Source: an optimization exercise on an open RTL-to-GDS flow (aim: small area). Production flows keep margins and buffers that such runs may drop.
At most, simulation tests tie the RTL to the original design; equivalence was not proved.
The series may have gaps, and a smaller design here may also do less where the tests do not look.
Function not checked in run 7: the RTL went through the layout flow alone.
In run 8 the design's own scripts or RTL, not TritonCTS, make the clock network.
The flow treats the clock pin as an ideal source. Dropping or thinning the clock tree relies on that and would not hold on a real chip.

===== flow/config.mk =====
export PLATFORM = sky130hd
export DESIGN_NAME = fpga_top
export DESIGN_NICKNAME = fpga_top
export VERILOG_FILES = /design/flow/design.v
export SDC_FILE = /design/flow/constraint.sdc
export NUM_CORES = 4
export LEC_CHECK = 0
export CAP_MARGIN = 20
export CORE_MARGIN = 2
export CORE_UTILIZATION = 40
export SLEW_MARGIN = 20

===== flow/constraint.sdc =====
create_clock -name core_clock -period 10.0 [get_ports {CLOCK_50}]
set_input_delay 2.0000 -clock core_clock [delete_from_list [all_inputs] [get_ports {CLOCK_50}]]
set_output_delay 2.0000 -clock core_clock [all_outputs]
set_load 0.01 [all_outputs]

===== flow/design.v =====
module fpga_top(SW, KEY, CLOCK_50, LEDR, HEX0, HEX1);
    input [9:0] SW;
    input [3:0] KEY;
    input CLOCK_50;
    output [9:0] LEDR;
    output [6:0] HEX0, HEX1;
    wire resetn;
    wire go;
    wire [7:0] data_result;
    assign go = ~KEY[1];
    assign resetn = KEY[0];
    wrapper u0(
        .clk(CLOCK_50),
        .resetn(resetn),
        .go(go),
        .data_in(SW[7:0]),
        .data_result(data_result)
    );
    assign LEDR[9:0] = {2'b00, data_result};
    hex_decoder H0(
        .hex_digit(data_result[3:0]), 
        .segments(HEX0)
        );
    hex_decoder H1(
        .hex_digit(data_result[7:4]), 
        .segments(HEX1)
        );
endmodule
module wrapper(
    input clk,
    input resetn,
    input go,
    input [7:0] data_in,
    output [7:0] data_result
    );
    wire ld_a, ld_b, ld_c, ld_x, ld_r;
    wire ld_alu_out;
    wire [1:0]  alu_select_a, alu_select_b;
    wire alu_op;
    control C0(
        .clk(clk),
        .resetn(resetn),
        .go(go),
        .ld_alu_out(ld_alu_out), 
        .ld_x(ld_x),
        .ld_a(ld_a),
        .ld_b(ld_b),
        .ld_c(ld_c), 
        .ld_r(ld_r), 
        .alu_select_a(alu_select_a),
        .alu_select_b(alu_select_b),
        .alu_op(alu_op)
    );
    datapath D0(
        .clk(clk),
        .resetn(resetn),
        .ld_alu_out(ld_alu_out), 
        .ld_x(ld_x),
        .ld_a(ld_a),
        .ld_b(ld_b),
        .ld_c(ld_c), 
        .ld_r(ld_r), 
        .alu_select_a(alu_select_a),
        .alu_select_b(alu_select_b),
        .alu_op(alu_op),
        .data_in(data_in),
        .data_result(data_result)
    );
 endmodule        
module control(
    input clk,
    input resetn,
    input go,
    output reg  ld_a, ld_b, ld_c, ld_x, ld_r,
    output reg  ld_alu_out,
    output reg [1:0]  alu_select_a, alu_select_b,
    output reg alu_op
    );
    reg [3:0] current_state, next_state; 
    localparam  S_LOAD_A        = 4'd0,
                S_LOAD_A_WAIT   = 4'd1,
                S_LOAD_B        = 4'd2,
                S_LOAD_B_WAIT   = 4'd3,
                S_LOAD_C        = 4'd4,
                S_LOAD_C_WAIT   = 4'd5,
                S_LOAD_X        = 4'd6,
                S_LOAD_X_WAIT   = 4'd7,
                S_CYCLE_0       = 4'd8,
                S_CYCLE_1       = 4'd9,
                S_CYCLE_2       = 4'd10,
		S_CYCLE_3       = 4'd11,
                S_CYCLE_4       = 4'd12;
    always@(*)
    begin: state_table 
            case (current_state)
                S_LOAD_A: next_state = go ? S_LOAD_A_WAIT : S_LOAD_A;  
                S_LOAD_A_WAIT: next_state = go ? S_LOAD_A_WAIT : S_LOAD_B;  
                S_LOAD_B: next_state = go ? S_LOAD_B_WAIT : S_LOAD_B;  
                S_LOAD_B_WAIT: next_state = go ? S_LOAD_B_WAIT : S_LOAD_C;  
                S_LOAD_C: next_state = go ? S_LOAD_C_WAIT : S_LOAD_C;  
                S_LOAD_C_WAIT: next_state = go ? S_LOAD_C_WAIT : S_LOAD_X;  
                S_LOAD_X: next_state = go ? S_LOAD_X_WAIT : S_LOAD_X;  
                S_LOAD_X_WAIT: next_state = go ? S_LOAD_X_WAIT : S_CYCLE_0;  
                S_CYCLE_0: next_state = S_CYCLE_1;
                S_CYCLE_1: next_state = S_CYCLE_2;
		S_CYCLE_2: next_state = S_CYCLE_3;
		S_CYCLE_3: next_state = S_CYCLE_4;
		S_CYCLE_4: next_state = S_LOAD_A;  
            default:     next_state = S_LOAD_A;
        endcase
    end  
    always @(*)
    begin: enable_signals
        ld_alu_out = 1'b0;
        ld_a = 1'b0;
        ld_b = 1'b0;
        ld_c = 1'b0;
        ld_x = 1'b0;
        ld_r = 1'b0;
        alu_select_a = 2'b00;
        alu_select_b = 2'b00;
        alu_op       = 1'b0;
        case (current_state)
            S_LOAD_A: begin
                ld_a = 1'b1;
                end
            S_LOAD_B: begin
                ld_b = 1'b1;
                end
            S_LOAD_C: begin
                ld_c = 1'b1;
                end
            S_LOAD_X: begin
                ld_x = 1'b1;
                end
            S_CYCLE_0: begin  
                ld_alu_out = 1'b1; ld_a = 1'b1;  
                alu_select_a = 2'b11;  
                alu_select_b = 2'b00;  
                alu_op = 1'b1;  
            end
	    S_CYCLE_1: begin  
                ld_alu_out = 1'b1; ld_a = 1'b1;  
                alu_select_a = 2'b11;  
                alu_select_b = 2'b00;  
                alu_op = 1'b1;  
            end
	    S_CYCLE_2: begin  
                ld_alu_out = 1'b1; ld_b = 1'b1;  
                alu_select_a = 2'b11;  
                alu_select_b = 2'b01;  
                alu_op = 1'b1;  
            end
	    S_CYCLE_3: begin  
                ld_alu_out = 1'b1; ld_b = 1'b1;  
                alu_select_a = 2'b00;  
                alu_select_b = 2'b01;  
                alu_op = 1'b0;  
            end
            S_CYCLE_4: begin 
                ld_r = 1'b1;  
                alu_select_a = 2'b01;  
                alu_select_b = 2'b10;  
                alu_op = 1'b0;  
            end
        endcase
    end  
    always@(posedge clk)
    begin: state_FFs
        if(!resetn)
            current_state <= S_LOAD_A;
        else
            current_state <= next_state;
    end  
endmodule
module datapath(
    input clk,
    input resetn,
    input [7:0] data_in,
    input ld_alu_out, 
    input ld_x, ld_a, ld_b, ld_c,
    input ld_r,
    input alu_op, 
    input [1:0] alu_select_a, alu_select_b,
    output reg [7:0] data_result
    );
    reg [7:0] a, b, c, x;
    reg [7:0] alu_out;
    reg [7:0] alu_a, alu_b;
    always @ (posedge clk) begin
        if (!resetn) begin
            a <= 8'd0; 
            b <= 8'd0; 
            c <= 8'd0; 
            x <= 8'd0; 
        end
        else begin
            if (ld_a)
                a <= ld_alu_out ? alu_out : data_in;  
            if (ld_b)
                b <= ld_alu_out ? alu_out : data_in;  
            if (ld_x)
                x <= data_in;
            if (ld_c)
                c <= data_in;
        end
    end
    always @ (posedge clk) begin
        if (!resetn) begin
            data_result <= 8'd0; 
        end
        else 
            if(ld_r)
                data_result <= alu_out;
    end
    always @(*)
    begin
        case (alu_select_a)
            2'd0:
                alu_a = a;
            2'd1:
                alu_a = b;
            2'd2:
                alu_a = c;
            2'd3:
                alu_a = x;
            default: alu_a = 8'd0;
        endcase
        case (alu_select_b)
            2'd0:
                alu_b = a;
            2'd1:
                alu_b = b;
            2'd2:
                alu_b = c;
            2'd3:
                alu_b = x;
            default: alu_b = 8'd0;
        endcase
    end
    always @(*)
    begin : ALU
        case (alu_op)
            0: begin
                   alu_out = alu_a + alu_b;  
               end
            1: begin
                   alu_out = alu_a * alu_b;  
               end
            default: alu_out = 8'd0;
        endcase
    end
endmodule
module hex_decoder(hex_digit, segments);
    input [3:0] hex_digit;
    output reg [6:0] segments;
    always @(*)
        case (hex_digit)
            4'h0: segments = 7'b100_0000;
            4'h1: segments = 7'b111_1001;
            4'h2: segments = 7'b010_0100;
            4'h3: segments = 7'b011_0000;
            4'h4: segments = 7'b001_1001;
            4'h5: segments = 7'b001_0010;
            4'h6: segments = 7'b000_0010;
            4'h7: segments = 7'b111_1000;
            4'h8: segments = 7'b000_0000;
            4'h9: segments = 7'b001_1000;
            4'hA: segments = 7'b000_1000;
            4'hB: segments = 7'b000_0011;
            4'hC: segments = 7'b100_0110;
            4'hD: segments = 7'b010_0001;
            4'hE: segments = 7'b000_0110;
            4'hF: segments = 7'b000_1110;   
            default: segments = 7'h7f;
        endcase
endmodule

===== flow/run.sh =====
#!/bin/bash
# synth_recipe.tcl (not shown) runs the flow's synth.tcl, then flattens the netlist and writes it again
# the make line also repeats each setting of config.mk as NAME=value (left out here)
make -C /OpenROAD-flow-scripts/flow DESIGN_CONFIG=/design/flow/config.mk WORK_HOME=/design/flow/orfs CLKGATE_MAP_FILE= SYNTH_SCRIPT=/design/flow/synth_recipe.tcl finish

run_1/metal_density.png
22 x 22 tiles, from dark purple (low) to yellow (high), scaled to the fullest tile. Values are wire area over tile area, all layers added.
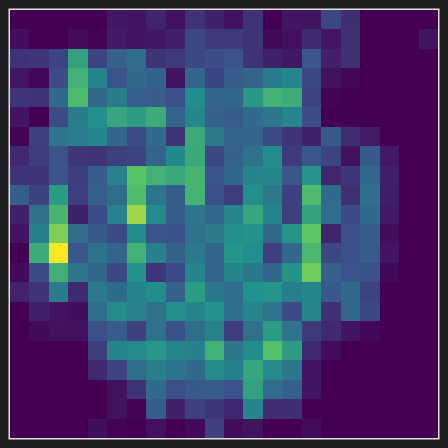
- mean over tiles: 0.12
- densest ninth of the die: centre
- tiles over half the peak: 9.9%
DR vias: 3384
DRT Wirelength: 9614 µm
Total GRT Usage: 16.33%
routed len/inst: 14.81 µm

run_1/clk_routes.png
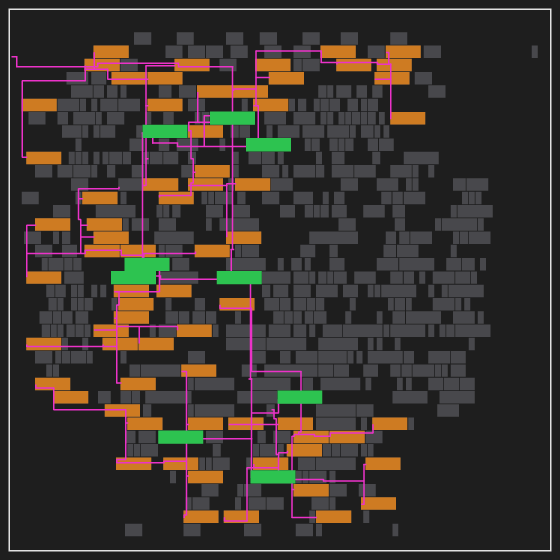
- magenta: clock wires (length 893 µm)
- green: clock drivers (count 9)
- orange: flip-flops (count 67)
- routed clock nets: 10
Skew-Pair Late Insertion Delay: 320 ps
Setup Skew: 2.900 ps

run_1/clocks.png
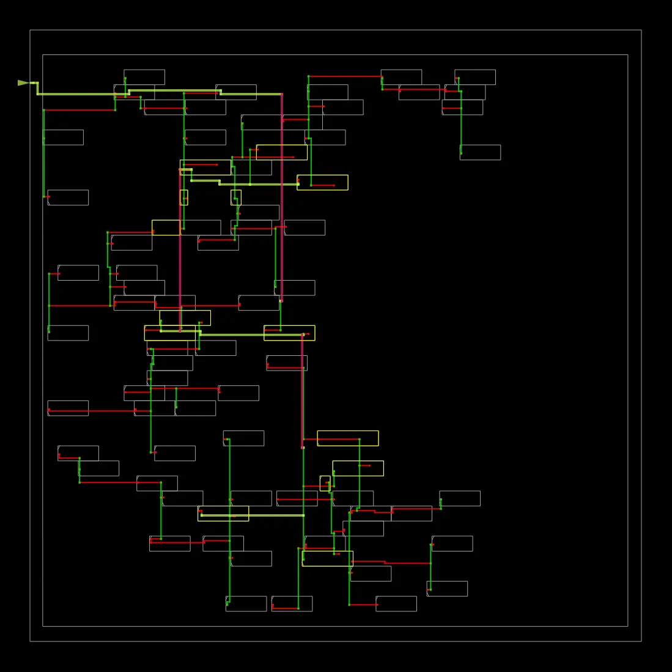
clk_buf instances: 11
TritonCTS Buffers: 9

==> flow_metrics.py, run 1 <==
metrics = {
    "logic_synthesis": {
        "synth_compound_area_share_pct": 12.04,
        "avgSynthCellArea_um2": 9.324,
        "synth_edf_count": 0,
        "yosysMostFrequentCell": "dfxtp_1",
        "ys_seq_area_share_pct": 29.54,
        "synth-xor-area-share_pct": 5.015,
        "syn_area_um2": 4541,
        "synth_seq_cells": 67,
    },
    "routing": {
        "drc": 0,
        "drtIter0Drc": 121,
        "dr.pass1.iters": 4,
        "ant_nets": 0,
    },
    "timing": {
        "setup_ws_ps": 3930,
        "setup_violations": 0,
        "min_period_over_period_pct": 60.70,
        "drv_slew": 0,
        "rsz0062_at_grt": "false",
        "period_minus_slack_ps": 6070,
    },
    "die": {
        "ios": 39,
        "die_area_um2": 12220,
        "n_tap_cell": 140,
        "die_width_um": 110.5,
        "rows": 38,
    },
    "clocking": {
        "post-cts-setup-buffers": 0,
        "cts_tree": "done",
        "hold_buffers": 0,
        "cts_root_buf": "clkbuf_16",
        "clkTransAtPathRegs_ps": 50,
        "clock_path_buffers": 2,
        "clkSinkCount": 67,
    },
    "grt": {
        "grt_pass1_wl_um": 16350,
        "grtUsageMet3_pct": 2.964,
        "first_global_vias": 3383,
        "grt_overflow": 0,
        "grtUsageMet2_pct": 28.14,
    },
    "critical_path": {
        "cp.depth": 19,
        "ff2ff_setup_slack_ps": 3930,
        "r2r_start": "u0.D0.alu_op$_SDFF_PP0_",
        "critPathArrivalTime_ps": 6300,
        "critPathMaxFanout": 16,
        "r2r_end": "HEX1[4]$_DFF_P_",
        "critPathLaunchType": "flip-flop",
        "worst-endpoint-required_ps": 10230,
        "slowest_stage": "dfxtp_1",
        "end_kind": "flip-flop",
        "worst-path-buf-inv": 4,
    },
    "final_layout": {
        "nFillCells": 1050,
        "final_cell_mix": "67 x dfxtp_1, 60 x nor2_1, 43 x inv_1, 42 x nand2_1, 36 x mux2i_1",
        "clkCellAreaFrac_pct": 5.450,
        "syn_to_final_growth_pct": 14.27,
        "seq_area_um2": 1341,
        "area_dominant_class": "multi-input combinational cells",
        "final_cell_count_no_fill": 649,
        "inv_count": 44,
    },
    "placed_design": {
        "gp_congestion": 0.8547,
        "port_buffers": 32,
        "dp_hpwl_um": 7229,
        "place_area_um2": 4906,
        "dp.cells": 635,
    },
    "worst_hold_path": {
        "hold_depth": 2,
    },
    "outcome": {
        "status": "timing/DRC/antenna clean",
    },
}
run_1/io_fan.png
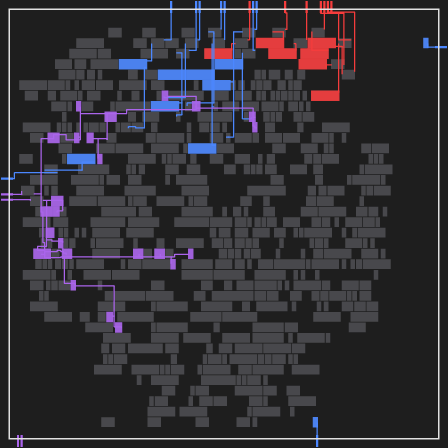

==> run 2: changes to the inputs <==
==> flow/design.v (replaced) <==
module fpga_top(SW, KEY, CLOCK_50, LEDR, HEX0, HEX1);
    input [9:0] SW;
    input [3:0] KEY;
    input CLOCK_50;
    output [9:0] LEDR;
    output [6:0] HEX0, HEX1;
    wire resetn = KEY[0];
    wire go = ~KEY[1];
    wire [7:0] data_result;
    quad_core u0(
        .clk(CLOCK_50),
        .resetn(resetn),
        .go(go),
        .data_in(SW[7:0]),
        .data_result(data_result)
    );
    assign LEDR[9:0] = {2'b00, data_result};
    hex_decoder H0(.hex_digit(data_result[3:0]), .segments(HEX0));
    hex_decoder H1(.hex_digit(data_result[7:4]), .segments(HEX1));
endmodule
module quad_core(
    input clk,
    input resetn,
    input go,
    input [7:0] data_in,
    output reg [7:0] data_result
    );
    reg [3:0] state;
    wire advance = state[3] | (state[0] ^ go);
    wire last    = (state == 4'd12);
    always @(posedge clk) begin
        if (!resetn)
            state <= 4'd0;
        else if (advance)
            state <= last ? 4'd0 : state + 4'd1;
    end
    wire ld_a  = (state == 4'd0);
    wire ld_b  = (state == 4'd2);
    wire ld_c  = (state == 4'd4);
    wire ld_x  = (state == 4'd6) & go;
    reg [7:0] a, b, c;
    wire [7:0] b_next = (ld_b | ld_x) ? data_in : b;
    wire [7:0] k   = state[3] ? c : b;
    wire [7:0] mac = a * b_next + k;
    always @(posedge clk) begin
        if (ld_a)
            a <= data_in;
        else if (ld_x)
            a <= mac;
        b <= b_next;
        if (ld_c)
            c <= data_in;
    end
    always @(posedge clk) begin
        if (!resetn)
            data_result <= 8'd0;
        else if (last)
            data_result <= mac;
    end
endmodule
module hex_decoder(hex_digit, segments);
    input [3:0] hex_digit;
    output [6:0] segments;
    localparam [15:0] SEG0 = 16'h2812,
                      SEG1 = 16'hd860,
                      SEG2 = 16'hd004,
                      SEG3 = 16'h8692,
                      SEG4 = 16'h02ba,
                      SEG5 = 16'h208e,
                      SEG6 = 16'h1083;
    assign segments = {SEG6[hex_digit], SEG5[hex_digit], SEG4[hex_digit],
                       SEG3[hex_digit], SEG2[hex_digit], SEG1[hex_digit],
                       SEG0[hex_digit]};
endmodule
run_2/io_fan.png
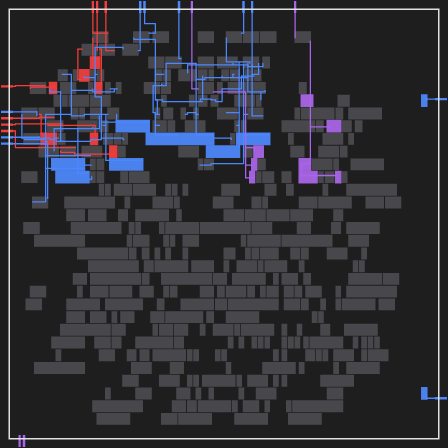
- red: HEX0 (bits 7; direction output; edge 4 left, 3 top; end cells 7; buffers 7; wire 130 µm)
- purple: KEY (bits 4; direction input; edge 2 top, 2 bottom; end cells 8; buffers 2; wire 97.6 µm)
- blue: LEDR (bits 10; direction output; edge 5 top, 3 left, 2 right; end cells 10; buffers 8; wire 545 µm)
Port Buffers: 32
Top Ports: 39

run_2/clk_routes.png
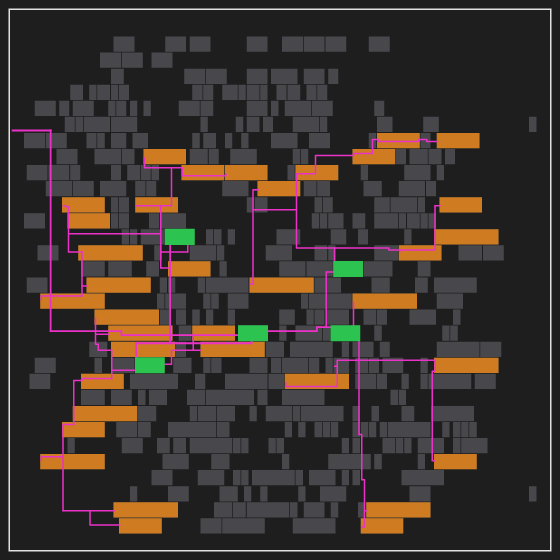
- orange: flip-flops (count 36)
- green: clock drivers (count 5)
- magenta: clock wires (length 523 µm)
- routed clock nets: 6
Setup Skew: 7.422 ps

run_2/clocks.png
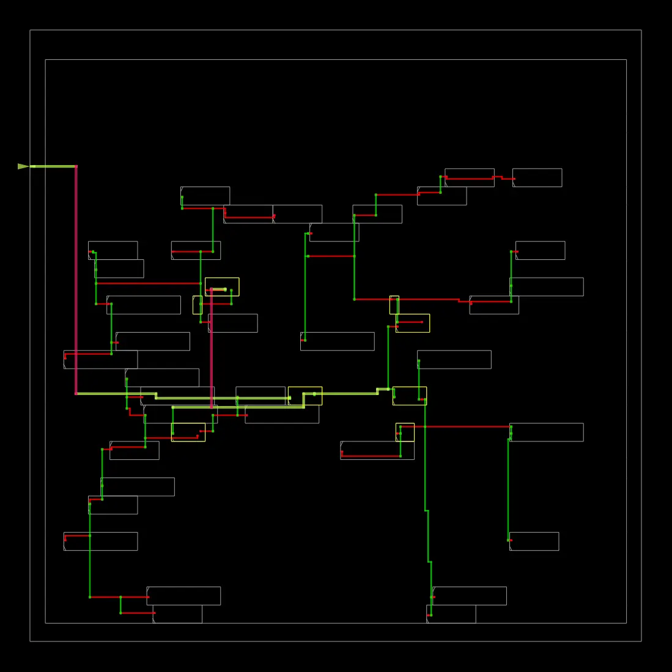
CTS sink cnt: 36
Skew-Pair Late Insertion Delay: 290 ps
clk_buf instances: 6
TritonCTS Buffers: 5

==> run 2 against run 1 <==
  * Cell count is 29% lower
  * Clock-buffer cell count down 5
  * Synthesized cell count down 31%
  * Sequential cell count is 31 lower
  * Critical path type is now primary input to flip-flop
==> flow_metrics.py, run 2 <==
metrics = {
    "outcome": {
        "status": "timing/DRC/antenna clean",
    },
    "logic_synthesis": {
        "synth_seq_cells": 36,
        "yosysMostFrequentCell": "nand2_1",
        "avgSynthCellArea_um2": 9.163,
        "synthTopCellsByArea": "edfxtp_1 16%, dfxtp_1 13%, ha_1 12%",
        "syn_area_um2": 3060,
        "yosysWarnings": 1,
        "synth_commonest_cells": "53 x nand2_1, 45 x inv_1, 30 x ha_1",
        "ys_seq_area_share_pct": 28.78,
        "synth-xor-area-share_pct": 5.642,
        "synth_edf_count": 16,
        "synth_compound_area_share_pct": 10.06,
        "synth_top_family_by_area": "adder cells",
        "async_flop_share_pct": 0,
    },
    "final_layout": {
        "final_cell_mix": "53 x nand2_1, 45 x inv_1, 32 x clkdlybuf4s50_1, 30 x ha_1",
        "seq_area_um2": 880.8,
        "final_cell_count_no_fill": 464,
        "area_dominant_class": "multi-input combinational cells",
        "n_all_buffers": 34,
        "syn_to_final_growth_pct": 15.78,
        "multi_input_area_um2": 1951,
        "nFillCells": 702,
        "clkCellAreaFrac_pct": 2.366,
        "inv_count": 45,
    },
    "critical_path": {
        "critPathMaxFanout": 9,
        "ff2ff_setup_slack_ps": 4200,
        "critPathArrivalTime_ps": 7400,
        "r2r_start": "u0.state[0]$_SDFFE_PN0P_",
        "r2r_end": "u0.a[7]$_DFFE_PP_",
        "crit_start": "KEY[1]",
        "end_kind": "flip-flop",
        "path_cells": "clkdlybuf4s50_1 > nand2_4 > nand2_2 > nand2_1 > nand2_1 > nand2_1 > fa_1 > inv_1 > fa_1 > inv_1 > fa_1 > fa_1 > inv_1 > ha_1 > a21oi_1 > xnor3_1 > xnor3_1 > xnor3_1 > o21ai_2",
        "critPathLaunchType": "primary input",
        "cp.depth": 19,
        "worst-endpoint-required_ps": 10040,
        "slowest_stage": "clkdlybuf4s50_1",
        "worst-path-buf-inv": 4,
    },
    "grt": {
        "grt_pass1_wl_um": 11400,
        "grt_overflow": 0,
        "grt_max_degree": 22,
        "grtUsageMet3_pct": 2.739,
        "top_usage_layer": "met2",
        "track_usage_pct": 17.15,
        "antenna_found_initial": 0,
        "grtUsageMet2_pct": 26.84,
        "first_global_vias": 2324,
    },
    "timing": {
        "min_period_over_period_pct": 73.53,
        "worstMarginPinSlew_ps": 931.0,
        "rsz0062_at_grt": "false",
        "drv_slew": 0,
        "period_minus_slack_ps": 7353,
        "hold_slack_ps": 509.1,
        "setup_violations": 0,
        "setup_ws_ps": 2647,
    },
    "routing": {
        "drc": 0,
        "dr.pass1.iters": 4,
        "drtIter0Drc": 126,
        "wl_met1_um": 3340,
        "drt_wl_total_um": 6845,
        "wl_per_cell_um": 14.75,
        "ant_nets": 0,
        "vias": 2352,
    },
    "die": {
        "die_width_um": 91.47,
        "die_area_um2": 8367,
        "rows": 31,
        "n_tap_cell": 99,
    },
    "clocking": {
        "clock_path_buffers": 2,
        "cts_tree": "done",
        "cts-htree-levels": 2,
        "hold_buffers": 0,
        "clkTransAtPathRegs_ps": 70,
        "cts_root_buf": "clkbuf_8",
        "post-cts-setup-buffers": 0,
    },
    "placed_design": {
        "place_area_um2": 3460,
        "dp_hpwl_um": 5286,
        "gp_congestion": 0.8199,
        "dp.cells": 456,
    },
    "worst_hold_path": {
        "hold_depth": 1,
    },
}
run_2/wires.png
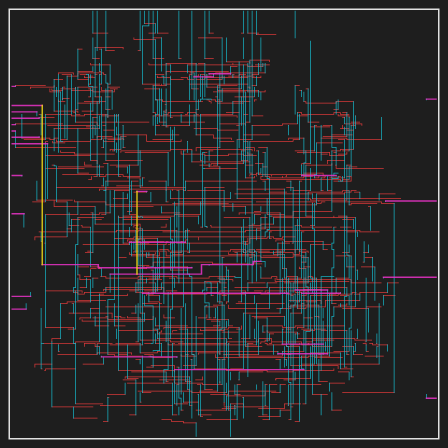

==> run 3: a larger rewrite; changed files in full <==
==> flow/design.v <==
module fpga_top(SW, KEY, CLOCK_50, LEDR, HEX0, HEX1);
    input [9:0] SW;
    input [3:0] KEY;
    input CLOCK_50;
    output [9:0] LEDR;
    output [6:0] HEX0, HEX1;
    wire resetn = KEY[0];
    wire go = ~KEY[1];
    wire [7:0] data_result;
    quad_core u0(
        .clk(CLOCK_50),
        .resetn(resetn),
        .go(go),
        .data_in(SW[7:0]),
        .data_result(data_result)
    );
    assign LEDR[9:0] = {2'b00, data_result};
    hex_decoder H0(.hex_digit(data_result[3:0]), .segments(HEX0));
    hex_decoder H1(.hex_digit(data_result[7:4]), .segments(HEX1));
endmodule
module quad_core(
    input clk,
    input resetn,
    input go,
    input [7:0] data_in,
    output reg [7:0] data_result
    );
    reg [3:0] state;
    wire advance = state[3] | (state[0] ^ go);
    wire last    = (state == 4'd12);
    always @(posedge clk) begin
        if (!resetn)
            state <= 4'd0;
        else if (advance)
            state <= last ? 4'd0 : state + 4'd1;
    end
    wire ld_a  = (state == 4'd0);
    wire ld_b  = (state == 4'd2);
    wire ld_c  = (state == 4'd4);
    wire ld_x  = (state == 4'd6) & go;
    reg [7:0] a, b, c;
    wire [7:0] b_next = (ld_b | ld_x) ? data_in : b;
    wire [7:0] k   = state[3] ? c : b;
    wire [7:0] mac;
    mac8 M0(.m(a), .n(b_next), .k(k), .y(mac));
    always @(posedge clk) begin
        if (ld_a)
            a <= data_in;
        else if (ld_x)
            a <= mac;
        b <= b_next;
        if (ld_c)
            c <= data_in;
    end
    always @(posedge clk) begin
        if (!resetn)
            data_result <= 8'd0;
        else if (last)
            data_result <= mac;
    end
endmodule
module hex_decoder(hex_digit, segments);
    input [3:0] hex_digit;
    output [6:0] segments;
    localparam [15:0] SEG0 = 16'h2812,
                      SEG1 = 16'hd860,
                      SEG2 = 16'hd004,
                      SEG3 = 16'h8692,
                      SEG4 = 16'h02ba,
                      SEG5 = 16'h208e,
                      SEG6 = 16'h1083;
    assign segments = {SEG6[hex_digit], SEG5[hex_digit], SEG4[hex_digit],
                       SEG3[hex_digit], SEG2[hex_digit], SEG1[hex_digit],
                       SEG0[hex_digit]};
endmodule
module mac8(
    input  [7:0] m,
    input  [7:0] n,
    input  [7:0] k,
    output [7:0] y
    );
    wire pp0_0 = m[0] & n[0];
    wire pp0_1 = m[1] & n[0];
    wire pp0_2 = m[2] & n[0];
    wire pp0_3 = m[3] & n[0];
    wire pp0_4 = m[4] & n[0];
    wire pp0_5 = m[5] & n[0];
    wire pp0_6 = m[6] & n[0];
    wire pp0_7 = m[7] & n[0];
    wire pp1_0 = m[0] & n[1];
    wire pp1_1 = m[1] & n[1];
    wire pp1_2 = m[2] & n[1];
    wire pp1_3 = m[3] & n[1];
    wire pp1_4 = m[4] & n[1];
    wire pp1_5 = m[5] & n[1];
    wire pp1_6 = m[6] & n[1];
    wire pp2_0 = m[0] & n[2];
    wire pp2_1 = m[1] & n[2];
    wire pp2_2 = m[2] & n[2];
    wire pp2_3 = m[3] & n[2];
    wire pp2_4 = m[4] & n[2];
    wire pp2_5 = m[5] & n[2];
    wire pp3_0 = m[0] & n[3];
    wire pp3_1 = m[1] & n[3];
    wire pp3_2 = m[2] & n[3];
    wire pp3_3 = m[3] & n[3];
    wire pp3_4 = m[4] & n[3];
    wire pp4_0 = m[0] & n[4];
    wire pp4_1 = m[1] & n[4];
    wire pp4_2 = m[2] & n[4];
    wire pp4_3 = m[3] & n[4];
    wire pp5_0 = m[0] & n[5];
    wire pp5_1 = m[1] & n[5];
    wire pp5_2 = m[2] & n[5];
    wire pp6_0 = m[0] & n[6];
    wire pp6_1 = m[1] & n[6];
    wire pp7_0 = m[0] & n[7];
    wire s0 = pp0_0 ^ k[0];
    wire c0 = pp0_0 & k[0];
    assign y[0] = s0;
    wire s1 = pp0_1 ^ pp1_0 ^ k[1];
    wire c1 = (pp0_1 & pp1_0) | (pp0_1 & k[1]) | (pp1_0 & k[1]);
    wire s2 = c0 ^ s1;
    wire c2 = c0 & s1;
    assign y[1] = s2;
    wire s3 = pp0_2 ^ pp1_1 ^ pp2_0;
    wire c3 = (pp0_2 & pp1_1) | (pp0_2 & pp2_0) | (pp1_1 & pp2_0);
    wire s4 = k[2] ^ c1 ^ c2;
    wire c4 = (k[2] & c1) | (k[2] & c2) | (c1 & c2);
    wire s5 = s3 ^ s4;
    wire c5 = s3 & s4;
    assign y[2] = s5;
    wire s6 = pp0_3 ^ pp1_2 ^ pp2_1;
    wire c6 = (pp0_3 & pp1_2) | (pp0_3 & pp2_1) | (pp1_2 & pp2_1);
    wire s7 = pp3_0 ^ k[3] ^ c3;
    wire c7 = (pp3_0 & k[3]) | (pp3_0 & c3) | (k[3] & c3);
    wire s8 = c4 ^ c5 ^ s6;
    wire c8 = (c4 & c5) | (c4 & s6) | (c5 & s6);
    wire s9 = s7 ^ s8;
    wire c9 = s7 & s8;
    assign y[3] = s9;
    wire s10 = pp0_4 ^ pp1_3 ^ pp2_2;
    wire c10 = (pp0_4 & pp1_3) | (pp0_4 & pp2_2) | (pp1_3 & pp2_2);
    wire s11 = pp3_1 ^ pp4_0 ^ k[4];
    wire c11 = (pp3_1 & pp4_0) | (pp3_1 & k[4]) | (pp4_0 & k[4]);
    wire s12 = c6 ^ c7 ^ c8;
    wire c12 = (c6 & c7) | (c6 & c8) | (c7 & c8);
    wire s13 = c9 ^ s10 ^ s11;
    wire c13 = (c9 & s10) | (c9 & s11) | (s10 & s11);
    wire s14 = s12 ^ s13;
    wire c14 = s12 & s13;
    assign y[4] = s14;
    wire s15 = pp0_5 ^ pp1_4 ^ pp2_3;
    wire c15 = (pp0_5 & pp1_4) | (pp0_5 & pp2_3) | (pp1_4 & pp2_3);
    wire s16 = pp3_2 ^ pp4_1 ^ pp5_0;
    wire c16 = (pp3_2 & pp4_1) | (pp3_2 & pp5_0) | (pp4_1 & pp5_0);
    wire s17 = k[5] ^ c10 ^ c11;
    wire c17 = (k[5] & c10) | (k[5] & c11) | (c10 & c11);
    wire s18 = c12 ^ c13 ^ c14;
    wire c18 = (c12 & c13) | (c12 & c14) | (c13 & c14);
    wire s19 = s15 ^ s16 ^ s17;
    wire c19 = (s15 & s16) | (s15 & s17) | (s16 & s17);
    wire s20 = s18 ^ s19;
    wire c20 = s18 & s19;
    assign y[5] = s20;
    wire s21 = pp0_6 ^ pp1_5 ^ pp2_4;
    wire c21 = (pp0_6 & pp1_5) | (pp0_6 & pp2_4) | (pp1_5 & pp2_4);
    wire s22 = pp3_3 ^ pp4_2 ^ pp5_1;
    wire c22 = (pp3_3 & pp4_2) | (pp3_3 & pp5_1) | (pp4_2 & pp5_1);
    wire s23 = pp6_0 ^ k[6] ^ c15;
    wire c23 = (pp6_0 & k[6]) | (pp6_0 & c15) | (k[6] & c15);
    wire s24 = c16 ^ c17 ^ c18;
    wire c24 = (c16 & c17) | (c16 & c18) | (c17 & c18);
    wire s25 = c19 ^ c20 ^ s21;
    wire c25 = (c19 & c20) | (c19 & s21) | (c20 & s21);
    wire s26 = s22 ^ s23 ^ s24;
    wire c26 = (s22 & s23) | (s22 & s24) | (s23 & s24);
    wire s27 = s25 ^ s26;
    wire c27 = s25 & s26;
    assign y[6] = s27;
    assign y[7] = pp0_7 ^ pp1_6 ^ pp2_5 ^ pp3_4 ^ pp4_3 ^ pp5_2 ^ pp6_1 ^ pp7_0 ^ k[7] ^ c21 ^ c22 ^ c23 ^ c24 ^ c25 ^ c26 ^ c27;
endmodule
==> flow/config.mk <==
export PLATFORM = sky130hd
export DESIGN_NAME = fpga_top
export DESIGN_NICKNAME = fpga_top
export VERILOG_FILES = /design/flow/design.v
export SDC_FILE = /design/flow/constraint.sdc
export NUM_CORES = 4
export LEC_CHECK = 0
export ABC_AREA = 1
export CAP_MARGIN = 20
export CORE_MARGIN = 2
export CORE_UTILIZATION = 40
export SLEW_MARGIN = 20
run_3/wires.png
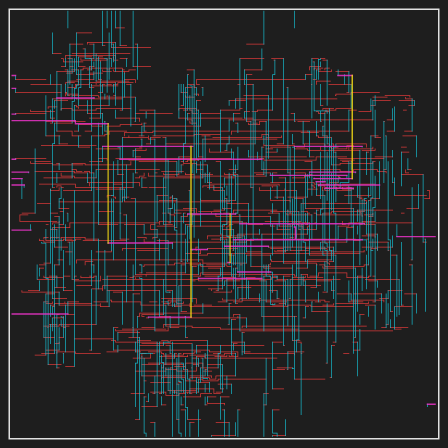
- magenta: metal 3 (wire length 307 µm)
- red: metal 1 (wire length 3190 µm)
- cyan: metal 2 (wire length 3280 µm)
- yellow: metal 4 (wire length 93.2 µm)
routed len/inst: 13.19 µm
DR vias: 2527
DRT Wirelength: 6874 µm
Total GRT Usage: 17.69%

run_3/clk_routes.png
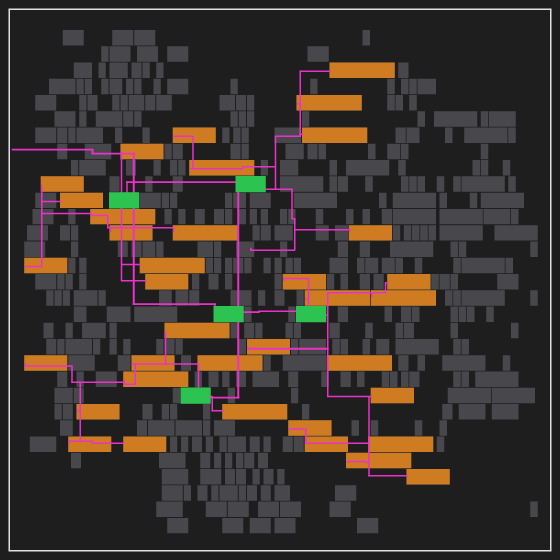
- green: clock drivers (count 5)
- orange: flip-flops (count 36)
- magenta: clock wires (length 483 µm)
- routed clock nets: 6
Setup Skew: 7.457 ps

==> run 3 against run 2 <==
  * Core utilization decreased by 0.45 points
  * Still clean
  * Sequential share of layout area increased by 0.50 points
  * Synthesized cell count increased by 16%
  * Via count increased by 7.4%
  * Largest cell class unchanged
  * Maximum frequency decreased by 15%
==> flow_metrics.py, run 3 <==
metrics = {
    "outcome": {
        "status": "timing/DRC/antenna clean",
    },
    "routing": {
        "dr.pass1.iters": 5,
        "met2_length_um": 3279,
        "ant_nets": 0,
        "drtIter0Drc": 137,
        "wl_met1_um": 3194,
        "drc": 0,
    },
    "clocking": {
        "cts_tree": "done",
        "post-cts-setup-buffers": 0,
        "clkLatencyLatePin_ps": 290,
        "clock_path_buffers": 2,
        "clkTransAtPathRegs_ps": 70,
        "clkSinkCount": 36,
        "hold_buffers": 0,
        "cts_buffers": 5,
        "cts-htree-levels": 2,
        "cts_root_buf": "clkbuf_8",
    },
    "final_layout": {
        "seq_area_um2": 880.8,
        "nFillCells": 741,
        "final_cell_count_no_fill": 521,
        "n_all_buffers": 32,
        "multi_input_area_share_pct": 50.58,
        "final_nets": 477,
        "n_clock_buffer": 5,
        "multi_input_area_um2": 1757,
        "syn_to_final_growth_pct": 16.54,
        "final_cell_mix": "80 x nand2_1, 79 x inv_1, 40 x nor2_1, 32 x clkdlybuf4s50_1, 29 x o21ai_0",
        "nMultiInputCombCells": 265,
        "inv_count": 81,
        "area_dominant_class": "multi-input combinational cells",
        "clkCellAreaFrac_pct": 2.522,
    },
    "die": {
        "ios": 39,
        "die_area_um2": 8158,
        "die_h_um": 90.32,
        "n_tap_cell": 99,
        "rows": 31,
        "coreArea_um2": 7253,
        "initial_core_util_pct": 41.09,
        "die_width_um": 90.32,
    },
    "logic_synthesis": {
        "yosys.area_share.simple_pct": 25.44,
        "synth_cells": 388,
        "synth_commonest_cells": "80 x nand2_1, 79 x inv_1, 40 x nor2_1",
        "syn_area_um2": 2980,
        "synth-xor-area-share_pct": 1.763,
        "yosysWarnings": 1,
        "ys_seq_area_share_pct": 29.55,
        "synth_top_area_share_pct": 16.12,
        "synth_edf_count": 16,
        "yosysMostFrequentCell": "nand2_1",
        "synth_seq_cells": 36,
        "synthAdderAreaFrac_pct": 22.50,
        "synth_compound_area_share_pct": 8.648,
        "avgSynthCellArea_um2": 7.681,
        "async_flop_share_pct": 0,
        "synth_top_family_by_area": "simple AND/OR/NAND/NOR gates",
        "synthTopCellsByArea": "edfxtp_1 16%, fa_1 14%, dfxtp_1 13%",
    },
    "grt": {
        "grtUsageMet2_pct": 29.70,
        "grt_pass1_wl_um": 11650,
        "grtUsageMet3_pct": 2.755,
        "first_global_vias": 2531,
        "grt_max_degree": 17,
        "antenna_found_initial": 0,
        "grt_overflow": 0,
        "top_usage_layer": "met2",
    },
    "timing": {
        "hold_slack_ps": 520.3,
        "worstMarginPinSlew_ps": 866.8,
        "period_minus_slack_ps": 8635,
        "min_period_over_period_pct": 86.35,
        "slew_headroom_pct": 42.00,
        "setup_ws_ps": 1365,
        "rsz0062_at_grt": "false",
        "setup_violations": 0,
        "drv_slew": 0,
    },
    "placed_design": {
        "place_area_um2": 3386,
        "gp_congestion": 0.8639,
        "dp_slack_ps": 1068,
        "dp_hpwl_um": 5519,
        "dp.cells": 513,
        "port_buffers": 32,
    },
    "critical_path": {
        "crit_start": "KEY[1]",
        "r2r_end": "u0.a[7]$_DFFE_PP_",
        "worstSetupPathType": "primary input to flip-flop",
        "cp.depth": 34,
        "reg2regPathDepth": 33,
        "critPathMaxStageDelay_ps": 540,
        "critPathTopFamily": "adder cells",
        "end_kind": "flip-flop",
        "ff2ff_setup_slack_ps": 2760,
        "worst-path-buf-inv": 9,
        "critPathArrivalTime_ps": 8680,
        "crit_path_frequent_cell": "inv_1",
        "critPathMaxFanout": 10,
        "worst-endpoint-required_ps": 10040,
        "critPathLaunchType": "primary input",
        "slowest_stage": "clkdlybuf4s50_1",
        "critPathCapture": "u0.a[7]$_DFFE_PP_",
        "r2r_start": "u0.state[3]$_SDFFE_PN0P_",
    },
    "worst_hold_path": {
        "hold_depth": 2,
    },
}
run_3/metal_density.png
18 x 18 tiles, from dark purple (low) to yellow (high), scaled to the fullest tile. Values are wire area over tile area, all layers added.
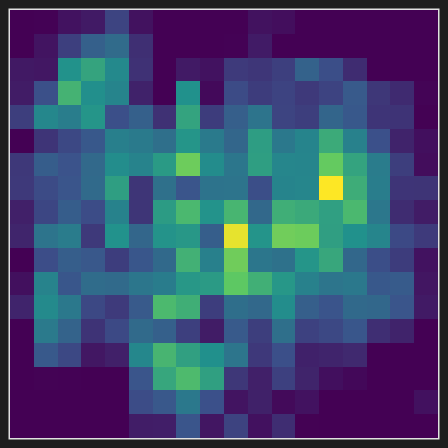
- tiles over half the peak: 15%
- fullest tile: 0.52
- nearly empty tiles: 21%
- densest ninth of the die: centre
- mean over tiles: 0.13

run_3/io_fan.png
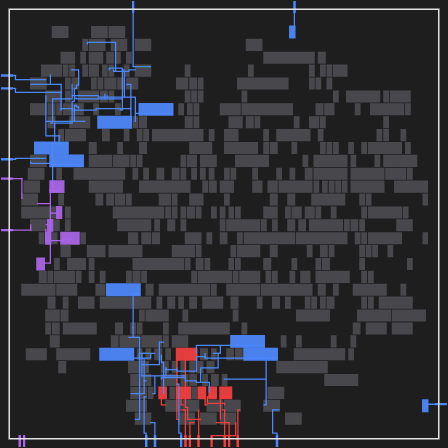

==> run 4: a larger rewrite; changed files in full <==
removed: flow/run.sh
==> flow/design.v <==
module fpga_top(SW, KEY, CLOCK_50, LEDR, HEX0, HEX1);
    input [9:0] SW;
    input [3:0] KEY;
    input CLOCK_50;
    output [9:0] LEDR;
    output [6:0] HEX0, HEX1;
    wire resetn = KEY[0];
    wire go = ~KEY[1];
    wire [7:0] data_result;
    quad_core u0(
        .clk(CLOCK_50),
        .resetn(resetn),
        .go(go),
        .data_in(SW[7:0]),
        .data_result(data_result)
    );
    assign LEDR[9:0] = {2'b00, data_result};
    hex_decoder H0(.hex_digit(data_result[3:0]), .segments(HEX0));
    hex_decoder H1(.hex_digit(data_result[7:4]), .segments(HEX1));
endmodule
module quad_core(
    input clk,
    input resetn,
    input go,
    input [7:0] data_in,
    output reg [7:0] data_result
    );
    reg [3:0] state;
    wire advance = state[3] | (state[0] ^ go);
    wire last    = (state == 4'd12);
    always @(posedge clk) begin
        if (!resetn)
            state <= 4'd0;
        else if (advance)
            state <= last ? 4'd0 : state + 4'd1;
    end
    wire ld_a  = (state == 4'd0);
    wire ld_b  = (state == 4'd2);
    wire ld_c  = (state == 4'd4);
    wire ld_x  = (state == 4'd6) & go;
    reg [7:0] a, b, c;
    wire       ld_bx  = ld_b | ld_x;
    wire [7:0] b_next = (data_in & {8{ld_bx}}) | (b & {8{~ld_bx}});
    wire [7:0] k   = state[3] ? c : b;
    wire [7:0] mac_n;
    wire [7:0] mac = ~mac_n;
    mac8 M0(.m(a), .n(b_next), .kn(~k), .yn(mac_n));
    always @(posedge clk) begin
        if (ld_a)
            a <= data_in;
        else if (ld_x)
            a <= mac;
        b <= b_next;
        if (ld_c)
            c <= data_in;
    end
    always @(posedge clk) begin
        if (!resetn)
            data_result <= 8'd0;
        else if (last)
            data_result <= mac;
    end
endmodule
module hex_decoder(hex_digit, segments);
    input [3:0] hex_digit;
    output [6:0] segments;
    localparam [15:0] SEG0 = 16'h2812,
                      SEG1 = 16'hd860,
                      SEG2 = 16'hd004,
                      SEG3 = 16'h8692,
                      SEG4 = 16'h02ba,
                      SEG5 = 16'h208e,
                      SEG6 = 16'h1083;
    assign segments = {SEG6[hex_digit], SEG5[hex_digit], SEG4[hex_digit],
                       SEG3[hex_digit], SEG2[hex_digit], SEG1[hex_digit],
                       SEG0[hex_digit]};
endmodule
module mac8(m, n, kn, yn);
    input [7:0] m, n, kn;
    output [7:0] yn;
    assign yn = ~(m * n + ~kn);
endmodule
==> flow/flow/run.sh <==
#!/bin/bash
# Layout flow: the standard flow, with the multiply-accumulate module
# mac8 taken from a hand-mapped cell netlist (flow/mac8_cells.v) instead of
# being synthesized, and without Yosys's full-adder extraction for the rest.
set -euo pipefail
here=$(pwd)
python3 - "$FLOW_DESIGN" flow/mac8_cells.v design_cells.v > swap_module.log 2>&1 <<'PY'
import re, sys
src = open(sys.argv[1]).read()
cells = open(sys.argv[2]).read()
m = re.search(r'^\s*module\s+mac8\b.*?^\s*endmodule\b', src, re.S | re.M)
assert m, "module mac8 not found"
src = src[:m.start()] + "\n" + cells + "\n" + src[m.end():]
open(sys.argv[3], 'w').write(src)
print("replaced mac8")
PY
bash standard.sh VERILOG_FILES="$here/design_cells.v" ADDER_MAP_FILE= finish > standard_flow.log 2>&1
==> flow/flow/mac8_cells.v <==
module mac8(m, n, kn, yn);
    input [7:0] m, n, kn;
    output [7:0] yn;
    wire ppn1;
    wire ppn3;
    wire ppn5;
    wire ppn7;
    wire ppn9;
    wire ppn11;
    wire ppn13;
    wire ppn15;
    wire ppn17;
    wire ppn19;
    wire ppn21;
    wire ppn23;
    wire ppn25;
    wire ppn27;
    wire ppn29;
    wire ppn31;
    wire ppn33;
    wire ppn35;
    wire ppn37;
    wire ppn39;
    wire ppn41;
    wire ppn43;
    wire ppn45;
    wire ppn47;
    wire ppn49;
    wire ppn51;
    wire ppn53;
    wire ppn55;
    wire ppn57;
    wire ppn59;
    wire ppn61;
    wire ppn63;
    wire ppn65;
    wire ppn67;
    wire ppn69;
    wire ppn71;
    wire s73;
    wire c74;
    wire s77;
    wire c78;
    wire s80;
    wire c81;
    wire s84;
    wire c85;
    wire s87;
    wire c88;
    wire s90;
    wire c91;
    wire s94;
    wire c95;
    wire s97;
    wire c98;
    wire s100;
    wire c101;
    wire s103;
    wire c104;
    wire s107;
    wire c108;
    wire s110;
    wire c111;
    wire s113;
    wire c114;
    wire s116;
    wire c117;
    wire s119;
    wire c120;
    wire s123;
    wire c124;
    wire s126;
    wire c127;
    wire s129;
    wire c130;
    wire s132;
    wire c133;
    wire s135;
    wire c136;
    wire s138;
    wire c139;
    wire s142;
    wire c143;
    wire s145;
    wire c146;
    wire s148;
    wire c149;
    wire s151;
    wire c152;
    wire s154;
    wire c155;
    wire s157;
    wire c158;
    wire s160;
    wire c161;
    wire x164;
    wire x166;
    wire x168;
    wire x170;
    wire x172;
    wire x174;
    wire x176;
    wire x178;
    wire x180;
    wire x182;
    wire x184;
    wire x186;
    wire x188;
    wire x190;
    sky130_fd_sc_hd__nand2_1 g2 (.A(m[0]), .B(n[0]), .Y(ppn1));
    sky130_fd_sc_hd__nand2_1 g4 (.A(m[1]), .B(n[0]), .Y(ppn3));
    sky130_fd_sc_hd__nand2_1 g6 (.A(m[2]), .B(n[0]), .Y(ppn5));
    sky130_fd_sc_hd__nand2_1 g8 (.A(m[3]), .B(n[0]), .Y(ppn7));
    sky130_fd_sc_hd__nand2_1 g10 (.A(m[4]), .B(n[0]), .Y(ppn9));
    sky130_fd_sc_hd__nand2_1 g12 (.A(m[5]), .B(n[0]), .Y(ppn11));
    sky130_fd_sc_hd__nand2_1 g14 (.A(m[6]), .B(n[0]), .Y(ppn13));
    sky130_fd_sc_hd__nand2_1 g16 (.A(m[7]), .B(n[0]), .Y(ppn15));
    sky130_fd_sc_hd__nand2_1 g18 (.A(m[0]), .B(n[1]), .Y(ppn17));
    sky130_fd_sc_hd__nand2_1 g20 (.A(m[1]), .B(n[1]), .Y(ppn19));
    sky130_fd_sc_hd__nand2_1 g22 (.A(m[2]), .B(n[1]), .Y(ppn21));
    sky130_fd_sc_hd__nand2_1 g24 (.A(m[3]), .B(n[1]), .Y(ppn23));
    sky130_fd_sc_hd__nand2_1 g26 (.A(m[4]), .B(n[1]), .Y(ppn25));
    sky130_fd_sc_hd__nand2_1 g28 (.A(m[5]), .B(n[1]), .Y(ppn27));
    sky130_fd_sc_hd__nand2_1 g30 (.A(m[6]), .B(n[1]), .Y(ppn29));
    sky130_fd_sc_hd__nand2_1 g32 (.A(m[0]), .B(n[2]), .Y(ppn31));
    sky130_fd_sc_hd__nand2_1 g34 (.A(m[1]), .B(n[2]), .Y(ppn33));
    sky130_fd_sc_hd__nand2_1 g36 (.A(m[2]), .B(n[2]), .Y(ppn35));
    sky130_fd_sc_hd__nand2_1 g38 (.A(m[3]), .B(n[2]), .Y(ppn37));
    sky130_fd_sc_hd__nand2_1 g40 (.A(m[4]), .B(n[2]), .Y(ppn39));
    sky130_fd_sc_hd__nand2_1 g42 (.A(m[5]), .B(n[2]), .Y(ppn41));
    sky130_fd_sc_hd__nand2_1 g44 (.A(m[0]), .B(n[3]), .Y(ppn43));
    sky130_fd_sc_hd__nand2_1 g46 (.A(m[1]), .B(n[3]), .Y(ppn45));
    sky130_fd_sc_hd__nand2_1 g48 (.A(m[2]), .B(n[3]), .Y(ppn47));
    sky130_fd_sc_hd__nand2_1 g50 (.A(m[3]), .B(n[3]), .Y(ppn49));
    sky130_fd_sc_hd__nand2_1 g52 (.A(m[4]), .B(n[3]), .Y(ppn51));
    sky130_fd_sc_hd__nand2_1 g54 (.A(m[0]), .B(n[4]), .Y(ppn53));
    sky130_fd_sc_hd__nand2_1 g56 (.A(m[1]), .B(n[4]), .Y(ppn55));
    sky130_fd_sc_hd__nand2_1 g58 (.A(m[2]), .B(n[4]), .Y(ppn57));
    sky130_fd_sc_hd__nand2_1 g60 (.A(m[3]), .B(n[4]), .Y(ppn59));
    sky130_fd_sc_hd__nand2_1 g62 (.A(m[0]), .B(n[5]), .Y(ppn61));
    sky130_fd_sc_hd__nand2_1 g64 (.A(m[1]), .B(n[5]), .Y(ppn63));
    sky130_fd_sc_hd__nand2_1 g66 (.A(m[2]), .B(n[5]), .Y(ppn65));
    sky130_fd_sc_hd__nand2_1 g68 (.A(m[0]), .B(n[6]), .Y(ppn67));
    sky130_fd_sc_hd__nand2_1 g70 (.A(m[1]), .B(n[6]), .Y(ppn69));
    sky130_fd_sc_hd__nand2_1 g72 (.A(m[0]), .B(n[7]), .Y(ppn71));
    sky130_fd_sc_hd__xnor2_1 g75 (.A(ppn1), .B(kn[0]), .Y(s73));
    sky130_fd_sc_hd__or2_1 g76 (.A(ppn1), .B(kn[0]), .X(c74));
    assign yn[0] = s73;
    sky130_fd_sc_hd__fa_1 g79 (.A(ppn3), .B(ppn17), .CIN(kn[1]), .COUT(c78), .SUM(s77));
    sky130_fd_sc_hd__xnor2_1 g82 (.A(c74), .B(s77), .Y(s80));
    sky130_fd_sc_hd__or2_1 g83 (.A(c74), .B(s77), .X(c81));
    assign yn[1] = s80;
    sky130_fd_sc_hd__fa_1 g86 (.A(ppn5), .B(ppn19), .CIN(ppn31), .COUT(c85), .SUM(s84));
    sky130_fd_sc_hd__fa_1 g89 (.A(kn[2]), .B(c78), .CIN(c81), .COUT(c88), .SUM(s87));
    sky130_fd_sc_hd__xnor2_1 g92 (.A(s84), .B(s87), .Y(s90));
    sky130_fd_sc_hd__or2_1 g93 (.A(s84), .B(s87), .X(c91));
    assign yn[2] = s90;
    sky130_fd_sc_hd__fa_1 g96 (.A(ppn7), .B(ppn21), .CIN(ppn33), .COUT(c95), .SUM(s94));
    sky130_fd_sc_hd__fa_1 g99 (.A(ppn43), .B(kn[3]), .CIN(c85), .COUT(c98), .SUM(s97));
    sky130_fd_sc_hd__fa_1 g102 (.A(c88), .B(c91), .CIN(s94), .COUT(c101), .SUM(s100));
    sky130_fd_sc_hd__xnor2_1 g105 (.A(s97), .B(s100), .Y(s103));
    sky130_fd_sc_hd__or2_1 g106 (.A(s97), .B(s100), .X(c104));
    assign yn[3] = s103;
    sky130_fd_sc_hd__fa_1 g109 (.A(ppn9), .B(ppn23), .CIN(ppn35), .COUT(c108), .SUM(s107));
    sky130_fd_sc_hd__fa_1 g112 (.A(ppn45), .B(ppn53), .CIN(kn[4]), .COUT(c111), .SUM(s110));
    sky130_fd_sc_hd__fa_1 g115 (.A(c95), .B(c98), .CIN(c101), .COUT(c114), .SUM(s113));
    sky130_fd_sc_hd__fa_1 g118 (.A(c104), .B(s107), .CIN(s110), .COUT(c117), .SUM(s116));
    sky130_fd_sc_hd__xnor2_1 g121 (.A(s113), .B(s116), .Y(s119));
    sky130_fd_sc_hd__or2_1 g122 (.A(s113), .B(s116), .X(c120));
    assign yn[4] = s119;
    sky130_fd_sc_hd__fa_1 g125 (.A(ppn11), .B(ppn25), .CIN(ppn37), .COUT(c124), .SUM(s123));
    sky130_fd_sc_hd__fa_1 g128 (.A(ppn47), .B(ppn55), .CIN(ppn61), .COUT(c127), .SUM(s126));
    sky130_fd_sc_hd__fa_1 g131 (.A(kn[5]), .B(c108), .CIN(c111), .COUT(c130), .SUM(s129));
    sky130_fd_sc_hd__fa_1 g134 (.A(c114), .B(c117), .CIN(c120), .COUT(c133), .SUM(s132));
    sky130_fd_sc_hd__fa_1 g137 (.A(s123), .B(s126), .CIN(s129), .COUT(c136), .SUM(s135));
    sky130_fd_sc_hd__xnor2_1 g140 (.A(s132), .B(s135), .Y(s138));
    sky130_fd_sc_hd__or2_1 g141 (.A(s132), .B(s135), .X(c139));
    assign yn[5] = s138;
    sky130_fd_sc_hd__fa_1 g144 (.A(ppn13), .B(ppn27), .CIN(ppn39), .COUT(c143), .SUM(s142));
    sky130_fd_sc_hd__fa_1 g147 (.A(ppn49), .B(ppn57), .CIN(ppn63), .COUT(c146), .SUM(s145));
    sky130_fd_sc_hd__fa_1 g150 (.A(ppn67), .B(kn[6]), .CIN(c124), .COUT(c149), .SUM(s148));
    sky130_fd_sc_hd__fa_1 g153 (.A(c127), .B(c130), .CIN(c133), .COUT(c152), .SUM(s151));
    sky130_fd_sc_hd__fa_1 g156 (.A(c136), .B(c139), .CIN(s142), .COUT(c155), .SUM(s154));
    sky130_fd_sc_hd__fa_1 g159 (.A(s145), .B(s148), .CIN(s151), .COUT(c158), .SUM(s157));
    sky130_fd_sc_hd__xnor2_1 g162 (.A(s154), .B(s157), .Y(s160));
    sky130_fd_sc_hd__or2_1 g163 (.A(s154), .B(s157), .X(c161));
    assign yn[6] = s160;
    sky130_fd_sc_hd__xor2_1 g165 (.A(ppn15), .B(ppn29), .X(x164));
    sky130_fd_sc_hd__xor2_1 g167 (.A(ppn41), .B(ppn51), .X(x166));
    sky130_fd_sc_hd__xor2_1 g169 (.A(ppn59), .B(ppn65), .X(x168));
    sky130_fd_sc_hd__xor2_1 g171 (.A(ppn69), .B(ppn71), .X(x170));
    sky130_fd_sc_hd__xor2_1 g173 (.A(kn[7]), .B(c143), .X(x172));
    sky130_fd_sc_hd__xor2_1 g175 (.A(c146), .B(c149), .X(x174));
    sky130_fd_sc_hd__xor2_1 g177 (.A(c152), .B(c155), .X(x176));
    sky130_fd_sc_hd__xor2_1 g179 (.A(c158), .B(c161), .X(x178));
    sky130_fd_sc_hd__xor2_1 g181 (.A(x164), .B(x166), .X(x180));
    sky130_fd_sc_hd__xor2_1 g183 (.A(x168), .B(x170), .X(x182));
    sky130_fd_sc_hd__xor2_1 g185 (.A(x172), .B(x174), .X(x184));
    sky130_fd_sc_hd__xor2_1 g187 (.A(x176), .B(x178), .X(x186));
    sky130_fd_sc_hd__xor2_1 g189 (.A(x180), .B(x182), .X(x188));
    sky130_fd_sc_hd__xor2_1 g191 (.A(x184), .B(x186), .X(x190));
    sky130_fd_sc_hd__xnor2_1 g192 (.A(x188), .B(x190), .Y(yn[7]));
endmodule
==> flow/standard.sh <==
#!/bin/bash
# synth_recipe.tcl (not shown) runs the flow's synth.tcl, then flattens the netlist and writes it again
# the make line also repeats each setting of config.mk as NAME=value (left out here)
make -C /OpenROAD-flow-scripts/flow DESIGN_CONFIG=/design/flow/config.mk WORK_HOME=/design/flow/orfs CLKGATE_MAP_FILE= SYNTH_SCRIPT=/design/flow/synth_recipe.tcl "${@:-finish}"
run_4/io_fan.png
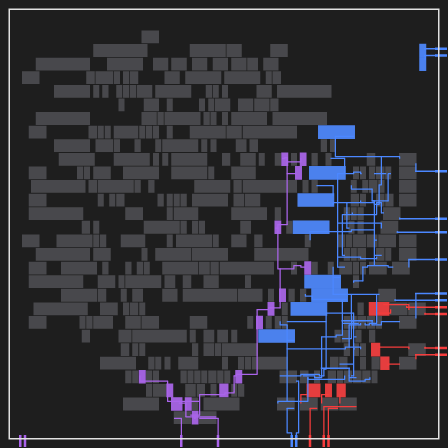
- purple: KEY (bits 4; direction input; edge bottom; end cells 15; buffers 2; wire 125 µm)
- red: HEX0 (bits 7; direction output; edge 4 right, 3 bottom; end cells 7; buffers 7; wire 68.3 µm)
- blue: LEDR (bits 10; direction output; edge 8 right, 2 bottom; end cells 10; buffers 8; wire 465 µm)

run_4/metal_density.png
17 x 17 tiles, from dark purple (low) to yellow (high), scaled to the fullest tile. Values are wire area over tile area, all layers added.
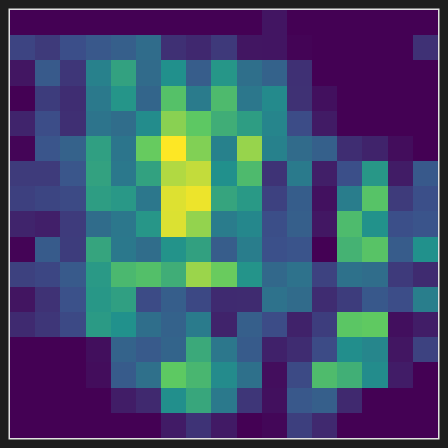
- nearly empty tiles: 23%
- densest ninth of the die: centre
- mean over tiles: 0.12
- emptiest ninth of the die: upper right
DR vias: 2136
DRT Wirelength: 5439 µm

==> run 4 against run 3 <==
  * Critical path depth decreased by 10
  * Routed wire length decreased by 21%
  * Still clean
  * Non-clock buffer count increased by 1
  * Critical path type unchanged
  * Clock skew about the same
  * Die area decreased by 10%
  * Synthesized cell count decreased by 16%
  * Largest cell class unchanged
  * Highest routed layer unchanged
==> flow_metrics.py, run 4 <==
metrics = {
    "outcome": {
        "status": "timing/DRC/antenna clean",
    },
    "logic_synthesis": {
        "async_flop_share_pct": 0,
        "ys_seq_area_share_pct": 33.05,
        "synth_edf_count": 16,
        "synth_top_family_by_area": "simple AND/OR/NAND/NOR gates",
        "synth_seq_cells": 36,
        "syn_area_um2": 2665,
        "synth_compound_area_share_pct": 5.164,
    },
    "grt": {
        "grt_pass1_wl_um": 9432,
        "top_usage_layer": "met2",
        "track_usage_pct": 16.03,
        "grt_overflow": 0,
    },
    "routing": {
        "drtIter0Drc": 67,
        "ant_nets": 0,
        "wl_per_cell_um": 12.53,
        "dr.pass1.iters": 4,
        "drc": 0,
    },
    "die": {
        "ios": 39,
        "die_width_um": 85.63,
        "initial_core_util_pct": 41.73,
        "rows": 29,
        "coreArea_um2": 6386,
        "die_area_um2": 7332,
        "n_tap_cell": 77,
    },
    "final_layout": {
        "syn_to_final_growth_pct": 15.87,
        "area_dominant_class": "multi-input combinational cells",
        "seq_area_um2": 880.8,
        "multi_input_area_share_pct": 53.04,
        "inv_count": 17,
        "nMultiInputCombCells": 263,
        "final_cell_mix": "108 x nand2_1, 35 x nor2_1, 32 x clkdlybuf4s50_1, 24 x nand3_1, 21 x fa_1",
        "n_clock_buffer": 7,
    },
    "critical_path": {
        "r2r_end": "u0.a[7]$_DFFE_PP_",
        "reg2regPathDepth": 23,
        "critPathLaunchType": "primary input",
        "worstSetupPathType": "primary input to flip-flop",
        "crit_start": "KEY[1]",
        "critPathArrivalTime_ps": 8810,
        "slowest_stage": "fa_1",
        "cp.depth": 24,
        "critPathTopFamily": "adder cells",
        "critPathMaxStageDelay_ps": 530,
        "crit_path_frequent_cell": "fa_1",
        "worst-endpoint-required_ps": 10020,
        "r2r_start": "u0.state[3]$_SDFFE_PN0P_",
    },
    "clocking": {
        "cts-htree-levels": 2,
        "cts_buffers": 5,
        "cts_root_buf": "clkbuf_8",
        "clock_path_buffers": 2,
        "clkSinkCount": 36,
        "post-cts-setup-buffers": 0,
        "cts_tree": "done",
    },
    "timing": {
        "setup_violations": 0,
        "fin_skew_ps": 7.135,
        "drv_slew": 0,
        "rsz0062_at_grt": "false",
        "worstMarginPinSlew_ps": 686.9,
        "period_minus_slack_ps": 8785,
        "slew_headroom_pct": 54.14,
    },
    "placed_design": {
        "dp.cells": 426,
        "port_buffers": 32,
        "dp_hpwl_um": 4345,
        "gp_congestion": 0.8482,
        "place_area_um2": 3007,
    },
}
run_4/clocks.png
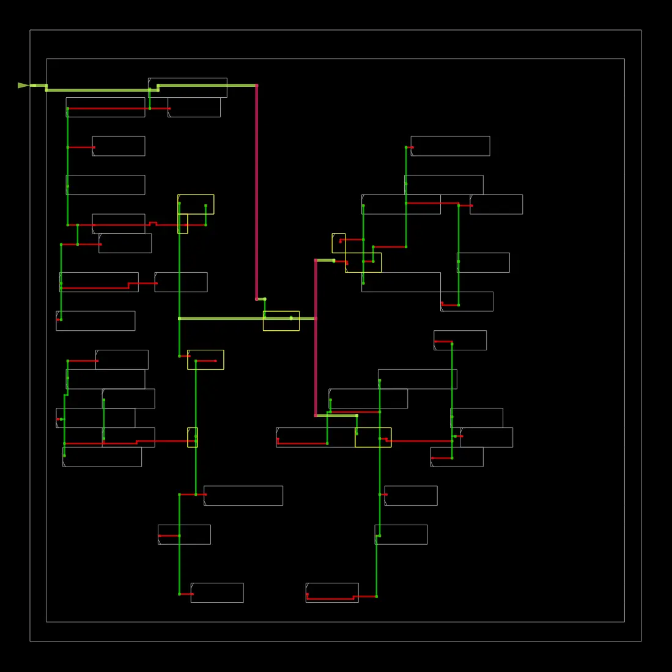
Skew-Pair Late Insertion Delay: 280 ps
seq_cells: 36

run_4/clk_routes.png
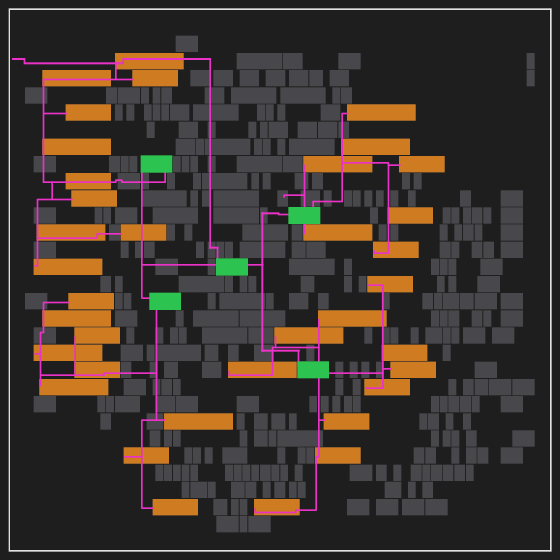

==> run 5: changes to the inputs <==
==> flow/flow/run.sh (replaced) <==
#!/bin/bash
# Layout flow: the standard flow (standard.sh) with three changes to
# synthesis only:
#  - module mac8 (the multiply-accumulate array) is taken from the
#    hand-mapped cell netlist flow/mac8_cells.v instead of being synthesized;
#  - Yosys's full-adder extraction is off for the rest (ADDER_MAP_FILE=);
#  - ABC maps with flow/abc_area_deep.script (area-oriented, no upsizing).
# Registers are inferred from the RTL exactly as in the standard synthesis.
set -euo pipefail
here=$(pwd)
python3 - "$FLOW_DESIGN" flow/mac8_cells.v design_cells.v > swap_module.log 2>&1 <<'PY'
import re, sys
src = open(sys.argv[1]).read()
cells = open(sys.argv[2]).read()
m = re.search(r'^\s*module\s+mac8\b.*?^\s*endmodule\b', src, re.S | re.M)
assert m, "module mac8 not found"
src = src[:m.start()] + "\n" + cells + "\n" + src[m.end():]
open(sys.argv[3], 'w').write(src)
print("replaced mac8")
PY
cp flow/abc_area_deep.script abc_area_deep.script
{
  head -n 1 synth_recipe.tcl
  cat <<TCL
proc abc {args} {
  set i [lsearch -exact \$args -script]
  if {\$i >= 0} { set args [lreplace \$args [expr {\$i+1}] [expr {\$i+1}] $here/abc_area_deep.script] }
  set j [lsearch -exact \$args -D]
  if {\$j >= 0} { set args [lreplace \$args \$j [expr {\$j+1}]] }
  yosys abc {*}\$args
}
TCL
  tail -n +2 synth_recipe.tcl
} > my_synth.tcl
bash standard.sh VERILOG_FILES="$here/design_cells.v" ADDER_MAP_FILE= SYNTH_SCRIPT="$here/my_synth.tcl" finish > standard_flow.log 2>&1
==> flow/flow/abc_area_deep.script (new file) <==
strash
&get -n
&deepsyn -T 30
&put
dch
map -a
topo
run_5/clk_routes.png
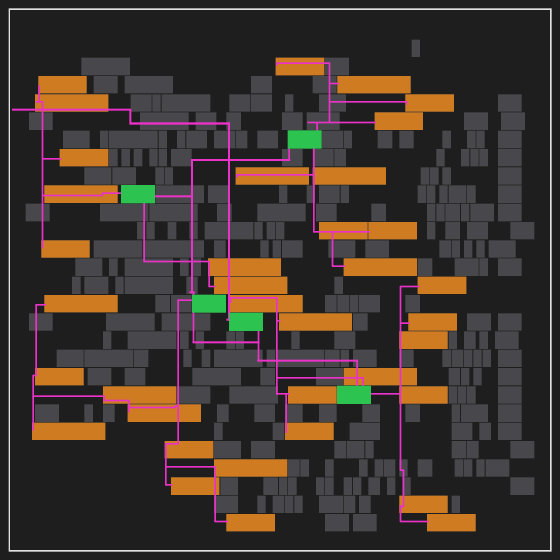
- orange: flip-flops (count 36)
- magenta: clock wires (length 503 µm)
- green: clock drivers (count 5)
- routed clock nets: 6
Setup Skew: 3.979 ps
Skew-Pair Late Insertion Delay: 290 ps

run_5/wires.png
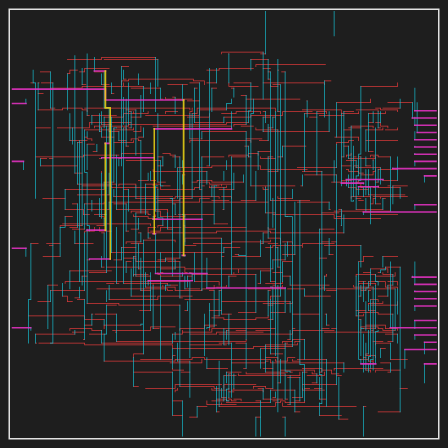
- cyan: metal 2 (wire length 2370 µm)
- red: metal 1 (wire length 2350 µm)
- yellow: metal 4 (wire length 102 µm)
- magenta: metal 3 (wire length 246 µm)
DRT Wirelength: 5064 µm
Total GRT Usage: 17.97%
DR vias: 1810

==> run 5 against run 4 <==
  * Highest routed layer unchanged
  * Via count down 15%
  * Routed wire length shrank 6.9%
  * Sequential cell count stayed put
  * Die area shrank 12%
  * Non-clock buffer count grew 3
  * Clock skew shrank 3.2 ps
  * Synthesized area shrank 12%
  * Sequential share of layout area is 1.9 points higher
  * Critical path depth is 2 lower
  * Setup slack got worse by 130 ps
==> flow_metrics.py, run 5 <==
metrics = {
    "routing": {
        "wl_met1_um": 2345,
        "met2_length_um": 2371,
        "ant_nets": 0,
        "dr.pass1.iters": 4,
        "wl_per_cell_um": 14.11,
        "drc": 0,
    },
    "final_layout": {
        "area_dominant_class": "multi-input combinational cells",
        "syn_to_final_growth_pct": 23.78,
        "final_nets": 322,
        "multi_input_area_share_pct": 48.14,
        "multi_input_area_um2": 1395,
        "clkCellAreaFrac_pct": 4.188,
        "final_cell_count_no_fill": 359,
        "nFillCells": 529,
        "n_all_buffers": 36,
        "final_cell_mix": "41 x nor2_1, 41 x nand2_1, 32 x clkdlybuf4s50_1, 21 x fa_1, 20 x dfxtp_1",
        "nMultiInputCombCells": 191,
        "seq_area_um2": 880.8,
        "n_sequential_cell": 36,
    },
    "critical_path": {
        "end_kind": "flip-flop",
        "critPathTopFamily": "adder cells",
        "reg2regPathDepth": 21,
        "r2r_start": "u0.state[2]$_SDFFE_PN0P_",
        "critPathCapture": "u0.a[7]$_DFFE_PP_",
        "ff2ff_setup_slack_ps": 2760,
        "cp.depth": 22,
        "path_cells": "clkdlybuf4s50_1 > clkinv_1 > o211ai_1 > mux2_2 > nand2_1 > fa_1 > or2_1 > fa_1 > or2_1 > fa_1 > or2_1 > fa_1 > or2_1 > fa_1 > fa_1 > fa_1 > or2_1 > xor2_1 > xor2_1 > xor2_1 > xnor2_1 > a21oi_1",
        "critPathArrivalTime_ps": 8930,
        "worstSetupPathType": "primary input to flip-flop",
        "worst-endpoint-required_ps": 10020,
        "crit_start": "KEY[1]",
        "r2r_end": "u0.a[7]$_DFFE_PP_",
        "critPathMaxFanout": 8,
        "crit_path_frequent_cell": "fa_1",
        "worst-path-buf-inv": 2,
    },
    "logic_synthesis": {
        "synth_seq_cells": 36,
        "syn_area_um2": 2341,
        "yosys.area_share.simple_pct": 16.19,
        "synth_compound_area_share_pct": 8.498,
        "synthAdderAreaFrac_pct": 17.96,
        "avgSynthCellArea_um2": 9.594,
        "synth-xor-area-share_pct": 8.605,
        "synth_top_area_share_pct": 20.52,
        "synth_cells": 244,
        "synth_edf_count": 16,
        "yosysWarnings": 1,
        "synth_commonest_cells": "41 x nand2_1, 41 x nor2_1, 21 x fa_1",
        "synth_top_family_by_area": "adder cells",
        "async_flop_share_pct": 0,
        "ys_seq_area_share_pct": 37.63,
        "synthTopCellsByArea": "edfxtp_1 21%, fa_1 18%, dfxtp_1 17%",
    },
    "die": {
        "initial_core_util_pct": 42.00,
        "die_h_um": 80.50,
        "die_width_um": 80.50,
        "ios": 39,
        "coreArea_um2": 5574,
        "die_area_um2": 6480,
        "rows": 27,
    },
    "grt": {
        "grt_max_degree": 18,
        "antenna_found_initial": 0,
        "grt_pass1_wl_um": 8562,
        "grtUsageMet1_pct": 23.09,
        "top_usage_layer": "met2",
        "grt_overflow": 0,
    },
    "clocking": {
        "clkSinkCount": 36,
        "post-cts-setup-buffers": 0,
        "hold_buffers": 0,
        "clock_path_buffers": 2,
        "cts_tree": "done",
        "clkTransAtPathRegs_ps": 70,
        "cts_root_buf": "clkbuf_8",
        "cts-htree-levels": 2,
    },
    "timing": {
        "min_period_over_period_pct": 89.12,
        "setup_violations": 0,
        "hold_slack_ps": 493.4,
        "rsz0062_at_grt": "false",
        "drv_slew": 0,
        "setup_ws_ps": 1088,
        "worstMarginPinSlew_ps": 744.1,
        "slew_headroom_pct": 50.25,
    },
    "placed_design": {
        "dp_slack_ps": 773.2,
        "dp_hpwl_um": 3909,
        "dp.cells": 351,
        "gp_congestion": 0.7620,
    },
    "worst_hold_path": {
        "hold_depth": 1,
        "hold_class": "flip-flop to flip-flop",
    },
    "outcome": {
        "status": "timing/DRC/antenna clean",
    },
}
run_5/io_fan.png
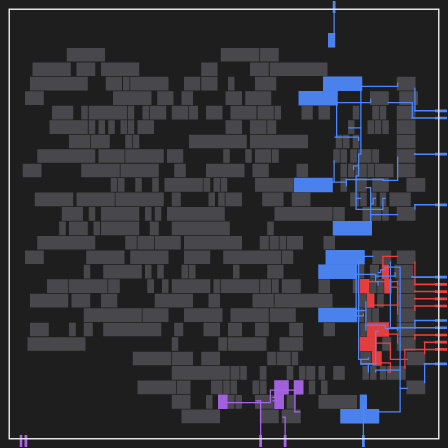
- blue: LEDR (bits 10; direction output; edge 8 right, 1 bottom, 1 top; end cells 10; buffers 8; wire 290 µm)
- red: HEX0 (bits 7; direction output; edge right; end cells 7; buffers 7; wire 85.0 µm)
- purple: KEY (bits 4; direction input; edge bottom; end cells 5; buffers 2; wire 34.2 µm)

run_5/metal_density.png
16 x 16 tiles, from dark purple (low) to yellow (high), scaled to the fullest tile. Values are wire area over tile area, all layers added.
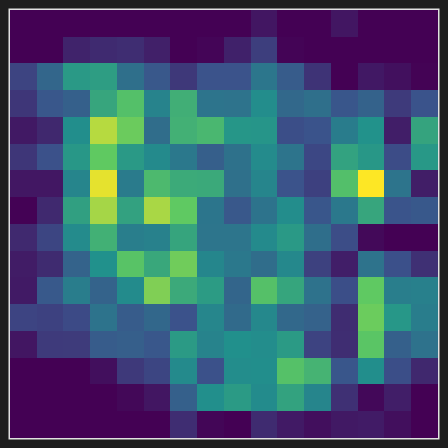

==> run 6: changes to the inputs <==
--- a/flow/flow/run.sh
+++ b/flow/flow/run.sh
@@ -32,4 +32,7 @@
 TCL
   tail -n +2 synth_recipe.tcl
 } > my_synth.tcl
-bash standard.sh VERILOG_FILES="$here/design_cells.v" ADDER_MAP_FILE= SYNTH_SCRIPT="$here/my_synth.tcl" finish > standard_flow.log 2>&1
+bash standard.sh VERILOG_FILES="$here/design_cells.v" ADDER_MAP_FILE= SYNTH_SCRIPT="$here/my_synth.tcl" \
+  BUFFER_PORTS_ARGS="-inputs -outputs -buffer_cell sky130_fd_sc_hd__buf_1" \
+  CTS_ARGS="-sink_clustering_enable -repair_clock_nets -dont_use_dummy_load -buf_list sky130_fd_sc_hd__clkbuf_8 -sink_clustering_size 40 -sink_clustering_max_diameter 200" \
+  finish > standard_flow.log 2>&1
run_6/metal_density.png
16 x 16 tiles, from dark purple (low) to yellow (high), scaled to the fullest tile. Values are wire area over tile area, all layers added.
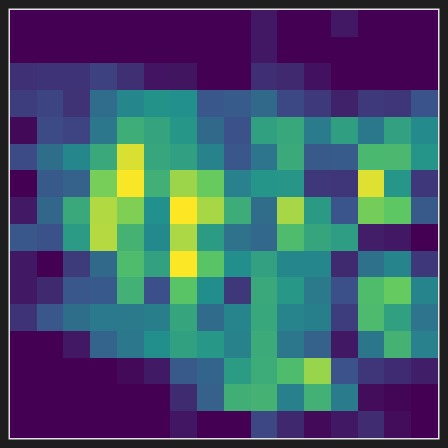
- emptiest ninth of the die: lower left
- densest ninth of the die: centre
- mean over tiles: 0.12
- tiles over half the peak: 27%
- fullest tile: 0.39
DR vias: 1844
routed len/inst: 13.93 µm
DRT Wirelength: 4958 µm
Total GRT Usage: 17.28%

run_6/io_fan.png
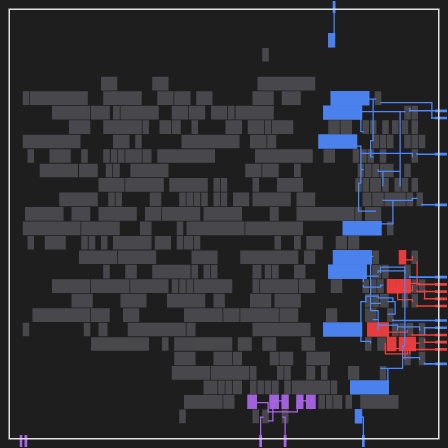
- red: HEX0 (bits 7; direction output; edge right; end cells 7; buffers 7; wire 68.0 µm)
- purple: KEY (bits 4; direction input; edge bottom; end cells 5; buffers 2; wire 28.0 µm)
- blue: LEDR (bits 10; direction output; edge 8 right, 1 bottom, 1 top; end cells 10; buffers 8; wire 242 µm)

run_6/clk_routes.png
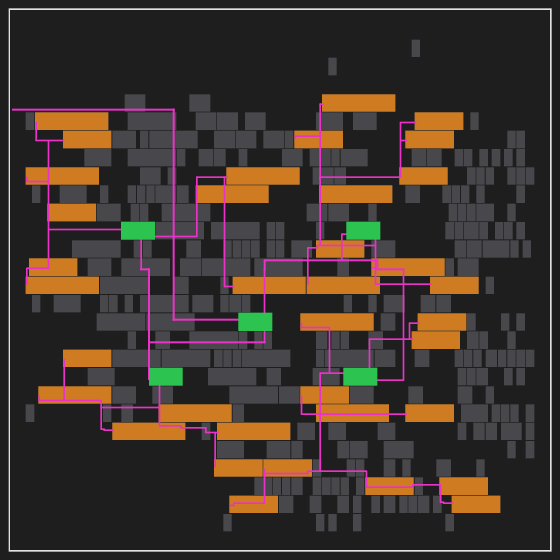
- orange: flip-flops (count 36)
- magenta: clock wires (length 510 µm)
- green: clock drivers (count 5)
- routed clock nets: 6
- flops lie: widely spread
Setup Skew: 23.21 ps
Skew-Pair Late Insertion Delay: 300 ps

==> run 6 against run 5 <==
  * Setup slack better by 400 ps
  * Critical path depth stayed put
  * Clock-buffer cell count is 3 lower
  * Routed wire length is 2.1% lower
  * Die area stayed put
==> flow_metrics.py, run 6 <==
metrics = {
    "grt": {
        "antenna_found_initial": 0,
        "grtUsageMet1_pct": 23.37,
        "grt_pass1_wl_um": 8431,
        "first_global_vias": 1726,
        "grt_max_degree": 18,
        "top_usage_layer": "met2",
        "grtUsageMet3_pct": 3.146,
        "grtUsageMet2_pct": 28.00,
    },
    "logic_synthesis": {
        "synth_top_family_by_area": "adder cells",
        "synthAdderAreaFrac_pct": 17.96,
        "ys_seq_area_share_pct": 37.63,
        "avgSynthCellArea_um2": 9.594,
        "async_flop_share_pct": 0,
        "synth_compound_area_share_pct": 8.498,
        "synth_commonest_cells": "41 x nand2_1, 41 x nor2_1, 21 x fa_1",
        "yosys.area_share.simple_pct": 16.19,
        "synth_edf_count": 16,
        "syn_area_um2": 2341,
        "synth_seq_cells": 36,
        "synth-xor-area-share_pct": 8.605,
        "synth_top_area_share_pct": 20.52,
    },
    "critical_path": {
        "worst-endpoint-required_ps": 10020,
        "crit_path_frequent_cell": "fa_1",
        "critPathLaunchType": "primary input",
        "critPathArrivalTime_ps": 8530,
        "end_kind": "flip-flop",
        "ff2ff_setup_slack_ps": 2800,
        "critPathTopFamily": "adder cells",
        "critPathCapture": "u0.a[7]$_DFFE_PP_",
        "r2r_start": "u0.state[2]$_SDFFE_PN0P_",
        "crit_start": "KEY[1]",
        "worstSetupPathType": "primary input to flip-flop",
        "critPathMaxFanout": 8,
        "cp.depth": 22,
        "r2r_end": "u0.a[7]$_DFFE_PP_",
        "critPathMaxStageDelay_ps": 530,
    },
    "routing": {
        "wl_met1_um": 2383,
        "drc": 0,
        "drtIter0Drc": 130,
        "dr.pass1.iters": 4,
        "met2_length_um": 2283,
    },
    "die": {
        "die_area_um2": 6480,
        "n_tap_cell": 72,
        "initial_core_util_pct": 42.00,
        "coreArea_um2": 5574,
        "die_width_um": 80.50,
    },
    "final_layout": {
        "n_sequential_cell": 36,
        "nMultiInputCombCells": 191,
        "n_all_buffers": 36,
        "inv_count": 16,
        "seq_area_um2": 880.8,
        "clkCellAreaFrac_pct": 2.602,
        "multi_input_area_share_pct": 52.74,
        "nFillCells": 548,
        "area_dominant_class": "multi-input combinational cells",
        "final_cell_count_no_fill": 356,
        "final_cell_mix": "41 x nor2_1, 41 x nand2_1, 32 x buf_1, 21 x fa_1, 20 x dfxtp_1",
    },
    "timing": {
        "hold_slack_ps": 479.0,
        "period_minus_slack_ps": 8510,
        "setup_ws_ps": 1490,
        "min_period_over_period_pct": 85.10,
    },
    "placed_design": {
        "dp.cells": 351,
        "place_area_um2": 2576,
        "port_buffers": 32,
        "gp_congestion": 0.7557,
        "dp_hpwl_um": 3780,
        "dp_slack_ps": 1178,
    },
    "clocking": {
        "clock_path_buffers": 2,
        "post-cts-setup-buffers": 0,
        "cts_root_buf": "clkbuf_8",
        "cts_buffers": 5,
        "cts-htree-levels": 2,
        "hold_buffers": 0,
    },
    "outcome": {
        "status": "timing/DRC/antenna clean",
    },
    "worst_hold_path": {
        "hold_depth": 1,
    },
}
run_6/wires.png
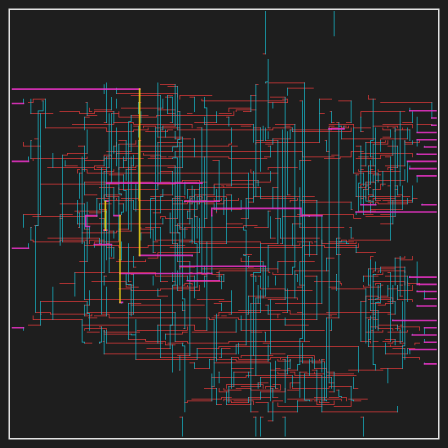

--- run 7: outline of the changes from run 6 ---
flow/design.v: 82 -> 114 lines; modules unchanged: 2
  fpga_top: edited, 20 -> 18 lines
  quad_core: edited, 43 -> 36 lines
  ctrl: new, 31 lines
  dsel: new, 10 lines
==> module dsel as of run 7 <==
module dsel(
    input  [7:0] data_in, a, b, c, r, mac_n,
    input        ld_a, bx, bx_n, ks, ks_n, lr_n, hr,
    output [7:0] a_d, b_next, k_n, r_d
    );
    assign a_d    = (data_in & {8{ld_a}}) | (~mac_n & {8{~ld_a}});
    assign b_next = (data_in & {8{bx}}) | (b & {8{bx_n}});
    assign k_n    = ~((c & {8{ks}}) | (b & {8{ks_n}}));
    assign r_d    = (~mac_n & {8{~lr_n}}) | (r & {8{hr}});
endmodule
==> module fpga_top as of run 7 <==
module fpga_top(SW, KEY, CLOCK_50, LEDR, HEX0, HEX1);
    input [9:0] SW;
    input [3:0] KEY;
    input CLOCK_50;
    output [9:0] LEDR;
    output [6:0] HEX0, HEX1;
    wire [7:0] data_result;
    quad_core u0(
        .clk(CLOCK_50),
        .resetn(KEY[0]),
        .go_n(KEY[1]),
        .data_in(SW[7:0]),
        .data_result(data_result)
    );
    assign LEDR[9:0] = {2'b00, data_result};
    hex_decoder H0(.hex_digit(data_result[3:0]), .segments(HEX0));
    hex_decoder H1(.hex_digit(data_result[7:4]), .segments(HEX1));
endmodule
==> module ctrl as of run 7 <==
module ctrl(
    input  [3:0] state,
    input        go_n,
    input        resetn,
    output [3:0] state_next,
    output       ld_a,       
    output       a_en,       
    output       bx,         
    output       bx_n,
    output       c_en,       
    output       ks,         
    output       ks_n,
    output       lr_n,       
    output       hr          
    );
    wire go      = ~go_n;
    wire advance = state[3] | (state[0] ^ go);
    wire last    = (state == 4'd12);
    wire ld_x    = (state == 4'd6) & go;
    assign state_next = (!resetn || (advance && last)) ? 4'd0 :
                        advance ? state + 4'd1 : state;
    assign ld_a = (state == 4'd0);
    assign a_en = ld_a | ld_x;
    assign bx   = (state == 4'd2) | ld_x;
    assign bx_n = ~bx;
    assign c_en = (state == 4'd4);
    assign ks   = state[3];
    assign ks_n = ~state[3];
    assign lr_n = ~(last & resetn);
    assign hr   = ~last & resetn;
endmodule
==> module quad_core as of run 7 <==
module quad_core(
    input clk,
    input resetn,
    input go_n,
    input [7:0] data_in,
    output reg [7:0] data_result
    );
    reg [3:0] state;
    reg [7:0] a, b, c;
    wire [3:0] state_next;
    wire ld_a, a_en, bx, bx_n, c_en, ks, ks_n, lr_n, hr;
    ctrl C0(
        .state(state), .go_n(go_n), .resetn(resetn),
        .state_next(state_next),
        .ld_a(ld_a), .a_en(a_en), .bx(bx), .bx_n(bx_n), .c_en(c_en),
        .ks(ks), .ks_n(ks_n), .lr_n(lr_n), .hr(hr)
    );
    wire [7:0] mac_n;      
    wire [7:0] a_d, b_next, k_n, r_d;
    dsel S0(
        .data_in(data_in), .a(a), .b(b), .c(c), .r(data_result), .mac_n(mac_n),
        .ld_a(ld_a), .bx(bx), .bx_n(bx_n), .ks(ks), .ks_n(ks_n),
        .lr_n(lr_n), .hr(hr),
        .a_d(a_d), .b_next(b_next), .k_n(k_n), .r_d(r_d)
    );
    mac8 M0(.m(a), .n(b_next), .kn(k_n), .yn(mac_n));
    always @(posedge clk) begin
        state <= state_next;
        if (a_en)
            a <= a_d;
        b <= b_next;
        if (c_en)
            c <= data_in;
        data_result <= r_d;
    end
endmodule
changed, not shown: flow/flow/run.sh
new, not shown: flow/flow/cells.v
removed: flow/flow/mac8_cells.v
run_7/wires.png
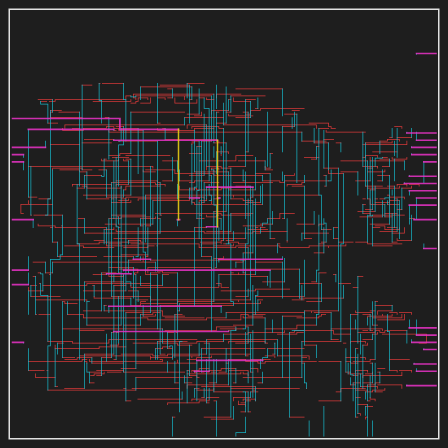
- red: metal 1 (wire length 2520 µm)
- magenta: metal 3 (wire length 294 µm)
- yellow: metal 4 (wire length 33.3 µm)
- cyan: metal 2 (wire length 2100 µm)
DR vias: 1788
DRT Wirelength: 4945 µm

run_7/metal_density.png
16 x 16 tiles, from dark purple (low) to yellow (high), scaled to the fullest tile. Values are wire area over tile area, all layers added.
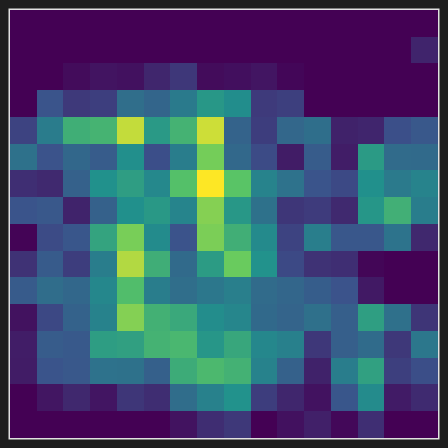
- tiles over half the peak: 17%
- nearly empty tiles: 24%
- fullest tile: 0.45
- mean over tiles: 0.12
routed len/inst: 14.09 µm
Total GRT Usage: 16.78%

==> run 7 against run 6 <==
  * First-iteration DRC count fell by 63%
  * Critical path depth grew 2
  * Highest routed layer unchanged
  * Register-to-register slack got worse by 470 ps
==> flow_metrics.py, run 7 <==
metrics = {
    "logic_synthesis": {
        "yosys.area_share.simple_pct": 13.80,
        "yosysWarnings": 1,
        "syn_area_um2": 2349,
        "synth_compound_area_share_pct": 17.95,
        "synth-xor-area-share_pct": 8.205,
    },
    "outcome": {
        "status": "timing/DRC/antenna clean",
    },
    "die": {
        "ios": 39,
        "initial_core_util_pct": 42.13,
        "die_h_um": 80.63,
        "rows": 27,
        "die_area_um2": 6500,
    },
    "timing": {
        "rsz0062_at_grt": "false",
        "fin_skew_ps": 13.07,
        "worstMarginPinSlew_ps": 861.8,
        "setup_ws_ps": 1134,
        "period_minus_slack_ps": 8866,
    },
    "critical_path": {
        "critPathCapture": "u0.a[7]$_DFFE_PP_",
        "critPathArrivalTime_ps": 8900,
        "critPathMaxStageDelay_ps": 510,
        "slowest_stage": "fa_1",
        "critPathLaunchType": "primary input",
        "critPathTopFamily": "adder cells",
        "cp.depth": 24,
        "worst-path-buf-inv": 4,
        "r2r_end": "u0.a[7]$_DFFE_PP_",
        "end_kind": "flip-flop",
        "crit_path_frequent_cell": "fa_1",
    },
    "grt": {
        "grt_overflow": 0,
        "grt_pass1_wl_um": 8211,
        "grtUsageMet3_pct": 3.371,
    },
    "final_layout": {
        "nFillCells": 545,
        "multi_input_area_share_pct": 52.07,
        "clkCellAreaFrac_pct": 2.623,
        "n_clock_buffer": 5,
        "n_all_buffers": 33,
        "n_sequential_cell": 36,
        "seq_area_um2": 880.8,
    },
    "placed_design": {
        "dp.cells": 346,
        "gp_congestion": 0.8443,
        "port_buffers": 32,
    },
    "routing": {
        "drtIter0Drc": 48,
        "wl_met1_um": 2515,
    },
    "clocking": {
        "cts_tree": "done",
        "cts_buffers": 5,
        "clkSinkCount": 36,
        "post-cts-setup-buffers": 0,
        "clock_path_buffers": 2,
    },
    "worst_hold_path": {
        "hold_class": "flip-flop to flip-flop",
        "hold_depth": 1,
    },
}
run_7/io_fan.png
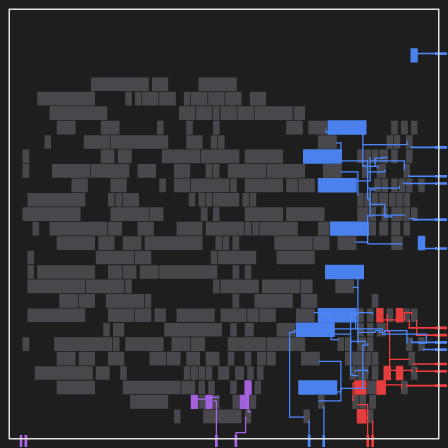
- purple: KEY (bits 4; direction input; edge bottom; end cells 4; buffers 2; wire 22.9 µm)
- blue: LEDR (bits 10; direction output; edge 8 right, 2 bottom; end cells 10; buffers 8; wire 304 µm)
- red: HEX0 (bits 7; direction output; edge 5 right, 2 bottom; end cells 7; buffers 7; wire 76.4 µm)

run_7/clk_routes.png
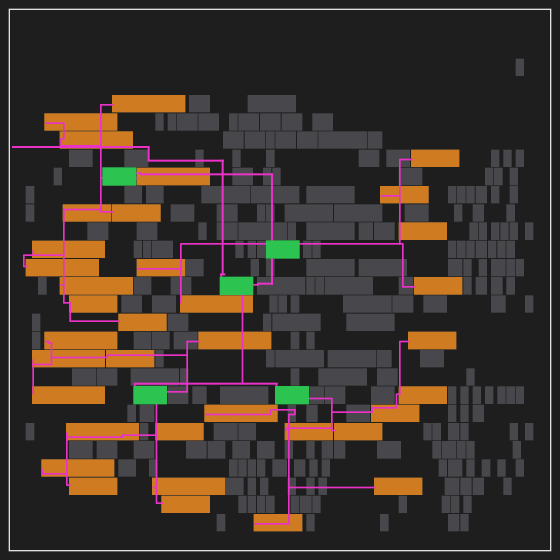

--- run 8: outline of the changes from run 7 ---
flow/design.v: 114 -> 115 lines; modules unchanged: 3
  quad_core: edited, 36 -> 35 lines
  ctrl: edited, 31 -> 33 lines
  dsel: edited, 10 -> 10 lines
==> module ctrl as of run 8 <==
module ctrl(
    input  [3:0] state,
    input        go_n,
    input        resetn,
    output [3:0] state_next,
    output       ld_a,       
    output       ldx_n,      
    output       a_hold,     
    output       bx,         
    output       bx_n,
    output       c_en,       
    output       ks,         
    output       ks_n,
    output       lr_n,       
    output       hr          
    );
    wire go      = ~go_n;
    wire advance = state[3] | (state[0] ^ go);
    wire last    = (state == 4'd12);
    wire ld_x    = (state == 4'd6) & go;
    assign state_next = (!resetn || (advance && last)) ? 4'd0 :
                        advance ? state + 4'd1 : state;
    assign ld_a = (state == 4'd0);
    assign ldx_n  = ~ld_x;
    assign a_hold = ~ld_a & ~ld_x;
    assign bx   = (state == 4'd2) | ld_x;
    assign bx_n = ~bx;
    assign c_en = (state == 4'd4);
    assign ks   = state[3];
    assign ks_n = ~state[3];
    assign lr_n = ~(last & resetn);
    assign hr   = ~last & resetn;
endmodule
==> module quad_core as of run 8 <==
module quad_core(
    input clk,
    input resetn,
    input go_n,
    input [7:0] data_in,
    output reg [7:0] data_result
    );
    reg [3:0] state;
    reg [7:0] a, b, c;
    wire [3:0] state_next;
    wire ld_a, ldx_n, a_hold, bx, bx_n, c_en, ks, ks_n, lr_n, hr;
    ctrl C0(
        .state(state), .go_n(go_n), .resetn(resetn),
        .state_next(state_next),
        .ld_a(ld_a), .ldx_n(ldx_n), .a_hold(a_hold), .bx(bx), .bx_n(bx_n), .c_en(c_en),
        .ks(ks), .ks_n(ks_n), .lr_n(lr_n), .hr(hr)
    );
    wire [7:0] mac_n;      
    wire [7:0] a_d, b_next, k_n, r_d;
    dsel S0(
        .data_in(data_in), .a(a), .b(b), .c(c), .r(data_result), .mac_n(mac_n),
        .ld_a(ld_a), .ldx_n(ldx_n), .a_hold(a_hold), .bx(bx), .bx_n(bx_n), .ks(ks), .ks_n(ks_n),
        .lr_n(lr_n), .hr(hr),
        .a_d(a_d), .b_next(b_next), .k_n(k_n), .r_d(r_d)
    );
    mac8 M0(.m(a), .n(b_next), .kn(k_n), .yn(mac_n));
    always @(posedge clk) begin
        state <= state_next;
        a <= a_d;
        b <= b_next;
        if (c_en)
            c <= data_in;
        data_result <= r_d;
    end
endmodule
==> module dsel as of run 8 <==
module dsel(
    input  [7:0] data_in, a, b, c, r, mac_n,
    input        ld_a, ldx_n, a_hold, bx, bx_n, ks, ks_n, lr_n, hr,
    output [7:0] a_d, b_next, k_n, r_d
    );
    assign a_d    = (data_in & {8{ld_a}}) | (a & {8{a_hold}}) | (~mac_n & {8{~ldx_n}});
    assign b_next = (data_in & {8{bx}}) | (b & {8{bx_n}});
    assign k_n    = ~((c & {8{ks}}) | (b & {8{ks_n}}));
    assign r_d    = (~mac_n & {8{~lr_n}}) | (r & {8{hr}});
endmodule
--- a/flow/flow/run.sh
+++ b/flow/flow/run.sh
@@ -7,5 +7,6 @@
 #    Yosys's full-adder extraction is off and ABC uses an area script.
 #  - ports are buffered with sky130_fd_sc_hd__buf_1.
-#  - clock tree: no dummy loads, clkbuf_8 only.
+#  - clock tree: a single clkbuf_16 driven by the clock port drives every
+#    register clock pin (flow/one_buf.tcl, run in place of TritonCTS).
 set -euo pipefail
 here=$(pwd)
@@ -36,6 +37,7 @@
   tail -n +2 synth_recipe.tcl
 } > my_synth.tcl
+export ONE_CLKBUF=sky130_fd_sc_hd__clkbuf_16
 bash standard.sh VERILOG_FILES="$here/design_cells.v" ADDER_MAP_FILE= SYNTH_SCRIPT="$here/my_synth.tcl" \
   BUFFER_PORTS_ARGS="-inputs -outputs -buffer_cell sky130_fd_sc_hd__buf_1" \
-  CTS_ARGS="-sink_clustering_enable -repair_clock_nets -dont_use_dummy_load -buf_list sky130_fd_sc_hd__clkbuf_8" \
+  PRE_CTS_TCL="$here/flow/one_buf.tcl" \
   finish > standard_flow.log 2>&1
--- a/flow/flow/cells.v
+++ b/flow/flow/cells.v
@@ -202,37 +202,46 @@
     sky130_fd_sc_hd__xnor2_1 g192 (.A(x188), .B(x190), .Y(yn[7]));
 endmodule
-module dsel(data_in, a, b, c, r, mac_n, ld_a, bx, bx_n, ks, ks_n, lr_n, hr, a_d, b_next, k_n, r_d);
+module dsel(data_in, a, b, c, r, mac_n, ld_a, ldx_n, a_hold, bx, bx_n, ks, ks_n, lr_n, hr, a_d, b_next, k_n, r_d);
     input [7:0] data_in, a, b, c, r, mac_n;
-    input ld_a, bx, bx_n, ks, ks_n, lr_n, hr;
+    input ld_a, ldx_n, a_hold, bx, bx_n, ks, ks_n, lr_n, hr;
     output [7:0] a_d, b_next, k_n, r_d;
-    sky130_fd_sc_hd__a2bb2o_1 ga0 (.A1_N(ld_a), .A2_N(mac_n[0]), .B1(ld_a), .B2(data_in[0]), .X(a_d[0]));
+    wire [7:0] at;
+    sky130_fd_sc_hd__nor2_1 gt0 (.A(ldx_n), .B(mac_n[0]), .Y(at[0]));
+    sky130_fd_sc_hd__a221o_1 ga0 (.A1(ld_a), .A2(data_in[0]), .B1(a_hold), .B2(a[0]), .C1(at[0]), .X(a_d[0]));
     sky130_fd_sc_hd__a22o_1 gb0 (.A1(data_in[0]), .A2(bx), .B1(b[0]), .B2(bx_n), .X(b_next[0]));
     sky130_fd_sc_hd__a22oi_1 gk0 (.A1(c[0]), .A2(ks), .B1(b[0]), .B2(ks_n), .Y(k_n[0]));
     sky130_fd_sc_hd__a2bb2o_1 gr0 (.A1_N(lr_n), .A2_N(mac_n[0]), .B1(r[0]), .B2(hr), .X(r_d[0]));
-    sky130_fd_sc_hd__a2bb2o_1 ga1 (.A1_N(ld_a), .A2_N(mac_n[1]), .B1(ld_a), .B2(data_in[1]), .X(a_d[1]));
+    sky130_fd_sc_hd__nor2_1 gt1 (.A(ldx_n), .B(mac_n[1]), .Y(at[1]));
+    sky130_fd_sc_hd__a221o_1 ga1 (.A1(ld_a), .A2(data_in[1]), .B1(a_hold), .B2(a[1]), .C1(at[1]), .X(a_d[1]));
     sky130_fd_sc_hd__a22o_1 gb1 (.A1(data_in[1]), .A2(bx), .B1(b[1]), .B2(bx_n), .X(b_next[1]));
     sky130_fd_sc_hd__a22oi_1 gk1 (.A1(c[1]), .A2(ks), .B1(b[1]), .B2(ks_n), .Y(k_n[1]));
     sky130_fd_sc_hd__a2bb2o_1 gr1 (.A1_N(lr_n), .A2_N(mac_n[1]), .B1(r[1]), .B2(hr), .X(r_d[1]));
-    sky130_fd_sc_hd__a2bb2o_1 ga2 (.A1_N(ld_a), .A2_N(mac_n[2]), .B1(ld_a), .B2(data_in[2]), .X(a_d[2]));
+    sky130_fd_sc_hd__nor2_1 gt2 (.A(ldx_n), .B(mac_n[2]), .Y(at[2]));
+    sky130_fd_sc_hd__a221o_1 ga2 (.A1(ld_a), .A2(data_in[2]), .B1(a_hold), .B2(a[2]), .C1(at[2]), .X(a_d[2]));
     sky130_fd_sc_hd__a22o_1 gb2 (.A1(data_in[2]), .A2(bx), .B1(b[2]), .B2(bx_n), .X(b_next[2]));
     sky130_fd_sc_hd__a22oi_1 gk2 (.A1(c[2]), .A2(ks), .B1(b[2]), .B2(ks_n), .Y(k_n[2]));
     sky130_fd_sc_hd__a2bb2o_1 gr2 (.A1_N(lr_n), .A2_N(mac_n[2]), .B1(r[2]), .B2(hr), .X(r_d[2]));
-    sky130_fd_sc_hd__a2bb2o_1 ga3 (.A1_N(ld_a), .A2_N(mac_n[3]), .B1(ld_a), .B2(data_in[3]), .X(a_d[3]));
+    sky130_fd_sc_hd__nor2_1 gt3 (.A(ldx_n), .B(mac_n[3]), .Y(at[3]));
+    sky130_fd_sc_hd__a221o_1 ga3 (.A1(ld_a), .A2(data_in[3]), .B1(a_hold), .B2(a[3]), .C1(at[3]), .X(a_d[3]));
     sky130_fd_sc_hd__a22o_1 gb3 (.A1(data_in[3]), .A2(bx), .B1(b[3]), .B2(bx_n), .X(b_next[3]));
     sky130_fd_sc_hd__a22oi_1 gk3 (.A1(c[3]), .A2(ks), .B1(b[3]), .B2(ks_n), .Y(k_n[3]));
     sky130_fd_sc_hd__a2bb2o_1 gr3 (.A1_N(lr_n), .A2_N(mac_n[3]), .B1(r[3]), .B2(hr), .X(r_d[3]));
-    sky130_fd_sc_hd__a2bb2o_1 ga4 (.A1_N(ld_a), .A2_N(mac_n[4]), .B1(ld_a), .B2(data_in[4]), .X(a_d[4]));
+    sky130_fd_sc_hd__nor2_1 gt4 (.A(ldx_n), .B(mac_n[4]), .Y(at[4]));
+    sky130_fd_sc_hd__a221o_1 ga4 (.A1(ld_a), .A2(data_in[4]), .B1(a_hold), .B2(a[4]), .C1(at[4]), .X(a_d[4]));
     sky130_fd_sc_hd__a22o_1 gb4 (.A1(data_in[4]), .A2(bx), .B1(b[4]), .B2(bx_n), .X(b_next[4]));
     sky130_fd_sc_hd__a22oi_1 gk4 (.A1(c[4]), .A2(ks), .B1(b[4]), .B2(ks_n), .Y(k_n[4]));
     sky130_fd_sc_hd__a2bb2o_1 gr4 (.A1_N(lr_n), .A2_N(mac_n[4]), .B1(r[4]), .B2(hr), .X(r_d[4]));
-    sky130_fd_sc_hd__a2bb2o_1 ga5 (.A1_N(ld_a), .A2_N(mac_n[5]), .B1(ld_a), .B2(data_in[5]), .X(a_d[5]));
+    sky130_fd_sc_hd__nor2_1 gt5 (.A(ldx_n), .B(mac_n[5]), .Y(at[5]));
+    sky130_fd_sc_hd__a221o_1 ga5 (.A1(ld_a), .A2(data_in[5]), .B1(a_hold), .B2(a[5]), .C1(at[5]), .X(a_d[5]));
     sky130_fd_sc_hd__a22o_1 gb5 (.A1(data_in[5]), .A2(bx), .B1(b[5]), .B2(bx_n), .X(b_next[5]));
     sky130_fd_sc_hd__a22oi_1 gk5 (.A1(c[5]), .A2(ks), .B1(b[5]), .B2(ks_n), .Y(k_n[5]));
     sky130_fd_sc_hd__a2bb2o_1 gr5 (.A1_N(lr_n), .A2_N(mac_n[5]), .B1(r[5]), .B2(hr), .X(r_d[5]));
-    sky130_fd_sc_hd__a2bb2o_1 ga6 (.A1_N(ld_a), .A2_N(mac_n[6]), .B1(ld_a), .B2(data_in[6]), .X(a_d[6]));
+    sky130_fd_sc_hd__nor2_1 gt6 (.A(ldx_n), .B(mac_n[6]), .Y(at[6]));
+    sky130_fd_sc_hd__a221o_1 ga6 (.A1(ld_a), .A2(data_in[6]), .B1(a_hold), .B2(a[6]), .C1(at[6]), .X(a_d[6]));
     sky130_fd_sc_hd__a22o_1 gb6 (.A1(data_in[6]), .A2(bx), .B1(b[6]), .B2(bx_n), .X(b_next[6]));
     sky130_fd_sc_hd__a22oi_1 gk6 (.A1(c[6]), .A2(ks), .B1(b[6]), .B2(ks_n), .Y(k_n[6]));
     sky130_fd_sc_hd__a2bb2o_1 gr6 (.A1_N(lr_n), .A2_N(mac_n[6]), .B1(r[6]), .B2(hr), .X(r_d[6]));
-    sky130_fd_sc_hd__a2bb2o_1 ga7 (.A1_N(ld_a), .A2_N(mac_n[7]), .B1(ld_a), .B2(data_in[7]), .X(a_d[7]));
+    sky130_fd_sc_hd__nor2_1 gt7 (.A(ldx_n), .B(mac_n[7]), .Y(at[7]));
+    sky130_fd_sc_hd__a221o_1 ga7 (.A1(ld_a), .A2(data_in[7]), .B1(a_hold), .B2(a[7]), .C1(at[7]), .X(a_d[7]));
     sky130_fd_sc_hd__a22o_1 gb7 (.A1(data_in[7]), .A2(bx), .B1(b[7]), .B2(bx_n), .X(b_next[7]));
     sky130_fd_sc_hd__a22oi_1 gk7 (.A1(c[7]), .A2(ks), .B1(b[7]), .B2(ks_n), .Y(k_n[7]));
@@ -240,5 +249,5 @@
 endmodule
 
-module ctrl(state, go_n, resetn, state_next, ld_a, a_en, bx, bx_n, c_en, ks, ks_n, lr_n, hr);
+module ctrl(state, go_n, resetn, state_next, ld_a, ldx_n, a_hold, bx, bx_n, c_en, ks, ks_n, lr_n, hr);
   input [3:0] state;
   wire [3:0] state;
@@ -251,6 +260,8 @@
   output ld_a;
   wire ld_a;
-  output a_en;
-  wire a_en;
+  output ldx_n;
+  wire ldx_n;
+  output a_hold;
+  wire a_hold;
   output bx;
   wire bx;
@@ -284,152 +295,161 @@
   wire _15_;
   wire _16_;
-  sky130_fd_sc_hd__clkinv_1 _17_ (
+  wire _17_;
+  sky130_fd_sc_hd__clkinv_1 _18_ (
     .A(state[3]),
     .Y(ks_n)
   );
-  sky130_fd_sc_hd__clkinv_1 _18_ (
-    .A(state[2]),
+  sky130_fd_sc_hd__clkinv_1 _19_ (
+    .A(state[1]),
     .Y(_00_)
   );
-  sky130_fd_sc_hd__clkinv_1 _19_ (
-    .A(state[0]),
+  sky130_fd_sc_hd__clkinv_1 _20_ (
+    .A(go_n),
     .Y(_01_)
   );
-  sky130_fd_sc_hd__nor2_1 _20_ (
-    .A(state[3]),
-    .B(go_n),
+  sky130_fd_sc_hd__nand2_1 _21_ (
+    .A(ks_n),
+    .B(_01_),
     .Y(_02_)
   );
-  sky130_fd_sc_hd__nor2_1 _21_ (
-    .A(_01_),
-    .B(_02_),
+  sky130_fd_sc_hd__nand2_1 _22_ (
+    .A(_02_),
+    .B(state[0]),
     .Y(_03_)
   );
-  sky130_fd_sc_hd__nand2_1 _22_ (
-    .A(_03_),
-    .B(state[1]),
+  sky130_fd_sc_hd__nor2_1 _23_ (
+    .A(_00_),
+    .B(_03_),
     .Y(_04_)
   );
-  sky130_fd_sc_hd__clkinv_1 _23_ (
+  sky130_fd_sc_hd__clkinv_1 _24_ (
     .A(_04_),
     .Y(_05_)
   );
-  sky130_fd_sc_hd__clkinv_1 _24_ (
-    .A(resetn),
+  sky130_fd_sc_hd__nand2_1 _25_ (
+    .A(_05_),
+    .B(resetn),
     .Y(_06_)
   );
-  sky130_fd_sc_hd__nor2_1 _25_ (
-    .A(_00_),
-    .B(_06_),
-    .Y(_07_)
+  sky130_fd_sc_hd__a21oi_1 _26_ (
+    .A1(_00_),
+    .A2(_03_),
+    .B1(_06_),
+    .Y(state_next[1])
   );
-  sky130_fd_sc_hd__nand2_1 _26_ (
-    .A(_05_),
-    .B(_07_),
-    .Y(_08_)
+  sky130_fd_sc_hd__clkinv_1 _27_ (
+    .A(state[2]),
+    .Y(_07_)
   );
-  sky130_fd_sc_hd__nor2_1 _27_ (
+  sky130_fd_sc_hd__or2_2 _28_ (
     .A(state[0]),
     .B(ks_n),
-    .Y(_09_)
+    .X(_08_)
   );
-  sky130_fd_sc_hd__clkinv_1 _28_ (
+  sky130_fd_sc_hd__nor3_1 _29_ (
     .A(state[1]),
-    .Y(_10_)
-  );
-  sky130_fd_sc_hd__a31oi_1 _29_ (
-    .A1(_09_),
-    .A2(_10_),
-    .A3(state[2]),
-    .B1(_06_),
-    .Y(hr)
+    .B(_07_),
+    .C(_08_),
+    .Y(_09_)
   );
   sky130_fd_sc_hd__nand2_1 _30_ (
-    .A(_08_),
-    .B(hr),
+    .A(_09_),
+    .B(resetn),
+    .Y(lr_n)
+  );
+  sky130_fd_sc_hd__clkinv_1 _31_ (
+    .A(_09_),
+    .Y(_10_)
+  );
+  sky130_fd_sc_hd__nand2_1 _32_ (
+    .A(_10_),
+    .B(resetn),
     .Y(_11_)
   );
-  sky130_fd_sc_hd__a21oi_1 _31_ (
-    .A1(_00_),
-    .A2(_04_),
+  sky130_fd_sc_hd__a21oi_1 _33_ (
+    .A1(_02_),
+    .A2(_08_),
     .B1(_11_),
-    .Y(state_next[2])
+    .Y(state_next[0])
   );
-  sky130_fd_sc_hd__o21ai_0 _32_ (
-    .A1(state[1]),
-    .A2(_03_),
-    .B1(resetn),
+  sky130_fd_sc_hd__nor2_1 _34_ (
+    .A(state[3]),
+    .B(state[0]),
     .Y(_12_)
   );
-  sky130_fd_sc_hd__nor2_1 _33_ (
+  sky130_fd_sc_hd__nand2_1 _35_ (
     .A(_12_),
-    .B(_05_),
-    .Y(state_next[1])
-  );
-  sky130_fd_sc_hd__o21a_1 _34_ (
-    .A1(_02_),
-    .A2(_09_),
-    .B1(hr),
-    .X(state_next[0])
-  );
-  sky130_fd_sc_hd__nand3_1 _35_ (
-    .A(_07_),
-    .B(_09_),
-    .C(_10_),
-    .Y(lr_n)
+    .B(_00_),
+    .Y(_13_)
   );
   sky130_fd_sc_hd__nor2_1 _36_ (
-    .A(state[3]),
-    .B(state[0]),
-    .Y(_13_)
+    .A(_07_),
+    .B(_13_),
+    .Y(c_en)
   );
-  sky130_fd_sc_hd__nand2_1 _37_ (
-    .A(_13_),
-    .B(_10_),
+  sky130_fd_sc_hd__clkinv_1 _37_ (
+    .A(_12_),
     .Y(_14_)
   );
   sky130_fd_sc_hd__nor2_1 _38_ (
+    .A(_01_),
+    .B(_07_),
+    .Y(_15_)
+  );
+  sky130_fd_sc_hd__nor3_1 _39_ (
     .A(_00_),
     .B(_14_),
-    .Y(c_en)
-  );
-  sky130_fd_sc_hd__clkinv_1 _39_ (
-    .A(go_n),
-    .Y(_15_)
+    .C(_15_),
+    .Y(bx)
   );
-  sky130_fd_sc_hd__o211ai_1 _40_ (
-    .A1(_15_),
-    .A2(_00_),
-    .B1(state[1]),
-    .C1(_13_),
-    .Y(bx_n)
+  sky130_fd_sc_hd__nand2_1 _40_ (
+    .A(bx),
+    .B(state[2]),
+    .Y(ldx_n)
   );
   sky130_fd_sc_hd__clkinv_1 _41_ (
-    .A(bx_n),
-    .Y(bx)
+    .A(bx),
+    .Y(bx_n)
   );
   sky130_fd_sc_hd__nor2_1 _42_ (
     .A(state[2]),
-    .B(_14_),
+    .B(_13_),
     .Y(ld_a)
   );
-  sky130_fd_sc_hd__o21bai_1 _43_ (
-    .A1(_00_),
-    .A2(bx_n),
-    .B1_N(ld_a),
-    .Y(a_en)
-  );
-  sky130_fd_sc_hd__nand3_1 _44_ (
-    .A(_08_),
-    .B(state[3]),
-    .C(hr),
-    .Y(_16_)
+  sky130_fd_sc_hd__a21oi_1 _43_ (
+    .A1(bx),
+    .A2(state[2]),
+    .B1(ld_a),
+    .Y(a_hold)
+  );
+  sky130_fd_sc_hd__clkinv_1 _44_ (
+    .A(_11_),
+    .Y(hr)
   );
   sky130_fd_sc_hd__o21ai_0 _45_ (
-    .A1(state[3]),
-    .A2(_08_),
-    .B1(_16_),
+    .A1(_07_),
+    .A2(_05_),
+    .B1(hr),
+    .Y(_16_)
+  );
+  sky130_fd_sc_hd__nand4_1 _46_ (
+    .A(_04_),
+    .B(ks_n),
+    .C(state[2]),
+    .D(resetn),
+    .Y(_17_)
+  );
+  sky130_fd_sc_hd__o21ai_0 _47_ (
+    .A1(ks_n),
+    .A2(_16_),
+    .B1(_17_),
     .Y(state_next[3])
   );
+  sky130_fd_sc_hd__a21oi_1 _48_ (
+    .A1(_07_),
+    .A2(_05_),
+    .B1(_16_),
+    .Y(state_next[2])
+  );
   assign ks = state[3];
 endmodule
==> flow/flow/one_buf.tcl (new file) <==
# Clock tree of a single buffer: the clock port drives one clock buffer,
# placed at the centroid of the registers, which drives every clock pin.
proc clock_tree_synthesis {args} {
  set buf_master $::env(ONE_CLKBUF)
  set block [ord::get_db_block]
  set db [ord::get_db]
  set master [$db findMaster $buf_master]
  set clk_port [$block findBTerm CLOCK_50]
  set clk_net [$clk_port getNet]
  set sinks {}
  set sx 0; set sy 0
  foreach it [$clk_net getITerms] {
    lappend sinks $it
    set inst [$it getInst]
    set bb [$inst getBBox]
    set sx [expr {$sx + ([$bb xMin] + [$bb xMax]) / 2}]
    set sy [expr {$sy + ([$bb yMin] + [$bb yMax]) / 2}]
  }
  set n [llength $sinks]
  puts "one-buffer clock tree: $n sinks, buffer $buf_master"
  set buf [odb::dbInst_create $block $master clkbuf_root]
  set new_net [odb::dbNet_create $block clknet_root]
  $new_net setSigType CLOCK
  $clk_net setSigType CLOCK
  foreach it $sinks {
    $it disconnect
    $it connect $new_net
  }
  [$buf findITerm A] connect $clk_net
  [$buf findITerm X] connect $new_net
  $buf setLocation [expr {$sx / $n}] [expr {$sy / $n}]
  $buf setPlacementStatus PLACED
}
run_8/clk_routes.png
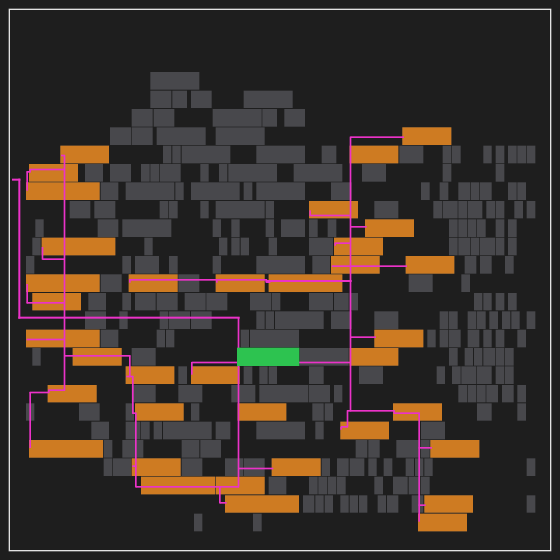
- magenta: clock wires (length 375 µm)
- green: clock drivers (count 1)
- orange: flip-flops (count 36)
- routed clock nets: 2
Setup Skew: 4.159 ps
Skew-Pair Late Insertion Delay: 180 ps

run_8/wires.png
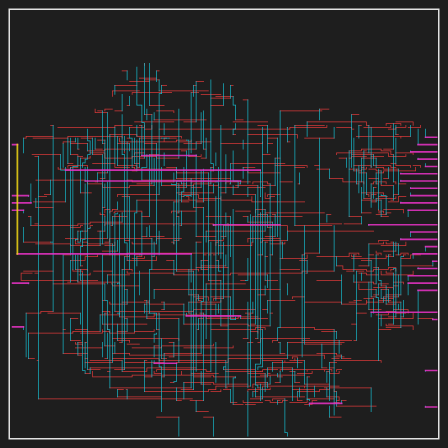
- magenta: metal 3 (wire length 272 µm)
- yellow: metal 4 (wire length 20.4 µm)
- red: metal 1 (wire length 2330 µm)
- cyan: metal 2 (wire length 2390 µm)
Total GRT Usage: 16.81%
DR vias: 1844
routed len/inst: 13.98 µm
DRT Wirelength: 5004 µm

run_8/clocks.png
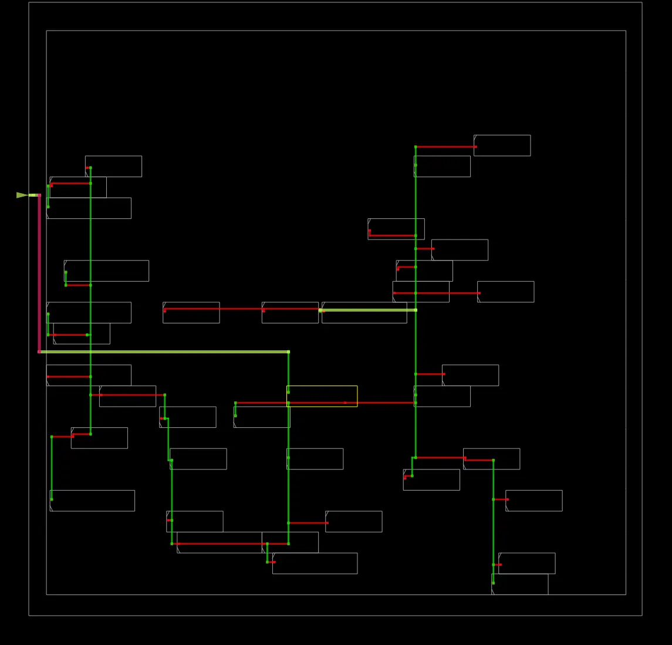

==> run 8 against run 7 <==
  * Register-to-register slack lost 130 ps
  * Worst hold slack lost 7.5 ps
  * Sequential share of layout area shrank 2.0 points
  * First-iteration DRC count grew 50%
  * Core utilization shrank 1.2 points
==> flow_metrics.py, run 8 <==
metrics = {
    "outcome": {
        "status": "timing/DRC/antenna clean",
    },
    "logic_synthesis": {
        "synth_top_area_share_pct": 24.36,
        "avgSynthCellArea_um2": 9.131,
        "ys_seq_area_share_pct": 34.80,
        "synth_edf_count": 8,
        "syn_area_um2": 2301,
        "synthTopCellsByArea": "dfxtp_1 24%, fa_1 18%, edfxtp_1 10%",
        "async_flop_share_pct": 0,
    },
    "timing": {
        "period_minus_slack_ps": 8979,
        "setup_ws_ps": 1021,
        "rsz0062_at_grt": "false",
        "worstMarginPinSlew_ps": 763.2,
    },
    "clocking": {
        "clkTransAtPathRegs_ps": 130,
        "hold_buffers": 0,
    },
    "routing": {
        "wl_met1_um": 2325,
        "drc": 0,
        "met2_length_um": 2386,
    },
    "critical_path": {
        "critPathTopFamily": "adder cells",
        "critPathCapture": "u0.a[7]$_DFF_P_",
        "slowest_stage": "fa_1",
        "critPathMaxStageDelay_ps": 510,
        "r2r_end": "u0.a[7]$_DFF_P_",
        "critPathArrivalTime_ps": 9070,
        "reg2regPathDepth": 25,
        "worstSetupPathType": "primary input to flip-flop",
        "end_kind": "flip-flop",
    },
    "final_layout": {
        "n_sequential_cell": 36,
        "nMultiInputCombCells": 190,
        "nFillCells": 572,
        "final_cell_count_no_fill": 358,
        "syn_to_final_growth_pct": 10.39,
    },
    "die": {
        "coreArea_um2": 5540,
        "initial_core_util_pct": 41.53,
        "ios": 39,
        "die_area_um2": 6375,
    },
    "grt": {
        "grtUsageMet3_pct": 0.6787,
        "grt_max_degree": 37,
        "grtUsageMet2_pct": 29.58,
        "grt_overflow": 0,
    },
    "placed_design": {
        "place_area_um2": 2515,
        "gp_congestion": 0.8226,
        "dp_hpwl_um": 3969,
    },
    "worst_hold_path": {
        "hold_class": "flip-flop to flip-flop",
    },
}

==> gallery <==
Clock wiring as the flow saved it.
image #1
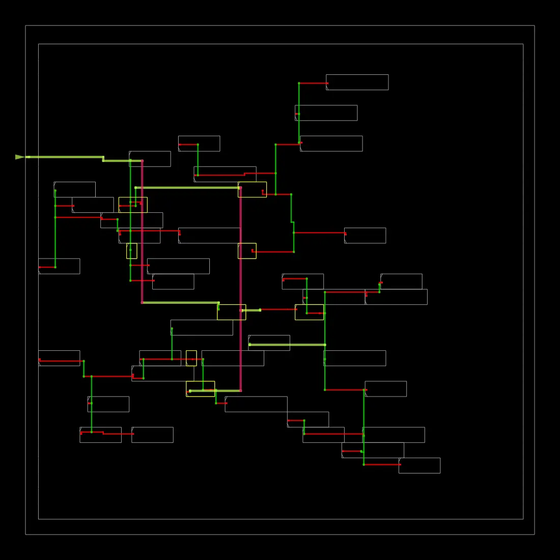
image #2
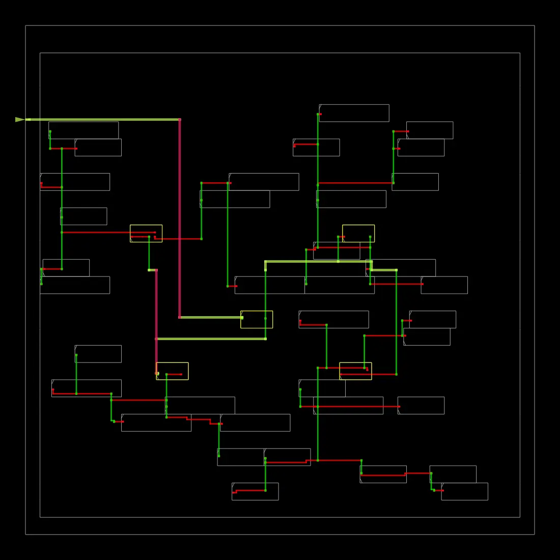
image #3
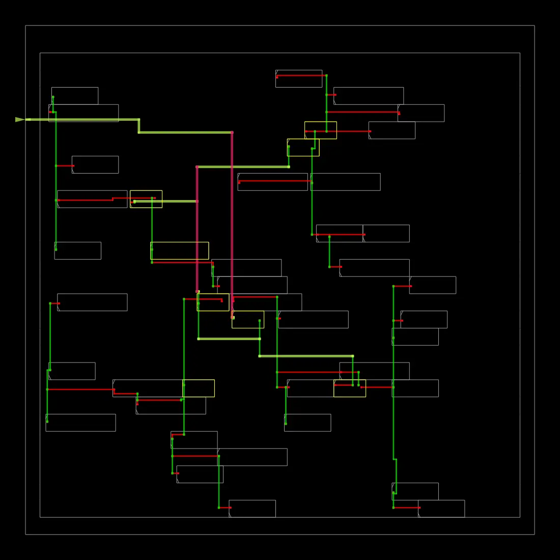
image #4
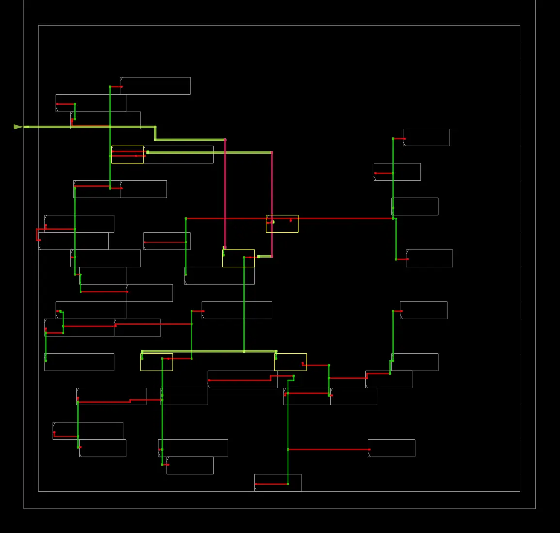
Of these, most clock buffers: image #3
image #4 -> run 7
image #3 -> run 5
image #2 -> run 6
image #1 -> run 3

-- separate check: timing with driven ports --
No port has a modelled driver above. Below, the same layouts with a new extraction and two added sets of constraints.
Step 1 sets driving cells, clkbuf_16 on the clock port and buf_2 on the other inputs (assumed; they add their load-dependent delay and slew).
Step 2 times the ports against the registers' clock, not the clock port: input delays grow and output delays shrink by t, the midpoint of the rising clock arrivals with the driver on.
Three values: ideal ports, drivers, drivers and shift; two values: the first two.
| run | t (ns) | slack for setup (ns) | slew at the worst register clock pin (ns) | pins driven straight from the clock port |
|---|---|---|---|---|
| run 1 | 0.357 | 3.930 / 3.930 / 3.930 | 0.05 / 0.05 | 1 |
| run 2 | 0.313 | 2.647 / 2.654 / 2.341 | 0.08 / 0.08 | 1 |
| run 3 | 0.315 | 1.365 / 1.370 / 1.055 | 0.08 / 0.08 | 1 |
| run 4 | 0.307 | 1.215 / 1.221 / 0.913 | 0.07 / 0.07 | 1 |
| run 5 | 0.314 | 1.088 / 1.091 / 0.777 | 0.07 / 0.07 | 1 |
| run 6 | 0.311 | 1.490 / 1.496 / 1.184 | 0.08 / 0.08 | 1 |
| run 7 | 0.307 | 1.134 / 1.137 / 0.830 | 0.07 / 0.07 | 1 |
| run 8 | 0.212 | 1.021 / 1.028 / 0.816 | 0.13 / 0.13 | 1 |
After both steps setup and hold are still met in every run listed. For run 5, which loses most, drivers alone change the setup slack by +0.003 ns; drivers and shift together by -0.311 ns.
